This is an optimization exercise on Yosys and OpenROAD, whose aim is a short achievable clock period and few clock cycles, not a production implementation. Function was checked by simulation only, so behaviour that the tests miss may differ from the original. Not every run is shown, and edits may drop behaviour that the tests do not exercise. Power is estimated from default activity; no workload was simulated.

--- design/flow/config.mk ---
export PLATFORM = sky130hd
export DESIGN_NAME = rv32i_core
export DESIGN_NICKNAME = rv32i_core
export VERILOG_FILES = /design/flow/design.v
export SDC_FILE = /design/flow/constraint.sdc
export NUM_CORES = 4
export LEC_CHECK = 0
export CAP_MARGIN = 20
export CORE_MARGIN = 2
export CORE_UTILIZATION = 40
export PLACE_DENSITY = 0.6
export SETUP_SLACK_MARGIN = 0.5
export SLEW_MARGIN = 20
--- design/flow/constraint.sdc ---
create_clock -name core_clock -period 13.0 [get_ports {clk}]
set_input_delay 2.6000 -clock core_clock [delete_from_list [all_inputs] [get_ports {clk}]]
set_output_delay 2.6000 -clock core_clock [all_outputs]
set_load 0.01 [all_outputs]
--- design/flow/design.v ---
`timescale 1ns / 1ps
module rv32i_pc #(
    parameter int WIDTH = 32
) (
    input logic clk,
    rst,
    i_pc_sel,
    input logic [WIDTH-1:0] i_jump_target,
    output logic [WIDTH-1:0] o_pc, o_pc_plus_4
);
    assign o_pc_plus_4 = o_pc + 32'd4;
    always_ff @(posedge clk) begin
        if (rst) o_pc <= 32'd0;
        else o_pc <= (i_pc_sel) ? i_jump_target : o_pc_plus_4;
    end
endmodule
`timescale 1ns / 1ps
module rv32i_decoder (
    input logic [31:0] i_inst,
    output logic [4:0] o_rs1_addr,
    output logic [4:0] o_rs2_addr,
    output logic [4:0] o_rd_addr,
    output logic [31:0] o_imm,
    output logic [2:0] o_funct3,
    output logic [6:0] o_opcode,
    output logic [5-1:0] o_alu_op,
    output logic [5-1:0] o_branch_op
);
    logic [31:0] imm;
    logic [ 6:0] o_funct7;
    always_comb begin
        o_opcode   = i_inst[6:0];
        o_funct3   = i_inst[14:12];
        o_funct7   = i_inst[31:25];
        o_rs1_addr = i_inst[19:15];
        o_rs2_addr = i_inst[24:20];
        o_rd_addr  = i_inst[11:7];
    end
    always_comb begin
        unique case (o_opcode)
            7'b0110111, 7'b0010111: imm = {i_inst[31], i_inst[30:12], {12{1'b0}}};   
            7'b0010011, 7'b0000011, 7'b1100111:
            imm = {{21{i_inst[31]}}, i_inst[30:20]};   
            7'b0100011: imm = {{21{i_inst[31]}}, i_inst[30:25], i_inst[11:7]};   
            7'b1100011:
            imm = {{20{i_inst[31]}}, i_inst[7], i_inst[30:25], i_inst[11:8], 1'b0};   
            7'b1101111:
            imm = {{12{i_inst[31]}}, i_inst[19:12], i_inst[20], i_inst[30:21], 1'b0};   
            7'b1110011, 7'b0001111: imm = 0;
            default: imm = 0;
        endcase
    end
    assign o_imm = imm;
    always_comb begin
        unique case (o_opcode)
            7'b0110011, 7'b0010011: begin
                unique case (o_funct3)
                    3'b000:
                    o_alu_op = (o_funct7[5] && (o_opcode == 7'b0110011)) ? 5'd1 : 5'd0;
                    3'b001: o_alu_op = 5'd7;
                    3'b010: o_alu_op = 5'd2;
                    3'b011: o_alu_op = 5'd3;
                    3'b100: o_alu_op = 5'd4;
                    3'b101: o_alu_op = (o_funct7[5]) ? 5'd9 : 5'd8;
                    3'b110: o_alu_op = 5'd5;
                    3'b111: o_alu_op = 5'd6;
                    default: o_alu_op = 5'd0;   
                endcase
            end
            7'b0110111:   o_alu_op = 5'd16;   
            7'b0010111: o_alu_op = 5'd0;   
            default:       o_alu_op = 5'd0;   
        endcase
    end
    always_comb begin
        if (o_opcode == 7'b1100011) begin
            unique case (o_funct3)
                3'b000:  o_branch_op = 5'd10;
                3'b001: o_branch_op = 5'd11;
                3'b100:  o_branch_op = 5'd12;
                3'b101:  o_branch_op = 5'd13;
                3'b110: o_branch_op = 5'd14;
                3'b111: o_branch_op = 5'd15;
                default:     o_branch_op = 5'd0;   
            endcase
        end else o_branch_op = 'd0;   
    end
endmodule
`timescale 1ns / 1ps
module rv32i_cu (
    input logic [6:0] i_opcode,
    output logic o_reg_write_en,
    o_mem_write_en,
    o_mem_read_en,
    o_alu_src_a,
    o_do_branch,
    o_do_jump,
    output logic [1:0] o_wb_sel,
    output logic [1:0] o_alu_src_b
);
    always_comb begin : control_unit
        o_reg_write_en = 0;
        o_mem_write_en = 0;
        o_mem_read_en  = 0;
        o_do_branch    = 0;
        o_do_jump      = 0;
        o_wb_sel       = 2'b00;
        o_alu_src_a    = 1'b0;
        o_alu_src_b    = 2'b00;
        unique case (i_opcode)
            7'b0110011: begin
                o_alu_src_a    = 1'b0;
                o_alu_src_b    = 2'b00;
                o_reg_write_en = 1;
                o_wb_sel       = 2'b00;
            end
            7'b0010011: begin
                o_alu_src_a    = 1'b0;
                o_alu_src_b    = 2'b01;
                o_reg_write_en = 1;
                o_wb_sel       = 2'b00;
            end
            7'b1100011: begin
                o_alu_src_a    = 1'b1;
                o_alu_src_b    = 2'b01;
                o_do_branch    = 1;
            end
            7'b1101111: begin
                o_alu_src_a    = 1'b1;
                o_alu_src_b    = 2'b01;
                o_do_jump      = 1;
                o_reg_write_en = 1;
                o_wb_sel       = 2'b10;  
            end
            7'b1100111: begin
                o_alu_src_a    = 1'b0;
                o_alu_src_b    = 2'b01;
                o_do_jump      = 1;
                o_reg_write_en = 1;
                o_wb_sel       = 2'b10;  
            end
            7'b0110111: begin
                o_alu_src_b    = 2'b01;
                o_reg_write_en = 1;
                o_wb_sel       = 2'b00;  
            end
            7'b0010111: begin
                o_alu_src_a    = 1'b1;
                o_alu_src_b    = 2'b01;
                o_reg_write_en = 1;
                o_wb_sel       = 2'b00;  
            end
            7'b0100011: begin
                o_mem_write_en = 1;
                o_alu_src_a    = 1'b0;
                o_alu_src_b    = 2'b01;
            end
            7'b0000011: begin
                o_alu_src_a    = 1'b0;
                o_alu_src_b    = 2'b01;
                o_reg_write_en = 1;
                o_wb_sel       = 2'b01;  
            end
            default: begin
                o_reg_write_en = 0;
                o_mem_write_en = 0;
                o_mem_read_en  = 0;
                o_do_branch    = 0;
                o_do_jump      = 0;
                o_wb_sel       = 2'b00;  
                o_alu_src_a    = 1'b0;
                o_alu_src_b    = 2'b00;
            end
        endcase
    end
endmodule
`timescale 1ns / 1ps
module rv32i_basereg #(
    parameter int WIDTH = 32,
    parameter int ADDR_WIDTH = 5
) (
    input logic clk,
    rst,
    i_we,
    input logic [ADDR_WIDTH-1:0] i_rs1_addr,
    input logic [ADDR_WIDTH-1:0] i_rs2_addr,
    input logic [ADDR_WIDTH-1:0] i_rd_addr,
    input logic [WIDTH-1:0] i_rd_data,
    output logic [WIDTH-1:0] o_rs1_data,
    output logic [WIDTH-1:0] o_rs2_data
);
    logic [WIDTH-1:0] reg_file[0:31];   
    always_comb begin
        o_rs1_data  = reg_file[i_rs1_addr];
        o_rs2_data  = reg_file[i_rs2_addr];
    end
    always_ff @(posedge clk or posedge rst) begin
        if (rst) begin
            for (int i = 0; i < 32; i++) begin
                reg_file[i] <= 0;
            end
        end else if (i_we && i_rd_addr != 0) begin
            reg_file[i_rd_addr] <= i_rd_data;
        end
        reg_file[0] <= 0;  
    end
endmodule
`timescale 1ns / 1ps
module rv32i_alu #(
    parameter WIDTH = 32
) (
    output logic [WIDTH-1:0] o_result,
    input logic [5-1:0] i_alu_op,
    input logic i_alu_src_a,
    input logic [WIDTH-1:0] i_rs1_data,
    input logic [WIDTH-1:0] i_pc,
    input logic [1:0] i_alu_src_b,
    input logic [WIDTH-1:0] i_rs2_data,
    input logic [WIDTH-1:0] i_imm
);
    logic [WIDTH-1:0] rs1;
    logic [WIDTH-1:0] rs2;
    assign rs1 = (i_alu_src_a) ? i_pc : i_rs1_data;
    always_comb
        unique case (i_alu_src_b)
            2'b01: rs2 = i_imm;
            2'b10: rs2 = 32'd4;
            default:        rs2 = i_rs2_data;
        endcase
    logic [4:0] shamt;
    assign shamt = rs2[4:0];
    always_comb begin
        o_result      = 'd0;   
        unique case (i_alu_op)
            5'd0:  o_result = (rs1 + rs2);
            5'd1:  o_result = (rs1 - rs2);
            5'd7:  o_result = rs1 << shamt;
            5'd2:  o_result = {{WIDTH - 1{1'b0}}, ($signed(rs1) < $signed(rs2))};
            5'd3: o_result = {{WIDTH - 1{1'b0}}, (rs1 < rs2)};
            5'd4:  o_result = rs1 ^ rs2;
            5'd8:  o_result = (rs1 >> shamt);
            5'd9:  o_result = ($signed(rs1) >>> shamt);
            5'd5:   o_result = rs1 | rs2;
            5'd6:  o_result = rs1 & rs2;
            5'd16:  o_result = rs2;   
            default:   o_result = 0;   
        endcase
    end
endmodule
`timescale 1ns / 1ps
module rv32i_branch_unit #(
    parameter WIDTH = 32
) (
    output logic o_pc_sel,
    input logic [5-1:0] i_branch_op,
    input logic [WIDTH-1:0] i_rs1_data,
    input logic [WIDTH-1:0] i_rs2_data,
    input logic i_do_branch,
    i_do_jump
);
	logic o_take_branch;
    logic [WIDTH-1:0] rs1;
    logic [WIDTH-1:0] rs2;
    assign rs1 = i_rs1_data;
    assign rs2 = i_rs2_data;
    always_comb begin
        o_take_branch = 1'b0;   
        unique case (i_branch_op)
            5'd10:  o_take_branch = (rs1 == rs2);
            5'd11: o_take_branch = (rs1 != rs2);
            5'd12:  o_take_branch = ($signed(rs1) < $signed(rs2));
            5'd13:  o_take_branch = ($signed(rs1) >= $signed(rs2));
            5'd14: o_take_branch = (rs1 < rs2);
            5'd15: o_take_branch = (rs1 >= rs2);
            default:  o_take_branch = 1'b0;   
        endcase
    end
	assign o_pc_sel = (i_do_branch && o_take_branch) || i_do_jump;
endmodule
`timescale 1ns / 1ps
module rv32i_write_back_mux #(
    parameter WIDTH = 32
) (
    output logic [WIDTH-1:0] o_wb_data,
    input logic [WIDTH-1:0] i_alu_result,
    input logic [WIDTH-1:0] i_mem_data,
    input logic [WIDTH-1:0] i_pc_plus_4,
    input logic [1:0] i_wb_sel
    );
    always_comb begin
        unique case (i_wb_sel)
            2'b00: o_wb_data = i_alu_result;   
            2'b01: o_wb_data = i_mem_data;     
            2'b10:  o_wb_data = i_pc_plus_4;            
            default:     o_wb_data = 'd0;             
        endcase
    end
endmodule
`timescale 1ns / 1ps
module rv32i_data_mem #(
    parameter int WIDTH = 32,
    parameter int ADDR_WIDTH = 32
) (
    input logic i_dm_we,
    input logic [ADDR_WIDTH-1:0] i_dm_addr,
    input logic [WIDTH-1:0] i_dm_data_in,
    input logic [2:0] i_dm_func3,   
    output logic [WIDTH-1:0] o_dm_data_out,
    input logic [WIDTH-1:0] i_mem_rdata,    
    output logic [WIDTH-1:0] o_mem_wdata,
    output logic [3:0] o_mem_wmask
);
    logic [WIDTH-1:0] LOAD_w;
    logic [15:0] LOAD_hw;
    logic [7:0] LOAD_b;
    logic LOAD_sign;
    always_comb begin
        LOAD_w = i_mem_rdata;   
        LOAD_hw = i_dm_addr[1] ? LOAD_w[31:16] : LOAD_w[15:0];
        LOAD_b = i_dm_addr[0] ? LOAD_hw[15:8] : LOAD_hw[7:0];
        LOAD_sign = !i_dm_func3[2] ? (i_dm_func3[0] ? LOAD_hw[15] : LOAD_b[7]) : 1'b0;
        unique case (i_dm_func3)
            3'b000, 3'b100:
            o_dm_data_out = {{24{LOAD_sign}}, LOAD_b};   
            3'b001, 3'b101:
            o_dm_data_out = {{16{LOAD_sign}}, LOAD_hw};   
            3'b010: o_dm_data_out = LOAD_w;   
            default: o_dm_data_out = '0;   
        endcase
    end
    always_comb begin
        o_mem_wmask = 4'b0000;
        o_mem_wdata = i_dm_data_in;
        if (i_dm_we) begin
            unique case (i_dm_func3)
                3'b010: o_mem_wmask = 4'b1111;   
                3'b001: begin   
                    o_mem_wmask = i_dm_addr[1] ? 4'b1100 : 4'b0011;
                    o_mem_wdata = {2{i_dm_data_in[15:0]}};
                end
                3'b000: begin   
                    o_mem_wmask = 4'b0001 << i_dm_addr[1:0];
                    o_mem_wdata = {4{i_dm_data_in[7:0]}};
                end
                default: ;
            endcase
        end
    end
endmodule
`timescale 1ns / 1ps
module rv32i_core (
    input logic clk,
    rst,
    output logic [31:0] imem_addr,
    input logic [31:0] imem_rdata,
    output logic [31:0] dmem_addr,
    input logic [31:0] dmem_rdata,
    output logic [31:0] dmem_wdata,
    output logic [3:0] dmem_wmask
);
    localparam WIDTH = 32;
    logic [WIDTH-1:0] alu_result;
    logic pc_sel;
    logic [WIDTH-1:0] pc, pc_plus_4;
    rv32i_pc #(
        .WIDTH(WIDTH)
    ) pc_unit (
        .clk(clk),
        .rst(rst),
        .i_jump_target(alu_result),   
        .o_pc(pc),
        .o_pc_plus_4(pc_plus_4),
        .i_pc_sel(pc_sel)   
    );
    logic [WIDTH-1:0] inst;
    assign imem_addr = pc;
    assign inst = imem_rdata;
    logic [4:0] rs1_addr;
    logic [4:0] rs2_addr;
    logic [4:0] rd_addr;
    logic [31:0] imm;
    logic [2:0] funct3;
    logic [6:0] opcode;
    logic [5-1:0] alu_op, branch_op;
    rv32i_decoder decoder (
        .i_inst(inst),
        .o_rs1_addr(rs1_addr),
        .o_rs2_addr(rs2_addr),
        .o_rd_addr(rd_addr),
        .o_imm(imm),
        .o_funct3(funct3),
        .o_opcode(opcode),
        .o_alu_op(alu_op),
        .o_branch_op(branch_op)
    );
    logic reg_write_en;
    logic mem_write_en;
    logic mem_read_en;
    logic alu_src_a;
    logic do_branch, do_jump;
    logic [1:0] alu_src_b, wb_sel;
    rv32i_cu control_unit (
        .i_opcode(opcode),
        .o_reg_write_en(reg_write_en),
        .o_mem_write_en(mem_write_en),
        .o_mem_read_en(mem_read_en),
        .o_alu_src_a(alu_src_a),
        .o_alu_src_b(alu_src_b),
        .o_do_branch(do_branch),
        .o_do_jump(do_jump),
        .o_wb_sel(wb_sel)
    );
    logic [WIDTH-1:0] rs1_data;
    logic [WIDTH-1:0] rs2_data;
    logic [WIDTH-1:0] rd_data;
    rv32i_basereg #(
        .WIDTH(WIDTH)
    ) reg_file (
        .clk(clk),
        .rst(rst),
        .i_we(reg_write_en),
        .i_rs1_addr(rs1_addr),
        .i_rs2_addr(rs2_addr),
        .i_rd_addr(rd_addr),
        .i_rd_data(rd_data),
        .o_rs1_data(rs1_data),
        .o_rs2_data(rs2_data)
    );
    rv32i_alu #(
        .WIDTH(WIDTH)
    ) alu (
        .o_result(alu_result),
        .i_alu_op(alu_op),
        .i_alu_src_a(alu_src_a),
        .i_rs1_data(rs1_data),
        .i_pc(pc),
        .i_alu_src_b(alu_src_b),
        .i_rs2_data(rs2_data),
        .i_imm(imm)
    );
    rv32i_branch_unit #(
        .WIDTH(WIDTH)
    ) branch_unit (
        .o_pc_sel(pc_sel),
        .i_branch_op(branch_op),
        .i_rs1_data(rs1_data),
        .i_rs2_data(rs2_data),
        .i_do_branch(do_branch),
        .i_do_jump(do_jump)
    );
    logic [WIDTH-1:0] dm_data_out;
    rv32i_data_mem #(
        .WIDTH(WIDTH)
    ) data_mem (
        .i_dm_we(mem_write_en),
        .i_dm_addr(alu_result),
        .i_dm_data_in(rs2_data),
        .i_dm_func3(funct3),
        .o_dm_data_out(dm_data_out),
        .i_mem_rdata(dmem_rdata),
        .o_mem_wdata(dmem_wdata),
        .o_mem_wmask(dmem_wmask)
    );
    assign dmem_addr = alu_result;
    rv32i_write_back_mux #(
        .WIDTH(WIDTH)
    ) wb_mux (
        .o_wb_data(rd_data),
        .i_alu_result(alu_result),
        .i_mem_data(dm_data_out),
        .i_pc_plus_4(pc_plus_4),  
        .i_wb_sel(wb_sel)
    );
endmodule
--- design/flow/run.sh ---
#!/bin/bash
# synth_recipe.tcl (not shown) runs the flow's synth.tcl, then flattens the netlist and writes it again
# the make line also repeats each setting of config.mk as NAME=value (left out here)
make -C /OpenROAD-flow-scripts/flow DESIGN_CONFIG=/design/flow/config.mk WORK_HOME=/design/flow/orfs CLKGATE_MAP_FILE= SYNTH_SCRIPT=/design/flow/synth_recipe.tcl finish
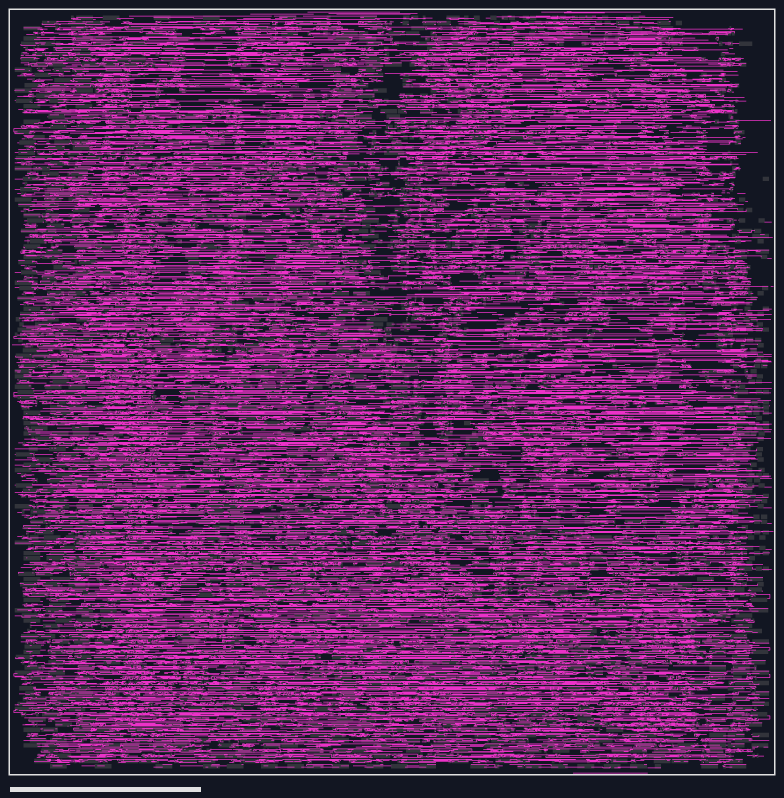
(run_1/m1.png)
Scale bar: 100 um.
nets with wire on the layer: 7441
longest straight run: 147 um

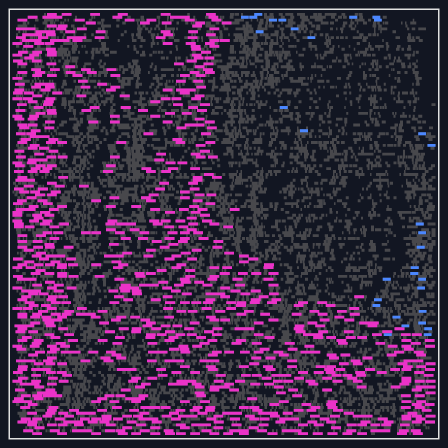
(run_1/blocks.png)
Other cells in grey.
legend:
  blue:
    scope: pc_unit
    flops: 32
  magenta:
    scope: reg_file
    flops: 992
    where: all over the die

==> key figures, run 1 <==
Detailed routing
  • Post-DRT Antenna Nets: 0
  • Via density: 7.171
  • WL/cell: 42.04 um
  • First-pass DRT Iterations: 15
  • Iter 0 DRT Violations: 12980
  • Detailed-route DRC error count: 0
  • DR vias: 70950
  • Routed wire length: 415900 um

Placed design
  • Pre-CTS setup slack: -227.3 ps
  • Placed inst area: 69450 um^2
  • Detailed placement HPWL: 296700 um
  • Count of input and output buffers: 165
  • GP Congestion: 1.087
  • Cell count after placement: 9613

Global routing
  • First-pass GRT wire length: 559000 um
  • Initial antenna violation count: 33
  • Grt total ovfl: 0
  • Vias in the first global route: 65420
  • Tot GR Track Use: 50.72%
  • Largest net degree at the start of global routing: 151

Cells and area
  • Design area: 74310 um^2
  • Total Nets Final: 7919
  • Top reg by flops: reg_file.reg_file
  • Core Util, Final: 47.68%
  • P&R area growth vs syn: 18.58%
  • Largest regs: reg_file.reg_file (992), pc_unit.o_pc (32)
  • Fin cells: 9895
  • FILL cells: 15140
  • Share of layout cells above drive strength 1: 14.65%
  • Sequential cell area: 25460 um^2
  • Area occupied by multi-input gates: 34960 um^2
  • Flip-flop count of the largest register after layout: 992

Logic synthesis
  • Syn_nets: 7730
  • Top cells by area, synth: dfrtp_1 40%, a22oi_1 7.3%, nand2_1 5.4%
  • Most area-hungry cell type in the Yosys netlist: dfrtp_1
  • Register area share after synthesis: 40.63%
  • Syn_area_per_cell: 8.328 um^2
  • Ys async rst share: 96.88%
  • Commonest cells in the netlist: 992 x dfrtp_1, 898 x nand2_1, 868 x nor2_1, 632 x a21oi_1, 619 x o21ai_0
  • Share of the synthesized area in the top cell type: 39.61%
  • Post-Syn Area: 62670 um^2
  • #FFs+latches synth: 1024
  • Top-count cell post-synth: dfrtp_1
  • Cells after synthesis: 7525
  • Post-synth EDFFs: 0
  • Yosys cell types: 117
  • Dominant synthesized flop cell: dfrtp_1
  • Yosys warnings: 9

Die
  • Die width: 399.8 um
  • Row cnt: 145
  • Initial core utilization: 40.21%
  • Core area: 155800 um^2
  • I/O pins: 166
  • DIE HEIGHT: 399.8 um
  • DIE AREA: 159800 um^2

Timing
  • Final Max Slew Viols: 0
  • Worst Hold Slack: 506.9 ps
  • Setup TNS: 0 ps
  • Fmax: 79.65 MHz
  • Fin. Hold Viols: 0
  • Tcrit/Tclk final: 96.58%
  • Setup ws final: 445.0 ps
  • Max-slew headroom: 23.14%
  • Final Setup Violations: 0
  • Worst-margin pin slew: 1149 ps
  • RSZ-0062 raised after global routing: yes
  • Min Tclk post-route: 12560 ps
  • Worst Clk Skew: 110.7 ps

Setup path
  • Worst Setup End Kind: primary output
  • R2r setup slk: 4920 ps
  • Launch point of the worst reg-to-reg path: reg_file.reg_file[16][2]
  • CP endpoint: dmem_addr[30]
  • Critical Path Source Type: input pin
  • CP arrival: 9960 ps
  • Critical R2R Capture: reg_file.reg_file[25][2]
  • CP required: 10400 ps
  • Worst Path Max Fanout: 30
  • CP Class: input pin to primary output
  • Depth of the most critical reg-to-reg path: 26
  • CP Launch Point: imem_rdata[21]

Clock tree
  • CTS tree: built
  • Clk latency of the worst-skew pair: 850 ps
  • Clock buffer depth: 3
  • Clk pin slew, worst setup/hold paths: 60 ps

Status
  • Status: timing/DRC/antenna clean

Worst hold path
  • Worst min path class: register to register
  • Hold Crit Depth: 2
  • Hold Crit Start: reg_file.reg_file[5][24]
  • Hold endpoint: reg_file.reg_file[5][24]

Pwr
  • Power, Total: 9.060 mW
  • Leakage: 33.50 nW
  • Peak supply drop: 0.1170 mV
  • Pwr per Cell Area: 121.9 nW/um^2

Job
  • Max cap viols: 0
Testbench counts for the RTL of run 1, summed over its fixed seeds: cycles 182,828.
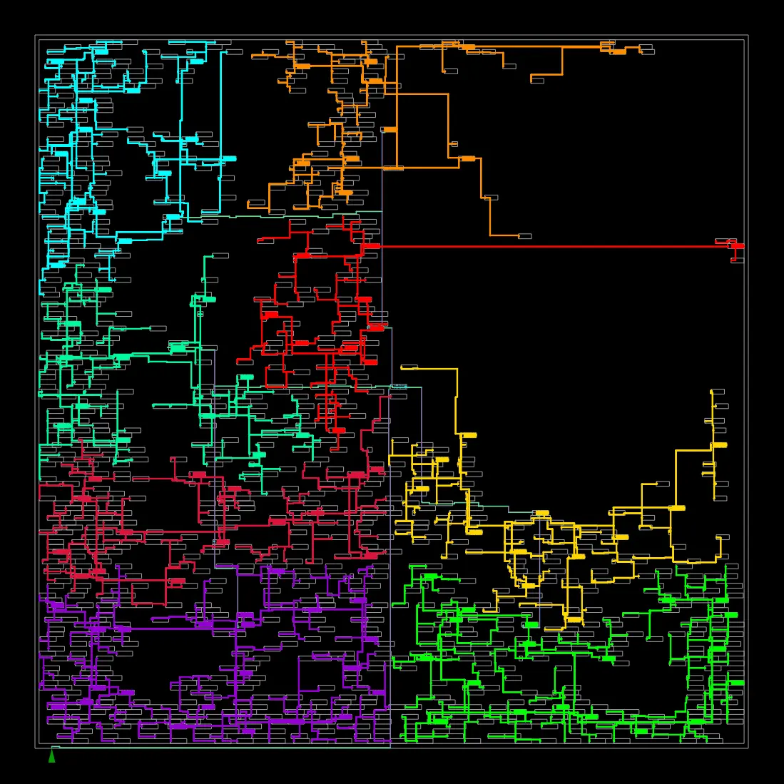
(run_1/cts.png)
H-tree level count: 3
CTS Buf Count: 117
CTS root buffer: clkbuf_16
Seq cells: 1024
clk sinks: 1024

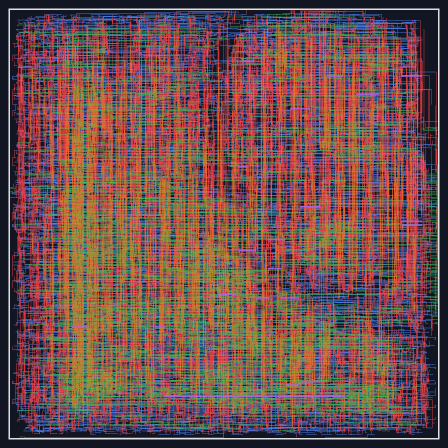
(run_1/layers.png)
legend:
  green:
    layer: M3
    wire_length: 59.6 mm
  purple:
    layer: M5
    wire_length: 440 um
  red:
    layer: M2
    wire_length: 164 mm
  orange:
    layer: M4
    wire_length: 38.3 mm
  blue:
    layer: M1
    wire_length: 153 mm

==> run 1: cells in the final DEF (no fill, tap or decap), types with 107 or more instances in the layout <==
cell	synthesis	layout
a21oi_1	632	630
a22oi_1	613	612
and3_1	355	353
buf_4	20	526
clkbuf_16	0	118
clkdlybuf4s50_1	0	156
dfrtp_1	992	992
ha_1	137	136
inv_1	136	135
nand2_1	898	874
nand3_1	172	169
nand4_1	107	107
nor2_1	868	776
o21ai_0	619	611
==> run 1: cells by family (layout without fill, tap and decap cells) <==
group | count (synthesis) | in the layout | share of synthesized area (%)
AOI/OAI and AO/OA | 2593 | 2593 | 27.35
other | 0 | 20 | 0
adders and majority gates | 139 | 139 | 2.799
muxes | 152 | 152 | 2.602
buffers and inverters | 812 | 1104 | 5.427
xor gates and xnor gates | 54 | 54 | 0.7547
and+or+nand+nor | 2751 | 2751 | 20.44
DFF | 1024 | 1024 | 40.63
==> run 1: layout make-up <==
class	count	share of cell area, %
antenna	20	0.06735
clock buffer	156	4.406
clock inverter	66	1.246
inverter	145	0.7409
multi-input combinational	5689	47.05
sequential	1024	34.27
tap	2058	3.465
timing repair buffer	737	8.757
==> run 1: metal layers <==
metal / GRT usage [%] / share of wire [%] / vias up
met5: 0.7567 / 0.11 / -
met4: 36.49 / 9.2 / 40
met3: 20.42 / 14 / 1985
met2: 70.06 / 40 / 6529
met1: 63.61 / 37 / 34390
li1: - / - / 28010
==> run 1: critical path: stages <==
cell             delay, ps
clkdlybuf4s50_1        510
buf_12                 210
or3b_2                 610
nor2_4                 260
buf_4                  270
buf_4                  350
buf_4                  290
a22oi_1                130
nand2_1                 90
nor4_1                  50
nand2_1                280
a221o_1                350
ha_1                   420
a21oi_1                450
o21bai_1               160
a21o_1                 210
a21oi_1                160
nor2b_1                 70
o21ai_0                340
a31oi_1                200
a2111oi_1              460
a221oi_1               110
xnor2_1                180
nor2_1                  90
a2111oi_4              280
buf_4                  170
inv_1                   80
clkdlybuf4s50_1        490
==> run 1: what timing repair did <==
action	4_1_cts	5_1_grt
setup endpoints to repair	13	11
cloned	0	1
gates resized for setup	15	42
pin swaps	11	11
hold buffers	0	0
hold endpoints to repair	0	0
setup buffers	25	14
==> run 1: report_power, final <==
part | internal [mW] | total, mW | switching, mW | leakage, nW
sequential | 3.33 | 3.53 | 0.198 | 14.0
combinational | 0.558 | 1.89 | 1.33 | 17.5
clock | 2.07 | 3.65 | 1.58 | 2.02
## Run 2: files that changed since run 1, shown whole
removed: design/flow/run.sh
==> design/flow/design.v <==
`timescale 1ns / 1ps
module rv32i_core (
    input logic clk,
    rst,
    output logic [31:0] imem_addr,
    input logic [31:0] imem_rdata,
    output logic [31:0] dmem_addr,
    input logic [31:0] dmem_rdata,
    output logic [31:0] dmem_wdata,
    output logic [3:0] dmem_wmask
);
    function automatic logic [32:0] padd(input logic [31:0] a, input logic [31:0] b, input logic cin);
        logic [31:0] g, p, G, P, Gn, Pn;
        logic [32:0] r;
        g = a & b;
        p = a ^ b;
        G = g;
        P = p;
        G[0] = g[0] | (p[0] & cin);
        for (int d = 1; d < 32; d = d * 2) begin
            Gn = G;
            Pn = P;
            for (int i = d; i < 32; i++) begin
                Gn[i] = G[i] | (P[i] & G[i-d]);
                Pn[i] = P[i] & P[i-d];
            end
            G = Gn;
            P = Pn;
        end
        r[0] = p[0] ^ cin;
        for (int i = 1; i < 32; i++) r[i] = p[i] ^ G[i-1];
        r[32] = G[31];
        padd = r;
    endfunction
    localparam int NBTB = 4;
    logic [31:0] pc;
    logic [31:0] pc_o;           
    logic [31:0] a_o;            
    logic [NBTB-1:0] bv;
    logic [29:0]     btag [NBTB];
    logic [29:0]     btgt [NBTB];
    logic [1:0]      bptr;
    logic            bi_v;       
    logic [29:0]     bi_tag, bi_tgt;
    logic        xv;             
    logic [31:0] x_pc, x_pc4, x_imm;
    logic [31:0] x_a, x_b;       
    logic [31:0] x_bimm;         
    logic        x_fwdb;         
    logic        x_fwd1, x_fwd2; 
    logic        x_lu;           
    logic [4:0]  x_rdw;          
    logic        x_load, x_store, x_branch, x_jal, x_jalr, x_pred, x_back;
    logic        x_useimm, x_inv, x_sra;
    logic [2:0]  x_f3;
    logic        x_r_add, x_r_slt, x_r_sltu, x_r_xor, x_r_or, x_r_and;
    logic        x_r_sll, x_r_sr, x_r_imm, x_r_pcimm, x_r_pc4;
    logic        mv;
    logic [4:0]  m_rdw;
    logic        m_load;
    logic [2:0]  m_f3;
    logic [31:0] m_res;
    logic [31:0] m_wdata;
    logic [3:0]  m_wmask;
    logic [31:0] rf[1:31];
    logic [31:0] inst;
    assign inst = imem_rdata;
    assign imem_addr = pc_o;
    logic [4:0] opc;
    assign opc = inst[6:2];
    logic f_load, f_store, f_branch, f_jal, f_jalr, f_op, f_opimm, f_lui, f_auipc;
    assign f_load   = (opc == 5'b00000);
    assign f_store  = (opc == 5'b01000);
    assign f_branch = (opc == 5'b11000);
    assign f_jalr   = (opc == 5'b11001);
    assign f_jal    = (opc == 5'b11011);
    assign f_opimm  = (opc == 5'b00100);
    assign f_op     = (opc == 5'b01100);
    assign f_lui    = (opc == 5'b01101);
    assign f_auipc  = (opc == 5'b00101);
    logic [4:0] f_rs1, f_rs2, f_rd;
    assign f_rs1 = inst[19:15];
    assign f_rs2 = inst[24:20];
    assign f_rd  = inst[11:7];
    logic [2:0] f_f3;
    assign f_f3 = inst[14:12];
    logic [31:0] imm_i, imm_s, imm_b, imm_u, imm_j, f_imm;
    assign imm_i = {{21{inst[31]}}, inst[30:20]};
    assign imm_s = {{21{inst[31]}}, inst[30:25], inst[11:7]};
    assign imm_b = {{20{inst[31]}}, inst[7], inst[30:25], inst[11:8], 1'b0};
    assign imm_u = {inst[31:12], 12'b0};
    assign imm_j = {{12{inst[31]}}, inst[19:12], inst[20], inst[30:21], 1'b0};
    always_comb begin
        if (f_store) f_imm = imm_s;
        else if (f_branch) f_imm = imm_b;
        else if (f_lui | f_auipc) f_imm = imm_u;
        else if (f_jal) f_imm = imm_j;
        else f_imm = imm_i;
    end
    logic [NBTB-1:0] bhit;
    logic f_pred;
    logic [29:0] f_btgt;
    always_comb begin
        f_btgt = 30'd0;
        for (int k = 0; k < NBTB; k++) begin
            bhit[k] = bv[k] & (btag[k] == pc[31:2]);
            f_btgt = f_btgt | (btgt[k] & {30{bhit[k]}});
        end
        f_pred = |bhit;
    end
    logic [31:0] f_pc4;
    assign f_pc4 = pc + 32'd4;
    logic f_use1, f_use2;
    assign f_use1 = ~(f_lui | f_auipc | f_jal);
    assign f_use2 = f_op | f_store | f_branch;
    logic f_wr;
    assign f_wr = ~(f_store | f_branch);
    logic f_fwd1, f_fwd2, f_lu;
    logic x_wr_ok;
    assign x_wr_ok = xv & (x_rdw != 5'd0);
    assign f_fwd1 = x_wr_ok & ~x_load & (x_rdw == f_rs1);
    assign f_fwd2 = x_wr_ok & ~x_load & (x_rdw == f_rs2);
    assign f_lu   = x_wr_ok & x_load & ((f_use1 & (x_rdw == f_rs1)) | (f_use2 & (x_rdw == f_rs2)));
    logic f_inv;
    assign f_inv = (f_op & inst[30] & (f_f3 == 3'b000)) | f_branch
                 | ((f_op | f_opimm) & (f_f3[2:1] == 2'b01));
    logic [31:0] wb_v;
    logic [31:0] rd1, rd2, f_a, f_b;
    always_comb begin
        rd1 = 32'd0;
        rd2 = 32'd0;
        for (int i = 1; i < 32; i++) begin
            rd1 = rd1 | (rf[i] & {32{f_rs1 == 5'(i)}});
            rd2 = rd2 | (rf[i] & {32{f_rs2 == 5'(i)}});
        end
    end
    logic m_wr_ok;
    assign m_wr_ok = mv & (m_rdw != 5'd0);
    assign f_a = (m_wr_ok & (m_rdw == f_rs1)) ? wb_v : rd1;
    assign f_b = (m_wr_ok & (m_rdw == f_rs2)) ? wb_v : rd2;
    logic [31:0] opa, rs2v, opb, opbx;
    assign opa  = x_fwd1 ? m_res : x_a;
    assign rs2v = x_fwd2 ? m_res : x_b;
    assign opb  = x_useimm ? x_imm : rs2v;
    assign opbx = x_useimm ? x_bimm : (x_fwdb ? (m_res ^ {32{x_inv}}) : (x_b ^ {32{x_inv}}));
    logic [32:0] add_r;
    logic [31:0] sum;
    assign add_r = padd(opa, opbx, x_inv);
    assign sum = add_r[31:0];
    logic [31:0] sll_r, sr_r;
    assign sll_r = opa << opb[4:0];
    logic signed [32:0] sr_in, sr_out;
    assign sr_in  = {x_sra & opa[31], opa};
    assign sr_out = sr_in >>> opb[4:0];
    assign sr_r   = sr_out[31:0];
    logic [31:0] pc_imm;
    logic [32:0] pc_imm_r;
    assign pc_imm_r = padd(x_pc, x_imm, 1'b0);
    assign pc_imm = pc_imm_r[31:0];
    logic [31:0] x_res;
    assign x_res = ({32{x_r_add}}   & sum)
                 | ({32{x_r_slt}}   & {31'd0, lt_s})
                 | ({32{x_r_sltu}}  & {31'd0, lt_u})
                 | ({32{x_r_xor}}   & (opa ^ opb))
                 | ({32{x_r_or}}    & (opa | opb))
                 | ({32{x_r_and}}   & (opa & opb))
                 | ({32{x_r_sll}}   & sll_r)
                 | ({32{x_r_sr}}    & sr_r)
                 | ({32{x_r_imm}}   & x_imm)
                 | ({32{x_r_pcimm}} & pc_imm)
                 | ({32{x_r_pc4}}   & x_pc4);
    function automatic logic [2:0] cmp(input logic [31:0] a, input logic [31:0] b);
        logic lu;
        lu = (a < b);
        cmp = {a == b, lu, (a[31] ^ b[31]) ? a[31] : lu};
    endfunction
    function automatic logic br_cond(input logic [2:0] f3, input logic [2:0] c);
        case (f3)
            3'b000:  br_cond = c[2];
            3'b001:  br_cond = ~c[2];
            3'b100:  br_cond = c[0];
            3'b101:  br_cond = ~c[0];
            3'b110:  br_cond = c[1];
            3'b111:  br_cond = ~c[1];
            default: br_cond = 1'b0;
        endcase
    endfunction
    logic [2:0] c_ab, c_mb, c_am, c_mm, c_ai, c_mi, c_sel;
    assign c_ab = cmp(x_a, x_b);
    assign c_mb = cmp(m_res, x_b);
    assign c_am = cmp(x_a, m_res);
    assign c_mm = 3'b100;
    assign c_ai = cmp(x_a, x_imm);
    assign c_mi = cmp(m_res, x_imm);
    assign c_sel = x_useimm ? (x_fwd1 ? c_mi : c_ai)
                            : (x_fwd1 ? (x_fwd2 ? c_mm : c_mb) : (x_fwd2 ? c_am : c_ab));
    logic taken, lt_s, lt_u;
    assign lt_u = c_sel[1];
    assign lt_s = c_sel[0];
    logic t_ab, t_mb, t_am, t_mm;
    assign t_ab = br_cond(x_f3, c_ab);
    assign t_mb = br_cond(x_f3, c_mb);
    assign t_am = br_cond(x_f3, c_am);
    assign t_mm = br_cond(x_f3, c_mm);
    assign taken = x_fwd1 ? (x_fwd2 ? t_mm : t_mb) : (x_fwd2 ? t_am : t_ab);
    logic [32:0] jt_a, jt_m;
    assign jt_a = padd(x_a, x_imm, 1'b0);
    assign jt_m = padd(m_res, x_imm, 1'b0);
    logic x_go;           
    assign x_go = xv & ~x_lu;
    logic x_replay;       
    assign x_replay = xv & x_lu;
    logic x_redirect;
    always_comb begin
        x_redirect = 1'b0;
        if (x_jalr) begin
            x_redirect = 1'b1;
        end else if (x_jal) begin
            x_redirect = ~x_pred;
        end else if (x_branch) begin
            x_redirect = taken ^ x_pred;
        end else begin
            x_redirect = x_pred;
        end
        x_redirect = (x_redirect & x_go) | x_replay;
    end
    logic b_ins;
    assign b_ins = x_go & ~x_pred & (x_jal | (x_branch & x_back & taken));
    logic [3:0] st_mask;
    logic [31:0] st_data;
    always_comb begin
        case (x_f3[1:0])
            2'b00: begin
                st_mask = 4'b0001 << sum[1:0];
                st_data = {4{rs2v[7:0]}};
            end
            2'b01: begin
                st_mask = sum[1] ? 4'b1100 : 4'b0011;
                st_data = {2{rs2v[15:0]}};
            end
            default: begin
                st_mask = 4'b1111;
                st_data = rs2v;
            end
        endcase
    end
    assign dmem_addr  = a_o;
    assign dmem_wdata = m_wdata;
    assign dmem_wmask = m_wmask;
    logic [15:0] ld_h;
    logic [7:0]  ld_b;
    logic [31:0] ld_v;
    always_comb begin
        ld_h = m_res[1] ? dmem_rdata[31:16] : dmem_rdata[15:0];
        ld_b = m_res[0] ? ld_h[15:8] : ld_h[7:0];
        case (m_f3)
            3'b000:  ld_v = {{24{ld_b[7]}}, ld_b};
            3'b100:  ld_v = {24'd0, ld_b};
            3'b001:  ld_v = {{16{ld_h[15]}}, ld_h};
            3'b101:  ld_v = {16'd0, ld_h};
            default: ld_v = dmem_rdata;
        endcase
    end
    assign wb_v = m_load ? ld_v : m_res;
    logic [31:0] f_next, pc_other, pc_t1, pc_t0, pc_n;
    logic x_brgo;
    always_comb begin
        if (f_pred) f_next = {f_btgt, 2'b00};
        else f_next = f_pc4;
        if (x_replay) pc_other = x_pc;
        else if (x_go & x_jalr) pc_other = x_fwd1 ? {jt_m[31:1], 1'b0} : {jt_a[31:1], 1'b0};
        else if (x_go & ~x_branch & x_pred & ~x_jal) pc_other = x_pc4;
        else if (x_go & x_jal & ~x_pred) pc_other = pc_imm;
        else pc_other = f_next;
        pc_t1 = x_pred ? f_next : pc_imm;
        pc_t0 = x_pred ? x_pc4 : f_next;
    end
    assign x_brgo = x_go & x_branch;
    assign pc_n = x_brgo ? (taken ? pc_t1 : pc_t0) : pc_other;
    always_ff @(posedge clk or posedge rst) begin
        if (rst) begin
            for (int i = 1; i < 32; i++) rf[i] <= 32'd0;
        end else if (mv) begin
            for (int i = 1; i < 32; i++) if (m_rdw == 5'(i)) rf[i] <= wb_v;
        end
    end
    always_ff @(posedge clk or posedge rst) begin
        if (rst) begin
            pc <= 32'd0;
            xv <= 1'b0;
            mv <= 1'b0;
            bv <= '0;
            bptr <= 2'd0;
            bi_v <= 1'b0;
        end else begin
            pc <= pc_n;
            xv <= ~x_redirect;
            mv <= x_go;
            bi_v <= b_ins;
            if (bi_v) begin
                bv[bptr] <= 1'b1;
                bptr <= bptr + 2'd1;
            end
        end
    end
    always_ff @(posedge clk) begin
        bi_tag <= x_pc[31:2];
        bi_tgt <= pc_imm[31:2];
        if (bi_v) begin
            btag[bptr] <= bi_tag;
            btgt[bptr] <= bi_tgt;
        end
        x_lu <= f_lu;
        x_fwd1 <= f_fwd1;
        x_fwd2 <= f_fwd2;
        x_fwdb <= f_fwd2 & (f_op | f_branch);
        x_a <= f_a;
        x_b <= f_b;
        x_pc <= pc;
        x_pc4 <= f_pc4;
        x_imm <= f_imm;
        x_rdw <= f_wr ? f_rd : 5'd0;
        x_load <= f_load;
        x_store <= f_store;
        x_branch <= f_branch;
        x_jal <= f_jal;
        x_jalr <= f_jalr;
        x_pred <= f_pred;
        x_back <= inst[31];
        x_useimm <= ~(f_op | f_branch);
        x_inv <= f_inv;
        x_bimm <= f_imm ^ {32{f_inv}};
        x_sra <= inst[30];
        x_f3 <= f_f3;
        x_r_add <= ((f_op | f_opimm) & (f_f3 == 3'b000)) | f_load | f_store;
        x_r_slt <= (f_op | f_opimm) & (f_f3 == 3'b010);
        x_r_sltu <= (f_op | f_opimm) & (f_f3 == 3'b011);
        x_r_xor <= (f_op | f_opimm) & (f_f3 == 3'b100);
        x_r_or <= (f_op | f_opimm) & (f_f3 == 3'b110);
        x_r_and <= (f_op | f_opimm) & (f_f3 == 3'b111);
        x_r_sll <= (f_op | f_opimm) & (f_f3 == 3'b001);
        x_r_sr <= (f_op | f_opimm) & (f_f3 == 3'b101);
        x_r_imm <= f_lui;
        x_r_pcimm <= f_auipc;
        x_r_pc4 <= f_jal | f_jalr;
        if (rst) pc_o <= 32'd0;
        else pc_o <= pc_n;
        a_o <= sum;
        m_rdw <= x_rdw;
        m_load <= x_load;
        m_f3 <= x_f3;
        m_res <= x_res;
        m_wdata <= st_data;
        m_wmask <= (x_go & x_store) ? st_mask : 4'd0;
    end
endmodule
==> design/flow/flow/run.sh <==
#!/bin/bash
set -euo pipefail
MARGIN=$(cat flow/margin.txt)
sed -E "s/SETUP_SLACK_MARGIN=[0-9.]+/SETUP_SLACK_MARGIN=${MARGIN}/" standard.sh > standard_margin.sh
grep -q "SETUP_SLACK_MARGIN=${MARGIN}" standard_margin.sh
bash standard_margin.sh synth > log_synth.txt 2>&1
bash standard_margin.sh floorplan > log_floorplan.txt 2>&1
bash standard_margin.sh place > log_place.txt 2>&1
bash standard_margin.sh cts > log_cts.txt 2>&1
bash standard_margin.sh route > log_route.txt 2>&1
bash standard_margin.sh finish > log_finish.txt 2>&1
==> design/flow/flow/margin.txt <==
9
==> design/flow/standard.sh <==
#!/bin/bash
# synth_recipe.tcl (not shown) runs the flow's synth.tcl, then flattens the netlist and writes it again
# the make line also repeats each setting of config.mk as NAME=value (left out here)
make -C /OpenROAD-flow-scripts/flow DESIGN_CONFIG=/design/flow/config.mk WORK_HOME=/design/flow/orfs CLKGATE_MAP_FILE= SYNTH_SCRIPT=/design/flow/synth_recipe.tcl "${@:-finish}"
==> design/flow/config.mk <==
export PLATFORM = sky130hd
export DESIGN_NAME = rv32i_core
export DESIGN_NICKNAME = rv32i_core
export VERILOG_FILES = /design/flow/design.v
export SDC_FILE = /design/flow/constraint.sdc
export NUM_CORES = 4
export LEC_CHECK = 0
export ABC_CLOCK_PERIOD_IN_PS = 3000
export CAP_MARGIN = 20
export CORE_MARGIN = 2
export CORE_UTILIZATION = 40
export PLACE_DENSITY = 0.6
export SETUP_SLACK_MARGIN = 5
export SLEW_MARGIN = 20
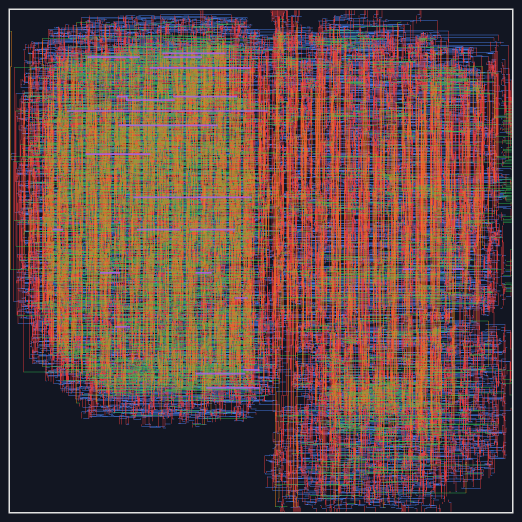
(run_2/layers.png)
legend:
  red:
    layer: M2
    wire_length: 202 mm
  green:
    layer: M3
    wire_length: 74.7 mm
  blue:
    layer: M1
    wire_length: 173 mm
  purple:
    layer: M5
    wire_length: 1070 um
  orange:
    layer: M4
    wire_length: 61.3 mm
WL/cell: 38.90 um
Tot GR Track Use: 43.20%
routed wire length: 511900 um

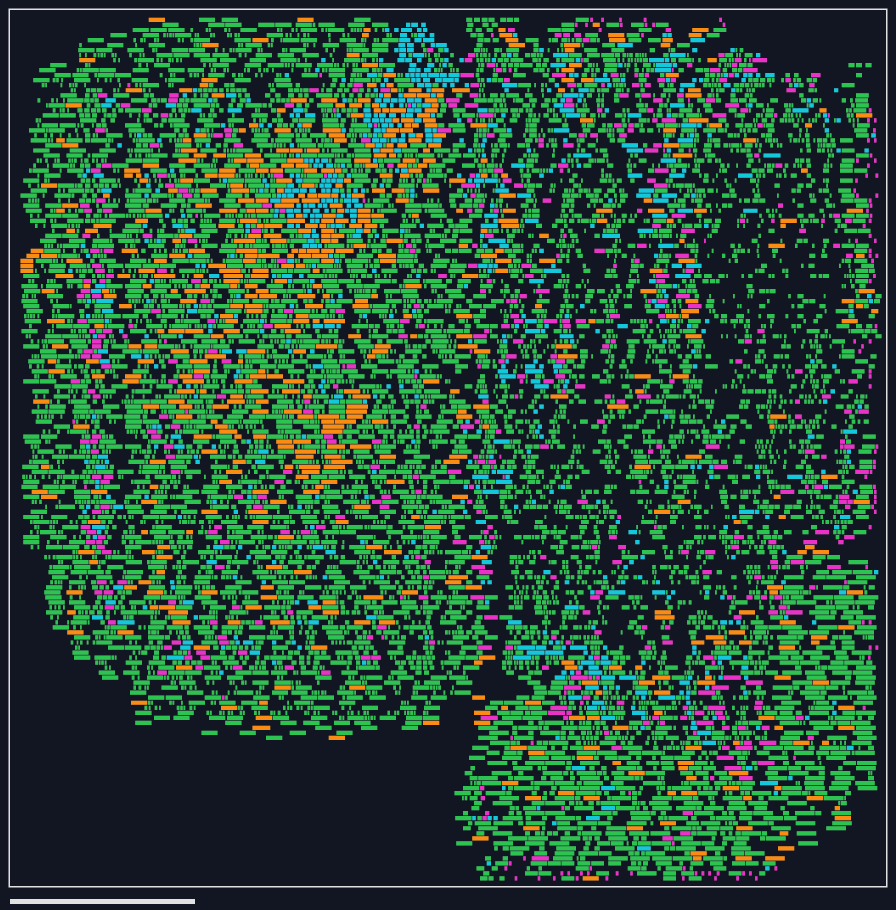
(run_2/sizing.png)
Scale bar: 100 um.
legend:
  magenta:
    size: x2
    cells: 618
    share: 6.1%
  orange:
    size: x6 and larger
    cells: 616
    share: 6.1%
  cyan:
    size: x3 and x4
    cells: 798
    share: 7.9%
  green:
    size: x1 and smaller
    cells: 8107
    share: 80%
non-clock buffer count: 997
setup ws final: 8760 ps
design area: 112500 um^2
P&R area growth vs syn: 27.00%

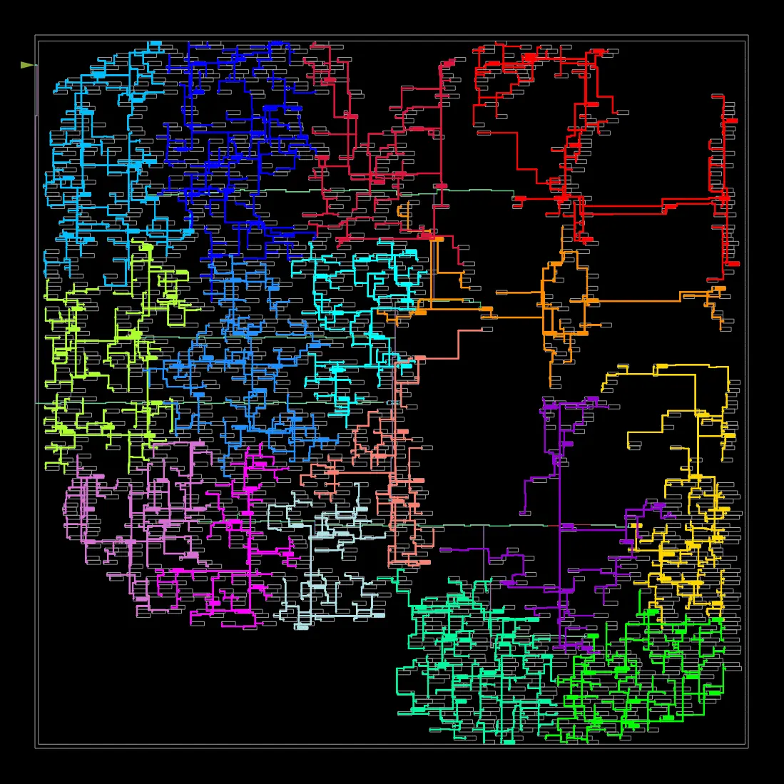
(run_2/cts.png)
H-tree level count: 4
CTS Buf Count: 186

==> key figures, run 2 <==
Pwr
  • Sequential share of power: 42.2% (+3.3 points)
  • Leakage: 47.11 nW (+41%)
  • Combinational fraction of design power: 31.1% (+10 points)
  • Int Power: 12.24 mW (+110%)

Die
  • DIE HEIGHT: 474.6 um (+19%)
  • DIE AREA: 225200 um^2 (+41%)
  • I/O pins: 166 (unchanged)

Setup path
  • CP arrival: 4980 ps (-4980 ps)
  • CP required: 13740 ps (+3340 ps)
  • CP Class: input pin to register
  • Worst Path Max Fanout: 14 (-53%)

Clock tree
  • Clock buffer depth: 3 (unchanged)
  • CTS root buffer: clkbuf_16
  • CTS tree: built
  • Cts hold-fix bufs: 0 (unchanged)

Timing
  • Fmax: 235.8 MHz (+200%)
  • Worst Clk Skew: 81.40 ps (-29.31 ps)
  • Fin. Hold Viols: 0 (unchanged)
  • Setup TNS: 0 ps (unchanged)
  • Tcrit/Tclk final: 32.62% (-64 points)
  • Min Tclk post-route: 4240 ps (-8315 ps)
  • Worst Hold Slack: 382.6 ps (-124.3 ps)
  • Final Setup Violations: 0 (unchanged)
  • Worst-margin pin slew: 1381 ps (+232.5 ps)
  • Final Max Slew Viols: 0 (unchanged)

Global routing
  • Largest net degree at the start of global routing: 94 (-38%)
  • First-pass GRT wire length: 678200 um (+21%)
  • Vias in the first global route: 83470 (+28%)

Cells and area
  • Core Util, Final: 51.15% (+3.5 points)
  • Flip-flop count of the largest register after layout: 992 (unchanged)

Detailed routing
  • Iter 0 DRT Violations: 18110 (+39%)
  • Detailed-route DRC error count: 0 (unchanged)
  • Post-DRT Antenna Nets: 0 (unchanged)

Status
  • Status: timing/DRC/antenna clean

Logic synthesis
  • Top-count cell post-synth: nand2_1
  • Cells after synthesis: 9541 (+27%)
  • Post-synthesis mux area share: 3.090% (+0.49 points)
  • Commonest cells in the netlist: 1419 x nand2_1, 1335 x o21ai_0, 1033 x dfrtp_1, 646 x clkbuf_1, 430 x a22oi_1
  • Share of the synthesized area in the top cell type: 29.18% (-10 points)
  • Synth Area in Simple Gates: 13.19% (-7.2 points)

Placed design
  • Count of input and output buffers: 163 (-1.2%)
Testbench counts for the RTL of run 2, summed over its fixed seeds: cycles 205,746.
-- run 2: cell families after synthesis --
group / Yosys count
buf+inv: 1020
mux: 268
xor+xnor: 322
compound gates: 3236
fa+ha+maj: 358
simple gates: 2641
flops: 1696
-- run 2: final timing paths --
| check | start | to | slack [ps] | cells past startpoint |
|---|---|---|---|---|
| setup / recovery | imem_rdata[18] | x_a[13] | 8760 | 13 |
| hold / removal | pc[0] | x_pc4[0] | 380 | 0 |
| setup reg to reg | m_res[31] | pc_o[31] | 8770 | 18 |
| hold reg to reg | pc[0] | x_pc4[0] | 380 | 0 |
| max in group asynchronous | rst | rf[27][1] | 9110 | 6 |
| min in group asynchronous | rst | pc[6] | 2320 | 3 |
-- run 2: routing by layer --
layer | share of wire (%) | global-route usage [%] | vias up
met3 | 15 | 19.38 | 3142
met4 | 12 | 38.40 | 45
li1 | - | - | 36130
met2 | 39 | 59.93 | 8650
met1 | 34 | 49.76 | 43870
met5 | 0.21 | 1.666 | -
-- run 2: area by class of cell --
cell class / count / area, um^2
repair buffers: 997 / 11790
flip-flops and latches: 1696 / 41690
multi-input cells: 6834 / 47840
diodes: 61 / 152.6
well taps: 2958 / 3701
inverters: 266 / 1047
clock buffers: 280 / 5504
clock inverters: 66 / 773.2
fillers: 19750 / 107400
-- run 2: through the flow --
step / power (mW) / instances
floorplan: 11.16 / 9541
global placement: 14.02 / 12180
detailed placement: 14.15 / 12180
CTS: 19.99 / 12890
global route: 21.28 / 13100
finish: 20.71 / 13160
-- run 2: worst max-delay path: stages --
cell	delay (ps)
buf_6	100
buf_12	140
nand2b_4	140
buf_12	130
buf_6	100
buf_12	90
nor2_4	70
buf_12	160
bufbuf_16	330
a22oi_1	280
nand4_1	260
nor3_4	390
mux2i_1	130
-- run 2: power by group through the flow --
stage	Combinational, mW	Sequential [mW]	Clock, mW
finish	6.45	8.75	5.51
global route	6.77	8.80	5.72
CTS	5.94	8.57	5.49
detailed placement	5.53	8.62	0
global placement	5.44	8.58	0
floorplan	3.36	7.80	0
-- run 2: repair_timing --
action                                 4_1_cts  5_1_grt
resized for setup                         1369      402
setup endpoints to repair                 2003     1001
pin swaps                                  212      239
endpoints found under the hold margin        0        0
cloned                                      57       21
buffers inserted                           299      183
==> run_2/route_heat.png <==
Scale bar: 100 um. 24 x 24 tiles, from black (low) to pale yellow (high), scaled to the fullest tile. Values are wire area over tile area, all layers added.
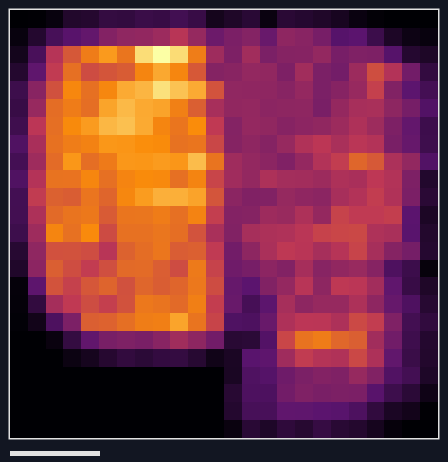

==> run 3, diff against run 2 <==
==> design/flow/run.sh (new file) <==
#!/bin/bash
# synth_recipe.tcl (not shown) runs the flow's synth.tcl, then flattens the netlist and writes it again
# the make line also repeats each setting of config.mk as NAME=value (left out here)
make -C /OpenROAD-flow-scripts/flow DESIGN_CONFIG=/design/flow/config.mk WORK_HOME=/design/flow/orfs CLKGATE_MAP_FILE= SYNTH_SCRIPT=/design/flow/synth_recipe.tcl finish
--- a/design/flow/config.mk
+++ b/design/flow/config.mk
@@ -5,7 +5,6 @@
 export SDC_FILE = /design/flow/constraint.sdc
 export NUM_CORES = 4
 export LEC_CHECK = 0
-export ABC_CLOCK_PERIOD_IN_PS = 3000
 export CAP_MARGIN = 20
 export CORE_MARGIN = 2
 export CORE_UTILIZATION = 40
removed: design/flow/flow/run.sh
removed: design/flow/flow/margin.txt
removed: design/flow/standard.sh
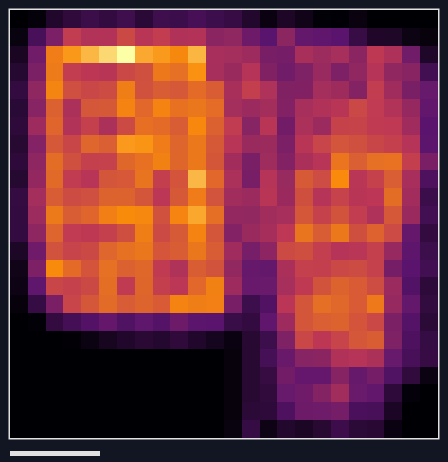
(run_3/route_heat.png)
Scale bar: 100 um. 24 x 24 tiles, from black (low) to pale yellow (high), scaled to the fullest tile. Values are wire area over tile area, all layers added.
tiles over half the peak: 36%
fullest tile: 1.0
nearly empty tiles: 14%
Tot GR Track Use: 38.96%
DR vias: 84570

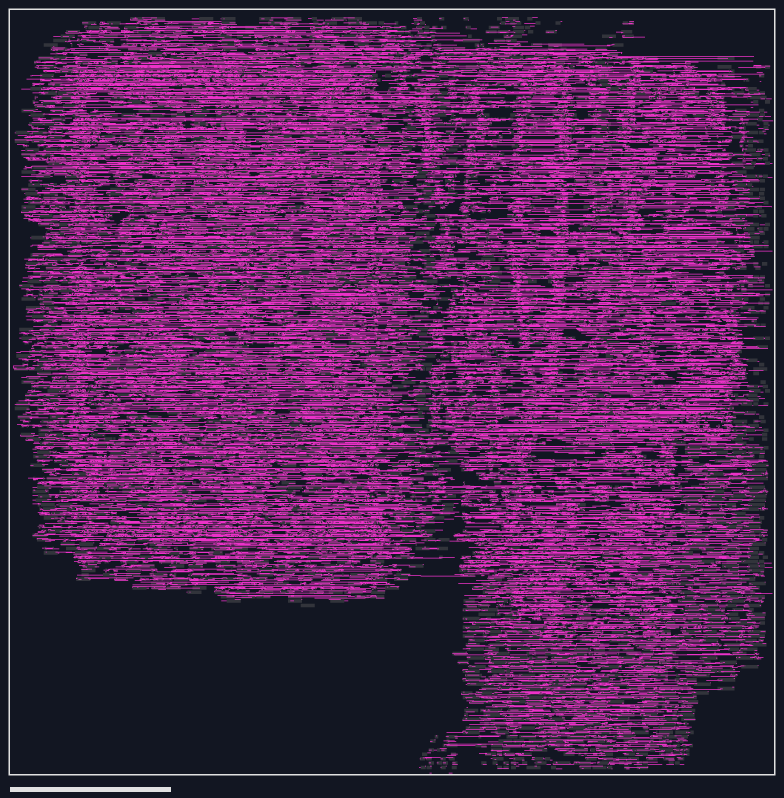
(run_3/m1.png)
Scale bar: 100 um.
nets with wire on the layer: 9229
longest straight run: 130 um
share of all routed wire: 35%
wire length on this layer: 159 mm
main direction: horizontal

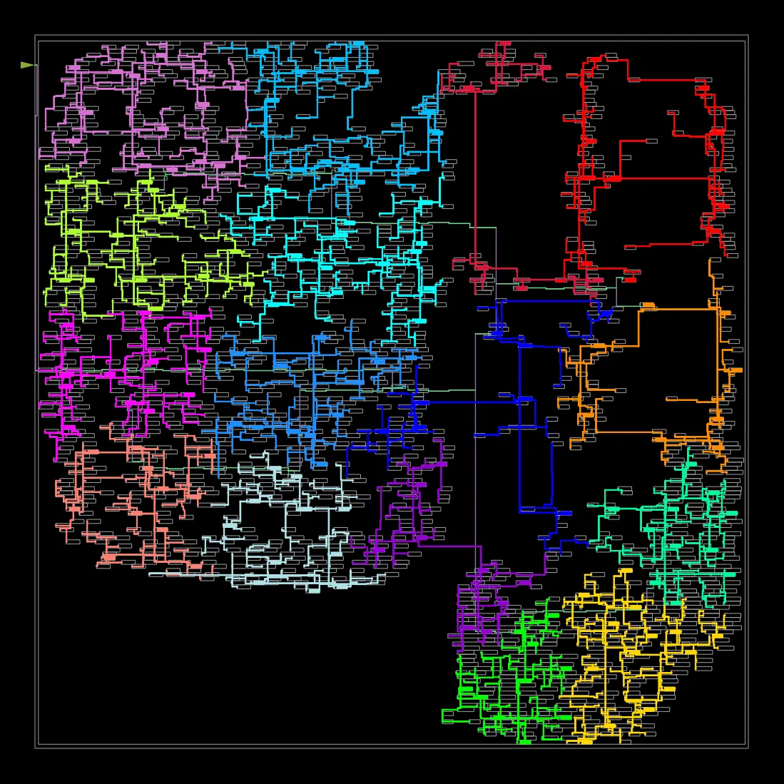
(run_3/cts.png)
Seq cells: 1696
clk sinks: 1696

==> key figures, run 3 <==
Status
  • Status: failed layout checks
  • SO Viols: max-capacitance violations, max-slew violations

Cells and area
  • P&R area growth vs syn: 13.30%
  • Top reg by flops: rf
  • Share of layout cells above drive strength 1: 8.152%
  • Design area: 100400 um^2 (-11%)
  • Flip-flop count of the largest register after layout: 992 (unchanged)
  • Largest regs: rf (992), btag (120), btgt (120)
  • Fin cells: 12510 (-5.0%)
  • Core Util, Final: 45.63% (-5.5 points)
  • Most common cell after layout, fill and taps aside: nand2_1

Detailed routing
  • Routed wire length: 451500 um (-12%)
  • Met3 Wirelength: 61810 um (-17%)
  • WL/cell: 36.10 um (-7.2%)
  • Via density: 6.763
  • Wire length on met2: 183900 um (-8.8%)
  • Met1 WL: 158900 um (-8.2%)
  • Post-DRT Antenna Nets: 0 (unchanged)
  • Iter 0 DRT Violations: 16240 (-10%)
  • Max Used Layer: met5
  • Detailed-route DRC error count: 0 (unchanged)

Global routing
  • Initial antenna violation count: 38
  • Grt total ovfl: 0
  • First-pass GRT wire length: 619900 um (-8.6%)
  • Largest net degree at the start of global routing: 179 (+90%)
  • Vias in the first global route: 78660 (-5.8%)

Setup path
  • CP arrival: 7190 ps (+2210 ps)
  • Critical Path Max Stage Delay: 930 ps (+540 ps)
  • CP Class: input pin to register
  • Worst Path Max Fanout: 19 (+5)
  • Worst path slowest cell: nor3_1
  • R2r setup slk: 6500 ps (-2270 ps)
  • Worst Setup End Kind: register
  • Cell breakdown of the critical path: clkdlybuf4s50_1, nand2b_1, nor2_4, buf_4, a22o_1, a221oi_1, nand4_1, nor3_1, mux2i_1
  • CP required: 13620 ps (-120 ps)

Placed design
  • GP Congestion: 1.121
  • Count of input and output buffers: 163 (unchanged)
  • Placed inst area: 93860 um^2
  • Cell count after placement: 12150 (-0.25%)
  • Detailed placement HPWL: 292200 um
  • Pre-CTS setup slack: 6069 ps

Clock tree
  • Post-CTS setup buffers: 0 (-100%)
  • Clock buffer depth: 3 (unchanged)
  • Post_cts resized: 0 (-100%)
  • CTS tree: built
  • CTS root buffer: clkbuf_16
  • Cts hold-fix bufs: 0 (unchanged)
  • Clk pin slew, worst setup/hold paths: 70 ps
  • CTS Buf Count: 181 (-2.7%)
  • Clk latency of the worst-skew pair: 900 ps
  • H-tree level count: 4 (unchanged)

Logic synthesis
  • Syn_nets: 9965
  • Commonest cells in the netlist: 1419 x nand2_1, 1335 x o21ai_0, 1033 x dfrtp_1, 646 x clkbuf_1, 430 x a22oi_1
  • Share of the synthesized area in the top cell type: 29.18% (unchanged)
  • Register area share after synthesis: 46.88%
  • Top-count cell post-synth: nand2_1
  • Syn_area_per_cell: 9.285 um^2
  • Top cells by area, synth: dfrtp_1 29%, dfxtp_1 9.6%, edfxtp_1 8.1%
  • Cells after synthesis: 9541 (unchanged)
  • Yosys warnings: 2
  • Most area-hungry cell type in the Yosys netlist: dfrtp_1
  • Post-Syn Area: 88580 um^2
  • Ys async rst share: 60.91%
  • Post-synth EDFFs: 240
  • #FFs+latches synth: 1696
  • Dominant synthesized flop cell: dfrtp_1

Pwr
  • Sw Share: 39.67%
  • Sequential share of power: 43.6% (+1.4 points)
  • Leakage: 41.68 nW (-12%)
  • Power, Total: 19.83 mW (-4.3%)
  • Peak supply drop: 0.1326 mV
  • Clk network pwr share: 27.9%
  • Int Power: 11.96 mW (-2.3%)
  • Net Sw Power: 7.866 mW
  • Pwr per Cell Area: 197.6 nW/um^2
  • Combinational fraction of design power: 28.5% (-2.6 points)

Die
  • DIE HEIGHT: 474.6 um (unchanged)
  • Die width: 474.6 um
  • Row cnt: 172
  • I/O pins: 166 (unchanged)
  • Core area: 219900 um^2
  • DIE AREA: 225200 um^2 (unchanged)

Timing
  • Max-slew headroom: -1.054%
  • Worst Clk Skew: 75.72 ps (-5.680 ps)
  • Setup TNS: 0 ps (unchanged)
  • Fmax: 152.3 MHz (-35%)
  • Setup ws final: 6432 ps (-2328 ps)
  • Final Max Slew Viols: 3 (+3)
  • Final Setup Violations: 0 (unchanged)
  • RSZ-0062 raised after global routing: no
  • Min Tclk post-route: 6568 ps (+2328 ps)
  • Worst-margin pin slew: 1505 ps (+123.9 ps)
  • Fin. Hold Viols: 0 (unchanged)
  • Worst Hold Slack: 374.2 ps (-8.402 ps)
  • Tcrit/Tclk final: 50.52% (+18 points)

Worst hold path
  • Worst min path class: register to register

Job
  • Max cap viols: 1
==> run 3: cell counts after synthesis <==
Identical to the previous run, type by type.
==> run 3: cells by family (layout without fill, tap and decap cells) <==
family / after synthesis / after routing / share of synthesized area [%]
DFF: 1696 / 1696 / 46.88
xor gates and xnor gates: 322 / 322 / 3.184
muxes: 268 / 268 / 3.090
adders and majority gates: 358 / 358 / 5.099
AOI/OAI and AO/OA: 3236 / 3236 / 24.13
buffers and inverters: 1020 / 1010 / 4.428
other: 0 / 16 / 0
and+or+nand+nor: 2641 / 2641 / 13.19
==> run 3: area by class of cell <==
type | count | area, um^2
diodes | 16 | 40.04
clock buffers | 248 | 5177
clock inverters | 85 | 1105
fillers | 20990 | 119600
inverters | 266 | 1006
multi-input cells | 6825 | 44220
flip-flops and latches | 1696 | 41540
well taps | 2958 | 3701
repair buffers | 411 | 3575
==> run 3: power groups by stage <==
stage | logic [mW] | registers (mW) | clock network (mW)
2_1_floorplan | 3.35 | 7.80 | 0
3_3_place_gp | 5.28 | 8.57 | 0
3_5_place_dp | 5.39 | 8.61 | 0
4_1_cts | 5.41 | 8.53 | 5.54
5_1_grt | 6.00 | 8.71 | 5.74
6_report | 5.66 | 8.65 | 5.53
==> run 3: path summary, 6_finish.rpt <==
check | from | cells past startpoint | endpoint
max in group asynchronous | rst | 6 | rf[19][12]
worst max register to register | m_res[30] | 15 | pc_o[29]
worst min-delay path | pc[0] | 0 | x_pc4[0]
worst min register to register | pc[0] | 0 | x_pc4[0]
worst max-delay path | imem_rdata[18] | 9 | x_a[0]
min in group asynchronous | rst | 3 | bv[0]
==> run 3: layer usage <==
layer,global-route usage (%),vias up
met5,0.1298,-
met4,31.04,36
met3,13.90,2200
met2,55.93,7022
met1,47.09,40560
li1,-,34760
==> run 3: critical path, delay by kind of cell <==
| kind | cells | cell delay, ps |
|---|---|---|
| muxes | 1 | 500 |
| buffers and inverters | 2 | 1210 |
| AOI/OAI and AO/OA | 2 | 530 |
| and+or+nand+nor | 4 | 2300 |
==> run_3/sizing.png <==
Scale bar: 100 um.
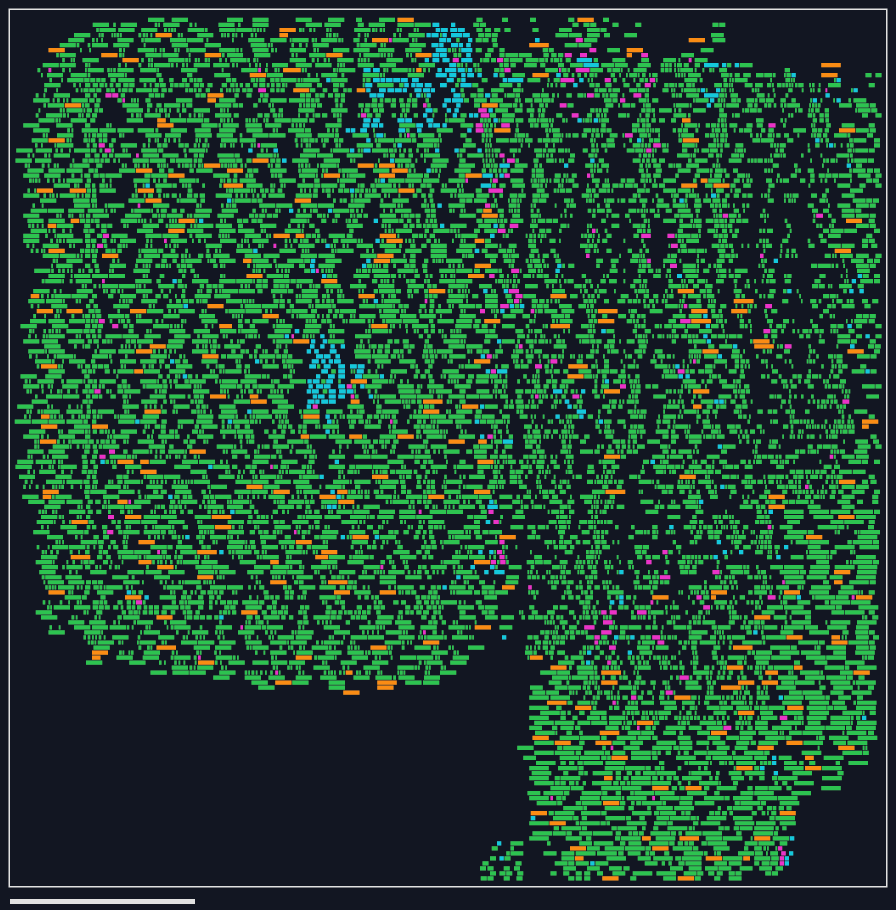

==> run 4, diff against run 3 <==
--- a/design/flow/design.v
+++ b/design/flow/design.v
@@ -32,15 +32,18 @@
         r[32] = G[31];
         padd = r;
     endfunction
-    localparam int NBTB = 4;
+    localparam int NBTB = 8;
     logic [31:0] pc;
     logic [31:0] pc_o;           
     logic [31:0] a_o;            
     logic [NBTB-1:0] bv;
     logic [29:0]     btag [NBTB];
     logic [29:0]     btgt [NBTB];
-    logic [1:0]      bptr;
+    logic [2:0]      bptr;
     logic            bi_v;       
+    logic            bd_v;       
+    logic [NBTB-1:0] bd_sel;
+    logic [NBTB-1:0] x_bhit;     
     logic [29:0]     bi_tag, bi_tgt;
     logic        xv;             
     logic [31:0] x_pc, x_pc4, x_imm;
@@ -170,9 +173,18 @@
                  | ({32{x_r_pcimm}} & pc_imm)
                  | ({32{x_r_pc4}}   & x_pc4);
     function automatic logic [2:0] cmp(input logic [31:0] a, input logic [31:0] b);
+        logic [31:0] l, e;
         logic lu;
-        lu = (a < b);
-        cmp = {a == b, lu, (a[31] ^ b[31]) ? a[31] : lu};
+        l = ~a & b;
+        e = ~(a ^ b);
+        for (int w = 1; w < 32; w = w * 2) begin
+            for (int k = 0; k < 32; k = k + 2 * w) begin
+                l[k] = l[k+w] | (e[k+w] & l[k]);
+                e[k] = e[k+w] & e[k];
+            end
+        end
+        lu = l[0];
+        cmp = {e[0], lu, (a[31] ^ b[31]) ? a[31] : lu};
     endfunction
     function automatic logic br_cond(input logic [2:0] f3, input logic [2:0] c);
         case (f3)
@@ -224,8 +236,9 @@
         end
         x_redirect = (x_redirect & x_go) | x_replay;
     end
-    logic b_ins;
-    assign b_ins = x_go & ~x_pred & (x_jal | (x_branch & x_back & taken));
+    logic b_ins, b_del;
+    assign b_ins = x_go & ~x_pred & (x_jal | (x_branch & taken));
+    assign b_del = x_go & x_pred & x_branch & ~x_back & ~taken;
     logic [3:0] st_mask;
     logic [31:0] st_data;
     always_comb begin
@@ -290,21 +303,26 @@
             xv <= 1'b0;
             mv <= 1'b0;
             bv <= '0;
-            bptr <= 2'd0;
+            bptr <= 3'd0;
             bi_v <= 1'b0;
+            bd_v <= 1'b0;
         end else begin
             pc <= pc_n;
             xv <= ~x_redirect;
             mv <= x_go;
             bi_v <= b_ins;
+            bd_v <= b_del;
+            if (bd_v) bv <= bv & ~bd_sel;
             if (bi_v) begin
                 bv[bptr] <= 1'b1;
-                bptr <= bptr + 2'd1;
+                bptr <= bptr + 3'd1;
             end
         end
     end
     always_ff @(posedge clk) begin
         bi_tag <= x_pc[31:2];
+        bd_sel <= x_bhit;
+        x_bhit <= bhit;
         bi_tgt <= pc_imm[31:2];
         if (bi_v) begin
             btag[bptr] <= bi_tag;
--- a/design/flow/config.mk
+++ b/design/flow/config.mk
@@ -5,9 +5,9 @@
 export SDC_FILE = /design/flow/constraint.sdc
 export NUM_CORES = 4
 export LEC_CHECK = 0
-export CAP_MARGIN = 20
+export CAP_MARGIN = 30
 export CORE_MARGIN = 2
 export CORE_UTILIZATION = 40
 export PLACE_DENSITY = 0.6
 export SETUP_SLACK_MARGIN = 5
-export SLEW_MARGIN = 20
+export SLEW_MARGIN = 30
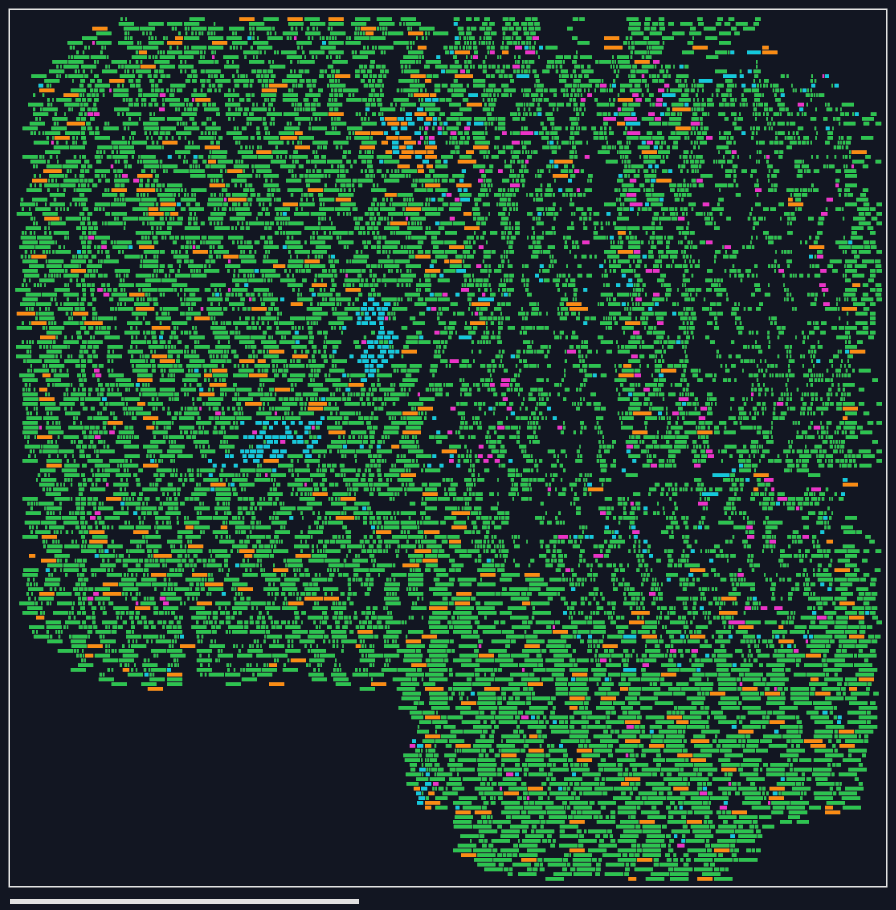
(run_4/sizing.png)
Scale bar: 200 um.
legend:
  magenta:
    size: x2
    cells: 216
    share: 2.1%
  green:
    size: x1 and smaller
    cells: 9249
    share: 91%
  orange:
    size: x6 and larger
    cells: 338
    share: 3.3%
  cyan:
    size: x3 and x4
    cells: 385
    share: 3.8%

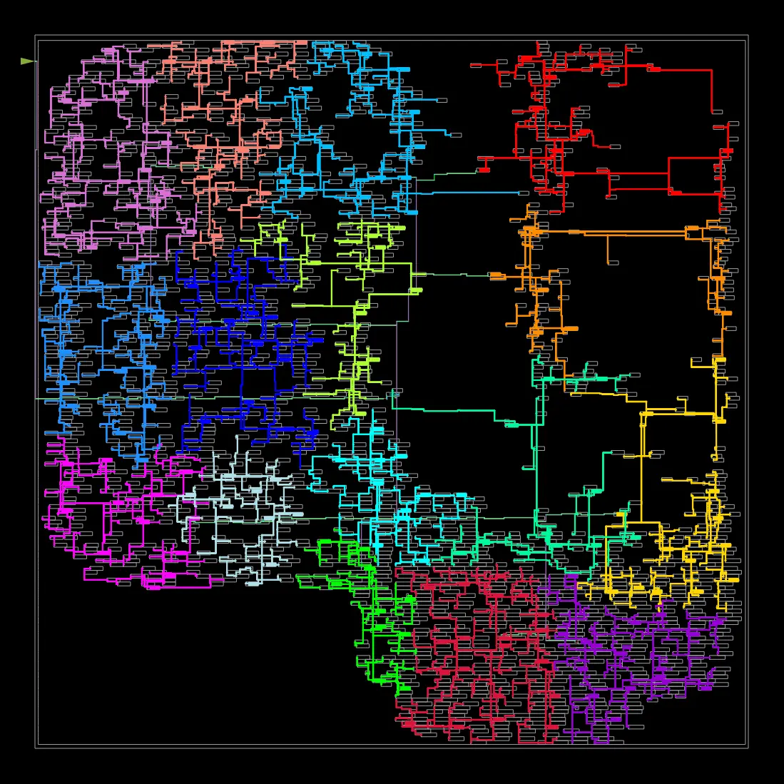
(run_4/cts.png)
clk sinks: 1958
Seq cells: 1958
CTS Buf Count: 209

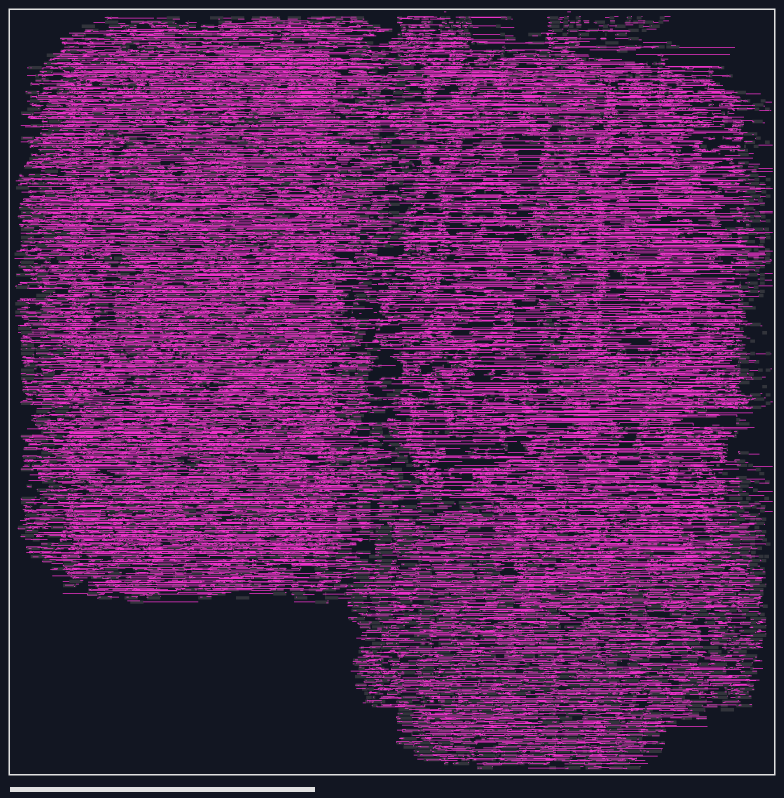
(run_4/m1.png)
Scale bar: 200 um.
nets with wire on the layer: 9839
longest straight run: 150 um
share of all routed wire: 38%
main direction: horizontal
wire length on this layer: 182 mm
routed wire length: 485200 um
DR vias: 89880

==> key figures, run 4 <==
Placed design
  • Detailed placement HPWL: 311900 um (+6.7%)
  • Count of input and output buffers: 163 (unchanged)
  • Cell count after placement: 13100 (+7.8%)
  • GP Congestion: 1.015 (-9.5%)

Die
  • DIE AREA: 251600 um^2 (+12%)
  • Die width: 501.6 um (+5.7%)
  • I/O pins: 166 (unchanged)
  • Row cnt: 182 (+5.8%)

Global routing
  • Tot GR Track Use: 37.55% (-1.4 points)
  • Grt total ovfl: 0 (unchanged)
  • First-pass GRT wire length: 667200 um (+7.6%)
  • Initial antenna violation count: 42 (+11%)
  • Largest net degree at the start of global routing: 183 (+2.2%)

Setup path
  • Cell breakdown of the critical path: clkdlybuf4s50_1, nand2b_1, nor2_4, buf_4, a22o_1, a221oi_1, nand4_1, nor3_1, mux2i_1
  • Critical Path Max Stage Delay: 1050 ps (+120 ps)
  • CP required: 13690 ps (+70 ps)
  • Worst Path Max Fanout: 22 (+3)
  • CP arrival: 7100 ps (-90 ps)

Detailed routing
  • Iter 0 DRT Violations: 15580 (-4.0%)
  • Post-DRT Antenna Nets: 0 (unchanged)
  • WL/cell: 35.90 um (-0.56%)
  • Detailed-route DRC error count: 0 (unchanged)

Timing
  • Final Max Slew Viols: 0 (-3)
  • Worst-margin pin slew: 1250 ps (-254.6 ps)
  • RSZ-0062 raised after global routing: no
  • Fmax: 155.8 MHz (+2.4%)
  • Max-slew headroom: 16.14% (+17 points)
  • Worst Hold Slack: 321.9 ps (-52.31 ps)
  • Fin. Hold Viols: 0 (unchanged)
  • Setup ws final: 6583 ps (+151.2 ps)
  • Worst Clk Skew: 99.23 ps (+23.51 ps)
  • Tcrit/Tclk final: 49.36% (-1.2 points)
  • Setup TNS: 0 ps (unchanged)
  • Min Tclk post-route: 6417 ps (-151.2 ps)

Logic synthesis
  • Post-synth EDFFs: 480 (+100%)
  • Commonest cells in the netlist: 1480 x nand2_1, 1245 x o21ai_0, 1039 x dfrtp_1, 638 x clkbuf_1, 480 x edfxtp_1
  • Ys async rst share: 53.06% (-7.8 points)
  • Top cells by area, synth: dfrtp_1 26%, edfxtp_1 15%, dfxtp_1 8.9%
  • Post-Syn Area: 99050 um^2 (+12%)
  • Yosys warnings: 2 (unchanged)
  • Share of the synthesized area in the top cell type: 26.25% (-2.9 points)

Cells and area
  • Flip-flop count of the largest register after layout: 992 (unchanged)
  • Most common cell after layout, fill and taps aside: nand2_1
  • Top reg by flops: rf
  • Largest regs: rf (992), btag (240), btgt (240)
  • Share of layout cells above drive strength 1: 9.217% (+1.1 points)

Clock tree
  • H-tree level count: 4 (unchanged)
  • Post_cts resized: 0 (unchanged)
  • Clock buffer depth: 3 (unchanged)
  • Clk latency of the worst-skew pair: 930 ps (+30 ps)
  • Cts hold-fix bufs: 0 (unchanged)

Worst hold path
  • Worst min path class: register to register

Status
  • Status: timing/DRC/antenna clean

Job
  • Max cap viols: 0 (-1)

Pwr
  • Leakage: 45.77 nW (+9.8%)
  • Peak supply drop: 0.1357 mV (+2.3%)
Testbench counts for the RTL of run 4, summed over its fixed seeds: cycles 200,637.
[run 4: cell type report]
class / count / area, um^2
clock buffer: 286 / 5998
tap: 3312 / 4144
fill: 23050 / 133100
multi-input combinational: 7133 / 47150
sequential: 1958 / 49210
inverter: 255 / 965.9
timing repair buffer: 446 / 4063
clock inverter: 110 / 1516
antenna: 14 / 35.03
[run 4: cells by family after synthesis]
| logic type | Yosys count | share of synthesized area, % |
|---|---|---|
| xor+xnor | 449 | 3.978 |
| fa+ha+maj | 355 | 4.522 |
| mux | 308 | 3.205 |
| simple gates | 2773 | 12.57 |
| buf+inv | 1029 | 4.104 |
| compound gates | 3248 | 21.94 |
| flops | 1958 | 49.67 |
[run 4: report_power, final]
group          internal, mW  switching [mW]
registers              7.93            2.01
logic                  2.21            4.17
clock network          3.68            2.78
total                  13.8            8.96
[run 4: worst paths after layout]
| check | end | start | cells past startpoint |
|---|---|---|---|
| min in group asynchronous | pc[1] | rst | 3 |
| worst max-delay path | x_a[14] | imem_rdata[19] | 9 |
| worst min register to register | x_pc4[0] | pc[0] | 0 |
| worst max register to register | pc_o[30] | x_imm[1] | 13 |
| worst min-delay path | x_pc4[0] | pc[0] | 0 |
| max in group asynchronous | rf[28][17] | rst | 7 |
[run 4: per-stage QoR]
step	area (um^2)	utilization, %	total power, mW
6_report	113100	45.94	22.78
5_1_grt	113100	45.93	23.52
4_1_cts	112700	45.79	22.50
3_5_place_dp	105200	42.73	16.10
3_3_place_gp	104900	42.60	15.96
2_1_floorplan	99070	-	12.64
[run 4: critical path: cells and delay by family]
family | cells | cell delay [ps]
mux | 1 | 220
simple gates | 4 | 2210
buf+inv | 2 | 1520
compound gates | 2 | 510
[run 4: per-layer routing]
layer  vias up  part of all wire, %  global-route usage, %
li1      37140                    -                      -
met1     43750                   38                  47.83
met2      6962                   42                  54.57
met3      1992                   13                  12.41
met4        32                  8.1                  23.96
met5         -                0.045                0.03859
==> run 5, diff against run 4 <==
==> design/flow/flow/run.sh (new file) <==
#!/bin/bash
set -euo pipefail
MARGIN=$(cat flow/margin.txt)
sed -E "s/SETUP_SLACK_MARGIN=[0-9.]+/SETUP_SLACK_MARGIN=${MARGIN}/" standard.sh > standard_margin.sh
grep -q "SETUP_SLACK_MARGIN=${MARGIN}" standard_margin.sh
bash standard_margin.sh synth > log_synth.txt 2>&1
bash standard_margin.sh floorplan > log_floorplan.txt 2>&1
bash standard_margin.sh place > log_place.txt 2>&1
bash standard_margin.sh cts > log_cts.txt 2>&1
bash standard_margin.sh route > log_route.txt 2>&1
bash standard_margin.sh finish > log_finish.txt 2>&1
==> design/flow/flow/margin.txt (new file) <==
9
==> design/flow/standard.sh (new file) <==
#!/bin/bash
# synth_recipe.tcl (not shown) runs the flow's synth.tcl, then flattens the netlist and writes it again
# the make line also repeats each setting of config.mk as NAME=value (left out here)
make -C /OpenROAD-flow-scripts/flow DESIGN_CONFIG=/design/flow/config.mk WORK_HOME=/design/flow/orfs CLKGATE_MAP_FILE= SYNTH_SCRIPT=/design/flow/synth_recipe.tcl "${@:-finish}"
removed: design/flow/run.sh
==> key figures, run 5 <==
Pwr
  • Sequential share of power: 42.4% (-1.2 points)
  • Pwr per Cell Area: 189.8 nW/um^2
  • Peak supply drop: 0.1325 mV (-2.4%)
  • Sw Share: 39.70% (+0.37 points)
  • Leakage: 51.37 nW (+12%)
  • Int Power: 14.38 mW (+4.0%)
  • Clk network pwr share: 26.8% (-1.5 points)
  • Net Sw Power: 9.468 mW (+5.7%)
  • Combinational fraction of design power: 30.8% (+2.8 points)

Cells and area
  • Most common cell after layout, fill and taps aside: nand2_1
  • Commonest non-fill, non-tap cells in the layout: 1439 x nand2_1, 1173 x o21ai_0, 1017 x dfrtp_1
  • Core Util, Final: 51.03% (+5.1 points)
  • Flip-flop count of the largest register after layout: 992 (unchanged)
  • Design area: 125600 um^2 (+11%)
  • Largest regs: rf (992), btag (240), btgt (240)
  • Sequential cell area: 49510 um^2 (+0.59%)
  • FILL cells: 21660 (-6.0%)
  • Top reg by flops: rf
  • Total Nets Final: 11060
  • Area occupied by multi-input gates: 50950 um^2 (+8.0%)
  • Share of layout cells above drive strength 1: 21.06% (+12 points)

Detailed routing
  • Wire length on met2: 214300 um (+6.4%)
  • Max Used Layer: met5
  • Iter 0 DRT Violations: 17540 (+13%)
  • Detailed-route DRC error count: 0 (unchanged)
  • Routed wire length: 535000 um (+10%)
  • Met1 WL: 188900 um (+3.6%)
  • WL/cell: 37.72 um (+5.1%)
  • First-pass DRT Iterations: 13
  • DR vias: 96750 (+7.6%)
  • Post-DRT Antenna Nets: 0 (unchanged)
  • Met3 Wirelength: 76800 um (+24%)

Global routing
  • Gr busiest metal: met2
  • Largest net degree at the start of global routing: 144 (-21%)
  • First-pass GRT wire length: 708100 um (+6.1%)
  • Vias in the first global route: 87120
  • Initial antenna violation count: 58 (+38%)
  • Grt total ovfl: 0 (unchanged)
  • Met2 usage: 56.55% (+2.0 points)
  • M3 GR Usage: 15.50% (+3.1 points)
  • Grt met1 use: 49.68% (+1.9 points)
  • Tot GR Track Use: 40.22% (+2.7 points)

Die
  • Die width: 501.6 um (unchanged)
  • Initial core utilization: 40.24%
  • Row cnt: 182 (unchanged)
  • Core area: 246200 um^2
  • I/O pins: 166 (unchanged)
  • DIE AREA: 251600 um^2 (unchanged)
  • DIE HEIGHT: 501.6 um

Clock tree
  • Clk pin slew, worst setup/hold paths: 70 ps
  • Clk latency of the worst-skew pair: 940 ps (about the same)
  • Clock buffer depth: 3 (unchanged)
  • H-tree level count: 4 (unchanged)
  • CTS root buffer: clkbuf_16
  • Clk sinks: 1958 (unchanged)
  • Cts hold-fix bufs: 0 (unchanged)

Timing
  • Setup ws final: 8778 ps (+2195 ps)
  • Worst Clk Skew: 96.68 ps (-2.546 ps)
  • Fin. Hold Viols: 0 (unchanged)
  • Final Max Slew Viols: 0 (unchanged)
  • RSZ-0062 raised after global routing: yes
  • Final Setup Violations: 0
  • Fmax: 236.9 MHz (+52%)
  • Min Tclk post-route: 4222 ps (-2195 ps)
  • Worst-margin pin slew: 1031 ps (-219.6 ps)
  • Setup TNS: 0 ps (unchanged)
  • Tcrit/Tclk final: 32.48% (-17 points)
  • Max-slew headroom: 31.28% (+15 points)

Logic synthesis
  • Synth Area in Compound Gates: 21.94% (unchanged)
  • #FFs+latches synth: 1958
  • Dominant synthesized flop cell: dfrtp_1
  • Register area share after synthesis: 49.67%
  • Commonest cells in the netlist: 1480 x nand2_1, 1245 x o21ai_0, 1039 x dfrtp_1, 638 x clkbuf_1, 480 x edfxtp_1
  • Synth Area in XOR/XNOR: 3.978% (unchanged)
  • Yosys warnings: 2 (unchanged)
  • Syn_area_per_cell: 9.787 um^2
  • Syn_nets: 10540
  • Post-synth EDFFs: 480 (unchanged)
  • Post-Syn Area: 99050 um^2 (unchanged)
  • Ys async rst share: 53.06% (unchanged)
  • Post-synthesis adder-cell area fraction: 4.522% (unchanged)
  • Synth Area in Simple Gates: 12.57% (unchanged)
  • Most area-hungry cell type in the Yosys netlist: dfrtp_1
  • Top-count cell post-synth: nand2_1
  • Top cells by area, synth: dfrtp_1 26%, edfxtp_1 15%, dfxtp_1 8.9%
  • Largest family of logic cells by synthesized area: compound AO/OA/AOI/OAI gates
  • Post-synthesis mux area share: 3.205% (unchanged)
  • Share of the synthesized area in the top cell type: 26.25% (unchanged)

Placed design
  • Placed inst area: 105300 um^2 (about the same)
  • Detailed placement HPWL: 313800 um (+0.62%)
  • GP Congestion: 1.012 (-0.32%)
  • Pre-CTS setup slack: 6091 ps
  • Count of input and output buffers: 163 (unchanged)

Setup path
  • Critical Path Source Type: register
  • CP arrival: 4970 ps (-2130 ps)
  • CP required: 13750 ps (+60 ps)
  • Worst Path Max Fanout: 4 (-82%)

Worst hold path
  • Worst min path class: register to register

Status
  • Status: timing/DRC/antenna clean

Job
  • Max cap viols: 0 (unchanged)
==> run 5: cell count changes in the layout (fill, tap and decap cells not counted), moves of 107 or more <==
cell | before | now
buf_6 | 19 | 126
buf_4 | 248 | 539
buf_12 | 6 | 155
clkdlybuf4s50_1 | 162 | 43
a221oi_2 | 0 | 117
a221oi_1 | 297 | 174
==> run 5: layout make-up <==
cell class | count | share of cell area (%)
clock buffers | 276 | 4.585
clock inverters | 113 | 1.250
diodes | 51 | 0.1016
well taps | 3312 | 3.299
repair inverters | 1 | 0.006972
repair buffers | 1082 | 9.968
multi-input cells | 7136 | 40.56
inverters | 255 | 0.8207
flip-flops and latches | 1958 | 39.41
==> run 5: final timing paths <==
check	cells past startpoint	end	from
min in group asynchronous	3	pc[1]	rst
max in group asynchronous	5	rf[2][17]	rst
min	0	bd_sel[1]	x_bhit[1]
max reg2reg	22	m_res[30]	x_fwd1
max	22	m_res[30]	x_fwd1
min reg2reg	0	bd_sel[1]	x_bhit[1]
==> run 5: stage by stage <==
step           power, mW  hold slack [ps]  std cells
2_1_floorplan      12.64            309.6      10120
3_3_place_gp       15.92            312.5      13100
3_5_place_dp       16.08            313.2      13100
4_1_cts            22.95            327.3      13830
5_1_grt            24.49            330.4      14140
6_report           23.85            327.5      14180
==> run 5: cells by family after synthesis <==
logic type                 count (synthesis)
AOI/OAI and AO/OA                       3248
xor gates and xnor gates                 449
adders and majority gates                355
buffers and inverters                   1029
DFF                                     1958
muxes                                    308
and+or+nand+nor                         2773
==> run 5: power groups by stage <==
stage	clock network [mW]	logic (mW)	registers, mW
finish	6.39	7.34	10.1
global route	6.64	7.70	10.2
CTS	6.39	6.59	9.97
detailed placement	0	6.03	10.0
global placement	0	5.91	10.0
floorplan	0	3.70	8.94
==> run 5: critical path: stages, from the launching register on <==
cell and delay (ps):
dfxtp_4 350, buf_12 130, buf_12 130, buf_6 110, nand2_2 50, a21boi_4 200
fa_2 260, inv_2 50, fa_2 390, a21o_1 200, a21oi_2 160, o21bai_2 120
a2111oi_4 310, buf_4 200, o31ai_4 80, buf_6 150, o41ai_4 220, buf_6 190
o31ai_4 80, a31oi_4 280, nor4b_2 80, a41oi_2 230, nand3_1 110
==> run 5: what timing repair did <==
item	4_1_cts	5_1_grt
pin swaps	216	283
setup endpoints to repair	1748	1105
buffers inserted	299	272
gates resized for setup	1382	503
cloned	47	26
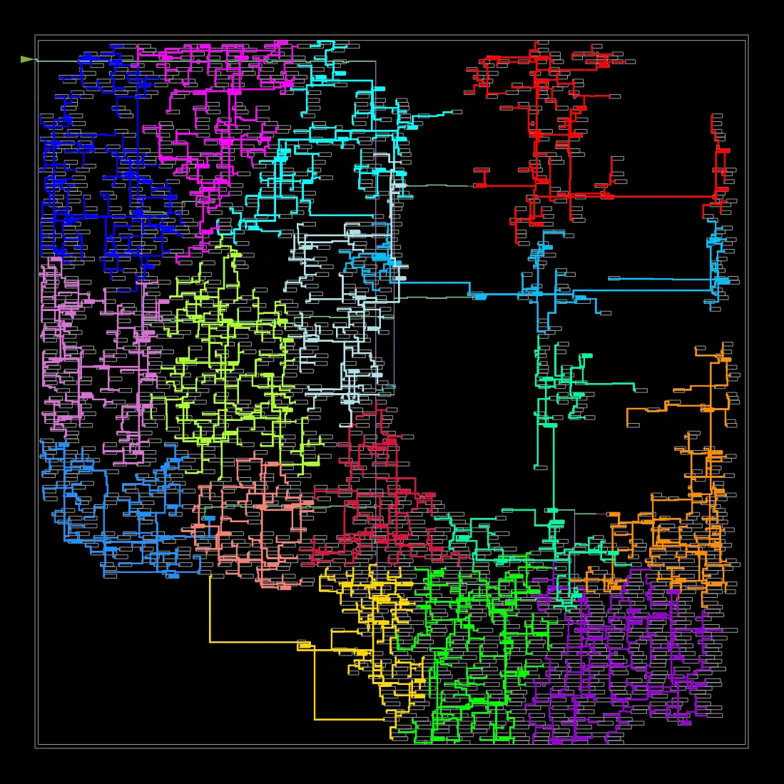
(run_5/cts.png)
CTS Buf Count: 206

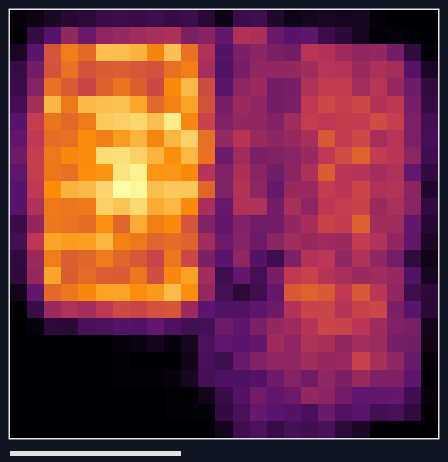
(run_5/route_heat.png)
Scale bar: 200 um. 25 x 25 tiles, from black (low) to pale yellow (high), scaled to the fullest tile. Values are wire area over tile area, all layers added.
fullest tile: 1.1
tiles over half the peak: 30%
nearly empty tiles: 13%
mean over tiles: 0.40
densest ninth of the die: left middle
emptiest ninth of the die: bottom left

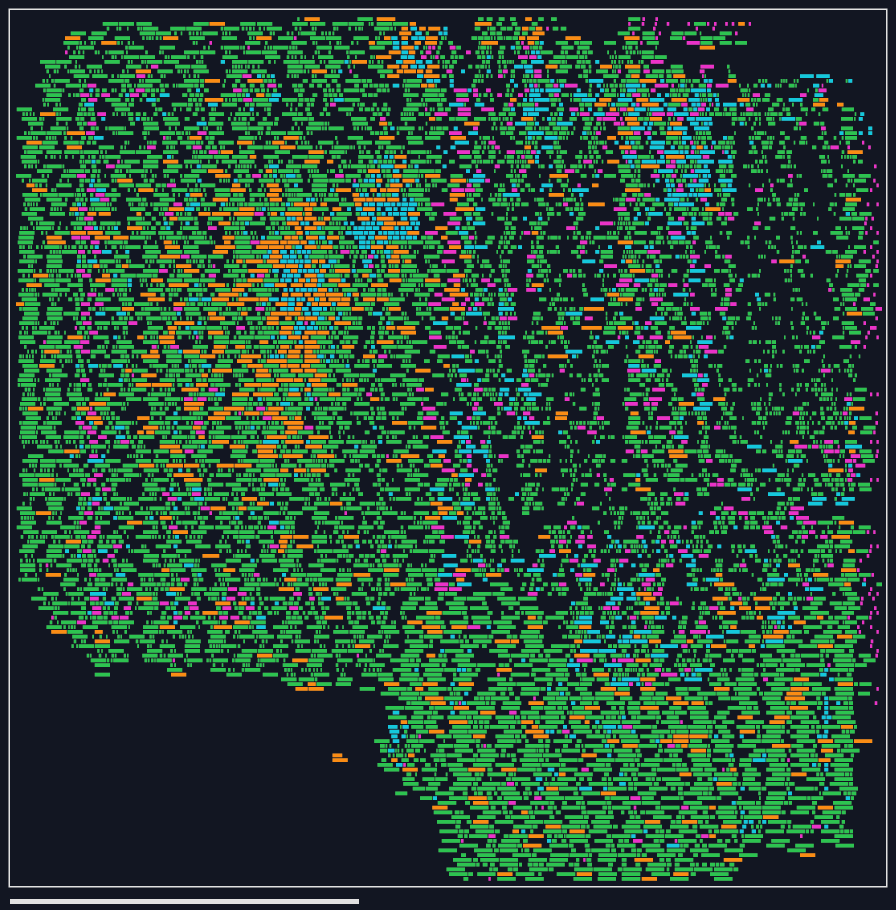
(run_5/sizing.png)
Scale bar: 200 um.
legend:
  orange:
    size: x6 and larger
    cells: 695
    share: 6.4%
  cyan:
    size: x3 and x4
    cells: 933
    share: 8.6%
  magenta:
    size: x2
    cells: 651
    share: 6.0%
  green:
    size: x1 and smaller
    cells: 8542
    share: 79%

==> run_5/layers.png <==
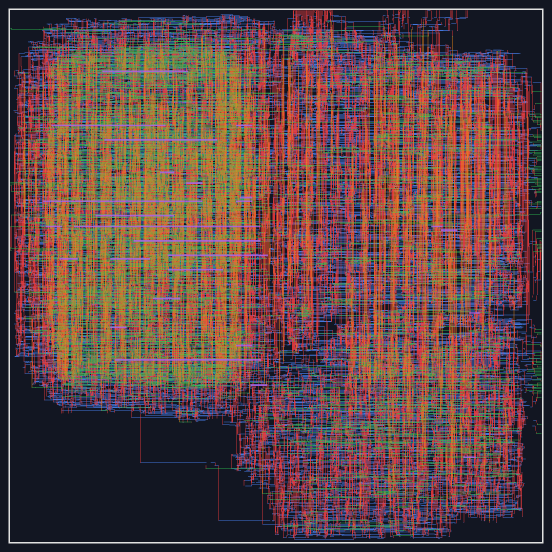

==> run 6, diff against run 5 <==
--- a/design/flow/config.mk
+++ b/design/flow/config.mk
@@ -5,9 +5,10 @@
 export SDC_FILE = /design/flow/constraint.sdc
 export NUM_CORES = 4
 export LEC_CHECK = 0
-export CAP_MARGIN = 30
+export ABC_CLOCK_PERIOD_IN_PS = 3000
+export CAP_MARGIN = 20
 export CORE_MARGIN = 2
 export CORE_UTILIZATION = 40
 export PLACE_DENSITY = 0.6
 export SETUP_SLACK_MARGIN = 5
-export SLEW_MARGIN = 30
+export SLEW_MARGIN = 20
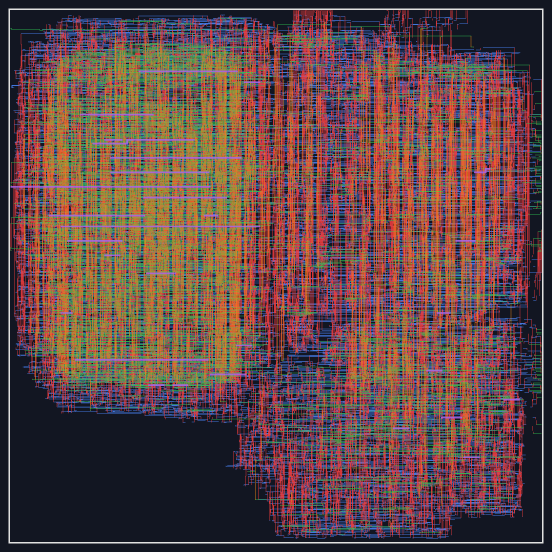
(run_6/layers.png)
legend:
  blue:
    layer: M1
    wire_length: 191 mm
  green:
    layer: M3
    wire_length: 76.8 mm
  red:
    layer: M2
    wire_length: 214 mm
  orange:
    layer: M4
    wire_length: 54.6 mm
  purple:
    layer: M5
    wire_length: 1470 um
Tot GR Track Use: 40.31%
WL/cell: 38.03 um
DR vias: 96800
routed wire length: 537400 um

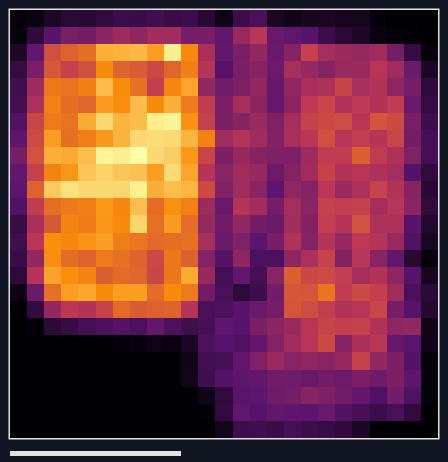
(run_6/route_heat.png)
Scale bar: 200 um. 25 x 25 tiles, from black (low) to pale yellow (high), scaled to the fullest tile. Values are wire area over tile area, all layers added.
nearly empty tiles: 13%
tiles over half the peak: 31%
fullest tile: 1.1
emptiest ninth of the die: bottom left
densest ninth of the die: left middle

==> key figures, run 6 <==
Die
  • I/O pins: 166 (unchanged)
  • DIE HEIGHT: 501.6 um (unchanged)
  • Die width: 501.6 um (unchanged)
  • DIE AREA: 251600 um^2 (unchanged)
  • Initial core utilization: 40.24% (unchanged)
  • Core area: 246200 um^2 (unchanged)

Worst hold path
  • Worst min path class: register to register
  • Hold endpoint: bd_sel[1]

Pwr
  • Sw Share: 39.90% (+0.20 points)
  • Int Power: 14.33 mW (-0.34%)
  • Peak supply drop: 0.1461 mV (+10%)
  • Net Sw Power: 9.516 mW (+0.51%)
  • Combinational fraction of design power: 30.5% (-0.3 points)
  • Clk network pwr share: 26.9% (about the same)
  • Sequential share of power: 42.6% (+0.2 points)

Clock tree
  • CTS Buf Count: 207 (+0.49%)
  • H-tree level count: 4 (unchanged)

Placed design
  • Detailed placement HPWL: 313300 um (-0.16%)
  • GP Congestion: 1.012 (unchanged)
  • Pre-CTS setup slack: 6064 ps (-26.85 ps)

Setup path
  • CP endpoint: m_res[30]
  • Worst Path Max Fanout: 4 (unchanged)
  • Depth of the most critical reg-to-reg path: 21 (-4.5%)
  • Cell breakdown of the critical path: mux2i_1, xnor2_1, nor2_1, a21oi_2, fa_2, inv_2, fa_2, a21o_1, a21oi_2, o21bai_2, a2111oi_4, buf_4, o31ai_4, buf_6, o41ai_4, buf_6, o31ai_4, a31oi_4, nor4b_2, a41oi_2, nand3_1
  • CP Launch Point: x_fwdb
  • Launch point of the worst reg-to-reg path: x_fwdb

Job
  • Max cap viols: 0 (unchanged)

Cells and area
  • FILL cells: 21660 (-0.014%)
  • Largest regs: rf (992), btag (240), btgt (240)
  • Total Nets Final: 11000 (-0.52%)
  • Share of layout cells above drive strength 1: 20.98% (-0.084 points)

Logic synthesis
  • Commonest cells in the netlist: 1480 x nand2_1, 1245 x o21ai_0, 1039 x dfrtp_1, 638 x clkbuf_1, 480 x edfxtp_1
  • Yosys warnings: 2 (unchanged)
  • Post-Syn Area: 99050 um^2 (unchanged)
  • Share of the synthesized area in the top cell type: 26.25% (unchanged)

Detailed routing
  • Detailed-route DRC error count: 0 (unchanged)
  • First-pass DRT Iterations: 14 (+1)

Timing
  • Worst Hold Slack: 326.3 ps (-1.204 ps)
  • Fmax: 234.6 MHz (-0.97%)

Global routing
  • First-pass GRT wire length: 710100 um (+0.28%)
  • Vias in the first global route: 87480 (+0.42%)

Status
  • Status: timing/DRC/antenna clean
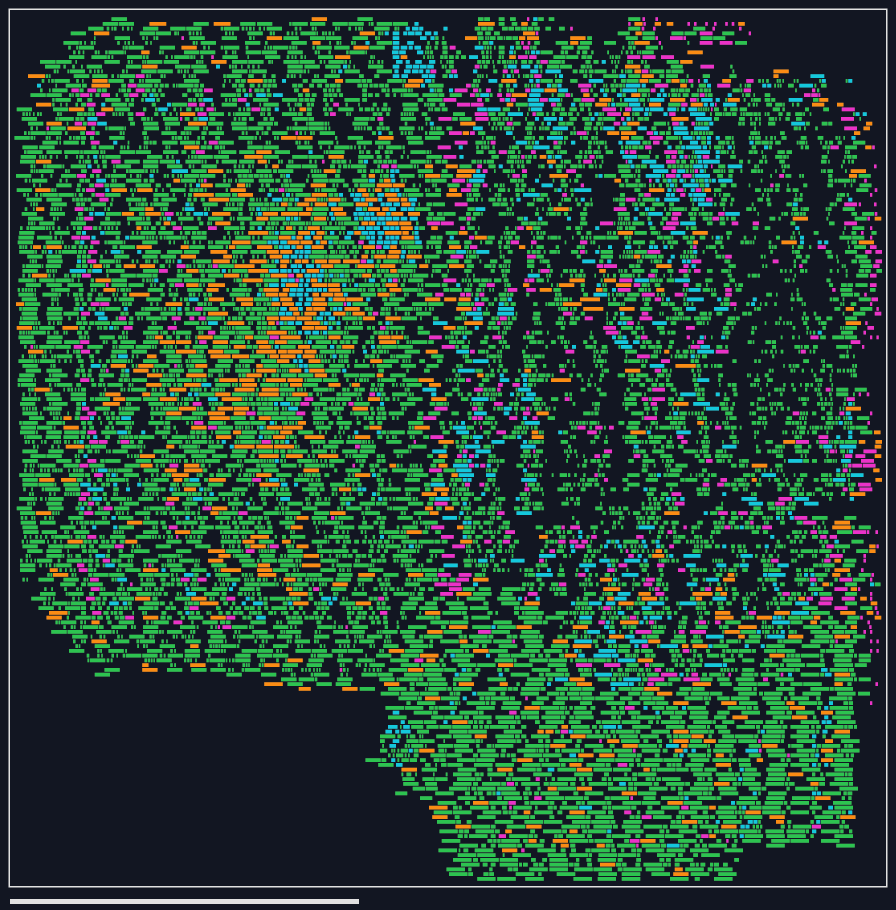
(run_6/sizing.png)
Scale bar: 200 um.
legend:
  orange:
    size: x6 and larger
    cells: 689
    share: 6.4%
  green:
    size: x1 and smaller
    cells: 8506
    share: 79%
  magenta:
    size: x2
    cells: 650
    share: 6.0%
  cyan:
    size: x3 and x4
    cells: 919
    share: 8.5%
setup ws final: 8737 ps
design area: 125300 um^2
non-clock buffer count: 1019
P&R area growth vs syn: 26.52%

==> run 6: cell types whose count changed in the layout (fill, tap and decap cells not counted), sizes merged, moves of 3 or more <==
cell,change
inv,+3
bufbuf,+4
buf,-82
bufinv,-9
clkdlybuf4s15,+8
clkbuf,+24
clkinv,-11
diode,+4
==> run 6: power groups by stage <==
stage               Clock (mW)  Sequential [mW]  Combinational (mW)
CTS                       6.41             9.99                6.55
finish                    6.41             10.2                7.28
floorplan                    0             8.94                3.70
global route              6.65             10.2                7.63
global placement             0             10.0                5.91
detailed placement           0             10.0                6.00
==> run 6: worst max-delay path: cells and delay by family (launching register included) <==
| kind | cells | cell delay [ps] |
|---|---|---|
| muxes | 1 | 220 |
| buffers and inverters | 4 | 570 |
| and+or+nand+nor | 3 | 290 |
| DFF | 1 | 360 |
| xor gates and xnor gates | 1 | 130 |
| AOI/OAI and AO/OA | 10 | 1990 |
| adders and majority gates | 2 | 590 |
==> run 6: area by class of cell <==
| cell class | count | area [um^2] | share of cell area [%] |
|---|---|---|---|
| multi-input combinational | 7141 | 50940 | 40.65 |
| sequential | 1958 | 49500 | 39.50 |
| timing repair buffer | 1019 | 12160 | 9.702 |
| clock buffer | 293 | 6090 | 4.859 |
| tap | 3312 | 4144 | 3.307 |
| clock inverter | 97 | 1303 | 1.039 |
| inverter | 255 | 1039 | 0.8287 |
| antenna | 55 | 137.6 | 0.1098 |
| timing repair inverter | 1 | 8.758 | 0.006989 |
==> run 6: cell families (layout without fill, tap and decap cells) <==
group           Yosys count  after routing  share of synthesized area (%)
simple gates           2773           2777                          12.57
other cells               0             55                              0
flops                  1958           1958                          49.67
compound gates         3248           3251                          21.94
fa+ha+maj               355            355                          4.522
mux                     308            309                          3.205
buf+inv                1029           1665                          4.104
xor+xnor                449            449                          3.978
==> run 6: repair_timing <==
action,CTS,global route
setup endpoints to repair,1749,1082
pin swaps,178,284
gates resized for setup,1411,533
cloned,54,36
setup buffers,287,209
==> run 6: metrics by stage <==
stage / instance area [um^2] / cells
after floorplan: 99130 / 10120
after global placement: 104900 / 13100
after detailed placement: 105000 / 13100
after CTS: 120200 / 13830
after global routing: 125200 / 14080
final: 125300 / 14130
==> run 6: layer usage <==
layer	share of wire (%)	global-route usage, %
met2	40	56.42
met4	10	30.22
met3	14	16.23
met1	36	49.39
met5	0.27	2.045

[afterwards: timing with drivers on the ports]
How much do the figures lean on ideal ports? The routed layouts below were timed once more, with nothing changed but the port constraints. Step 1 (the two cells are an assumption about what drives the block):
set clk [get_ports {clk}]
set_driving_cell -lib_cell sky130_fd_sc_hd__clkbuf_16 $clk
set_driving_cell -lib_cell sky130_fd_sc_hd__buf_2 [delete_from_list [all_inputs] $clk]
Step 2 moves the port delays by t, midway between the first and last clock arrival at a register: inputs arrive t later, outputs are due t later. That takes back most of the time a late clock gives input paths. a / b / c = ideal / step 1 / step 2; a / b = the first two.
run | shift t [ns] | setup WS [ns] | pins driven straight from the clock port
run 1 | 0.871 | 0.445 / 0.422 / 0.422 | 1
run 2 | 0.982 | 8.760 / 8.714 / 7.732 | 1
run 3 | 0.956 | 6.432 / 6.500 / 5.545 | 1
run 4 | 0.984 | 6.583 / 6.652 / 5.669 | 1
run 5 | 0.994 | 8.778 / 8.692 / 7.698 | 1
run 6 | 0.995 | 8.737 / 8.712 / 7.717 | 1
The setup slack of run 5, which loses most, moves by -0.086 ns with the drivers and by -1.080 ns with both steps.
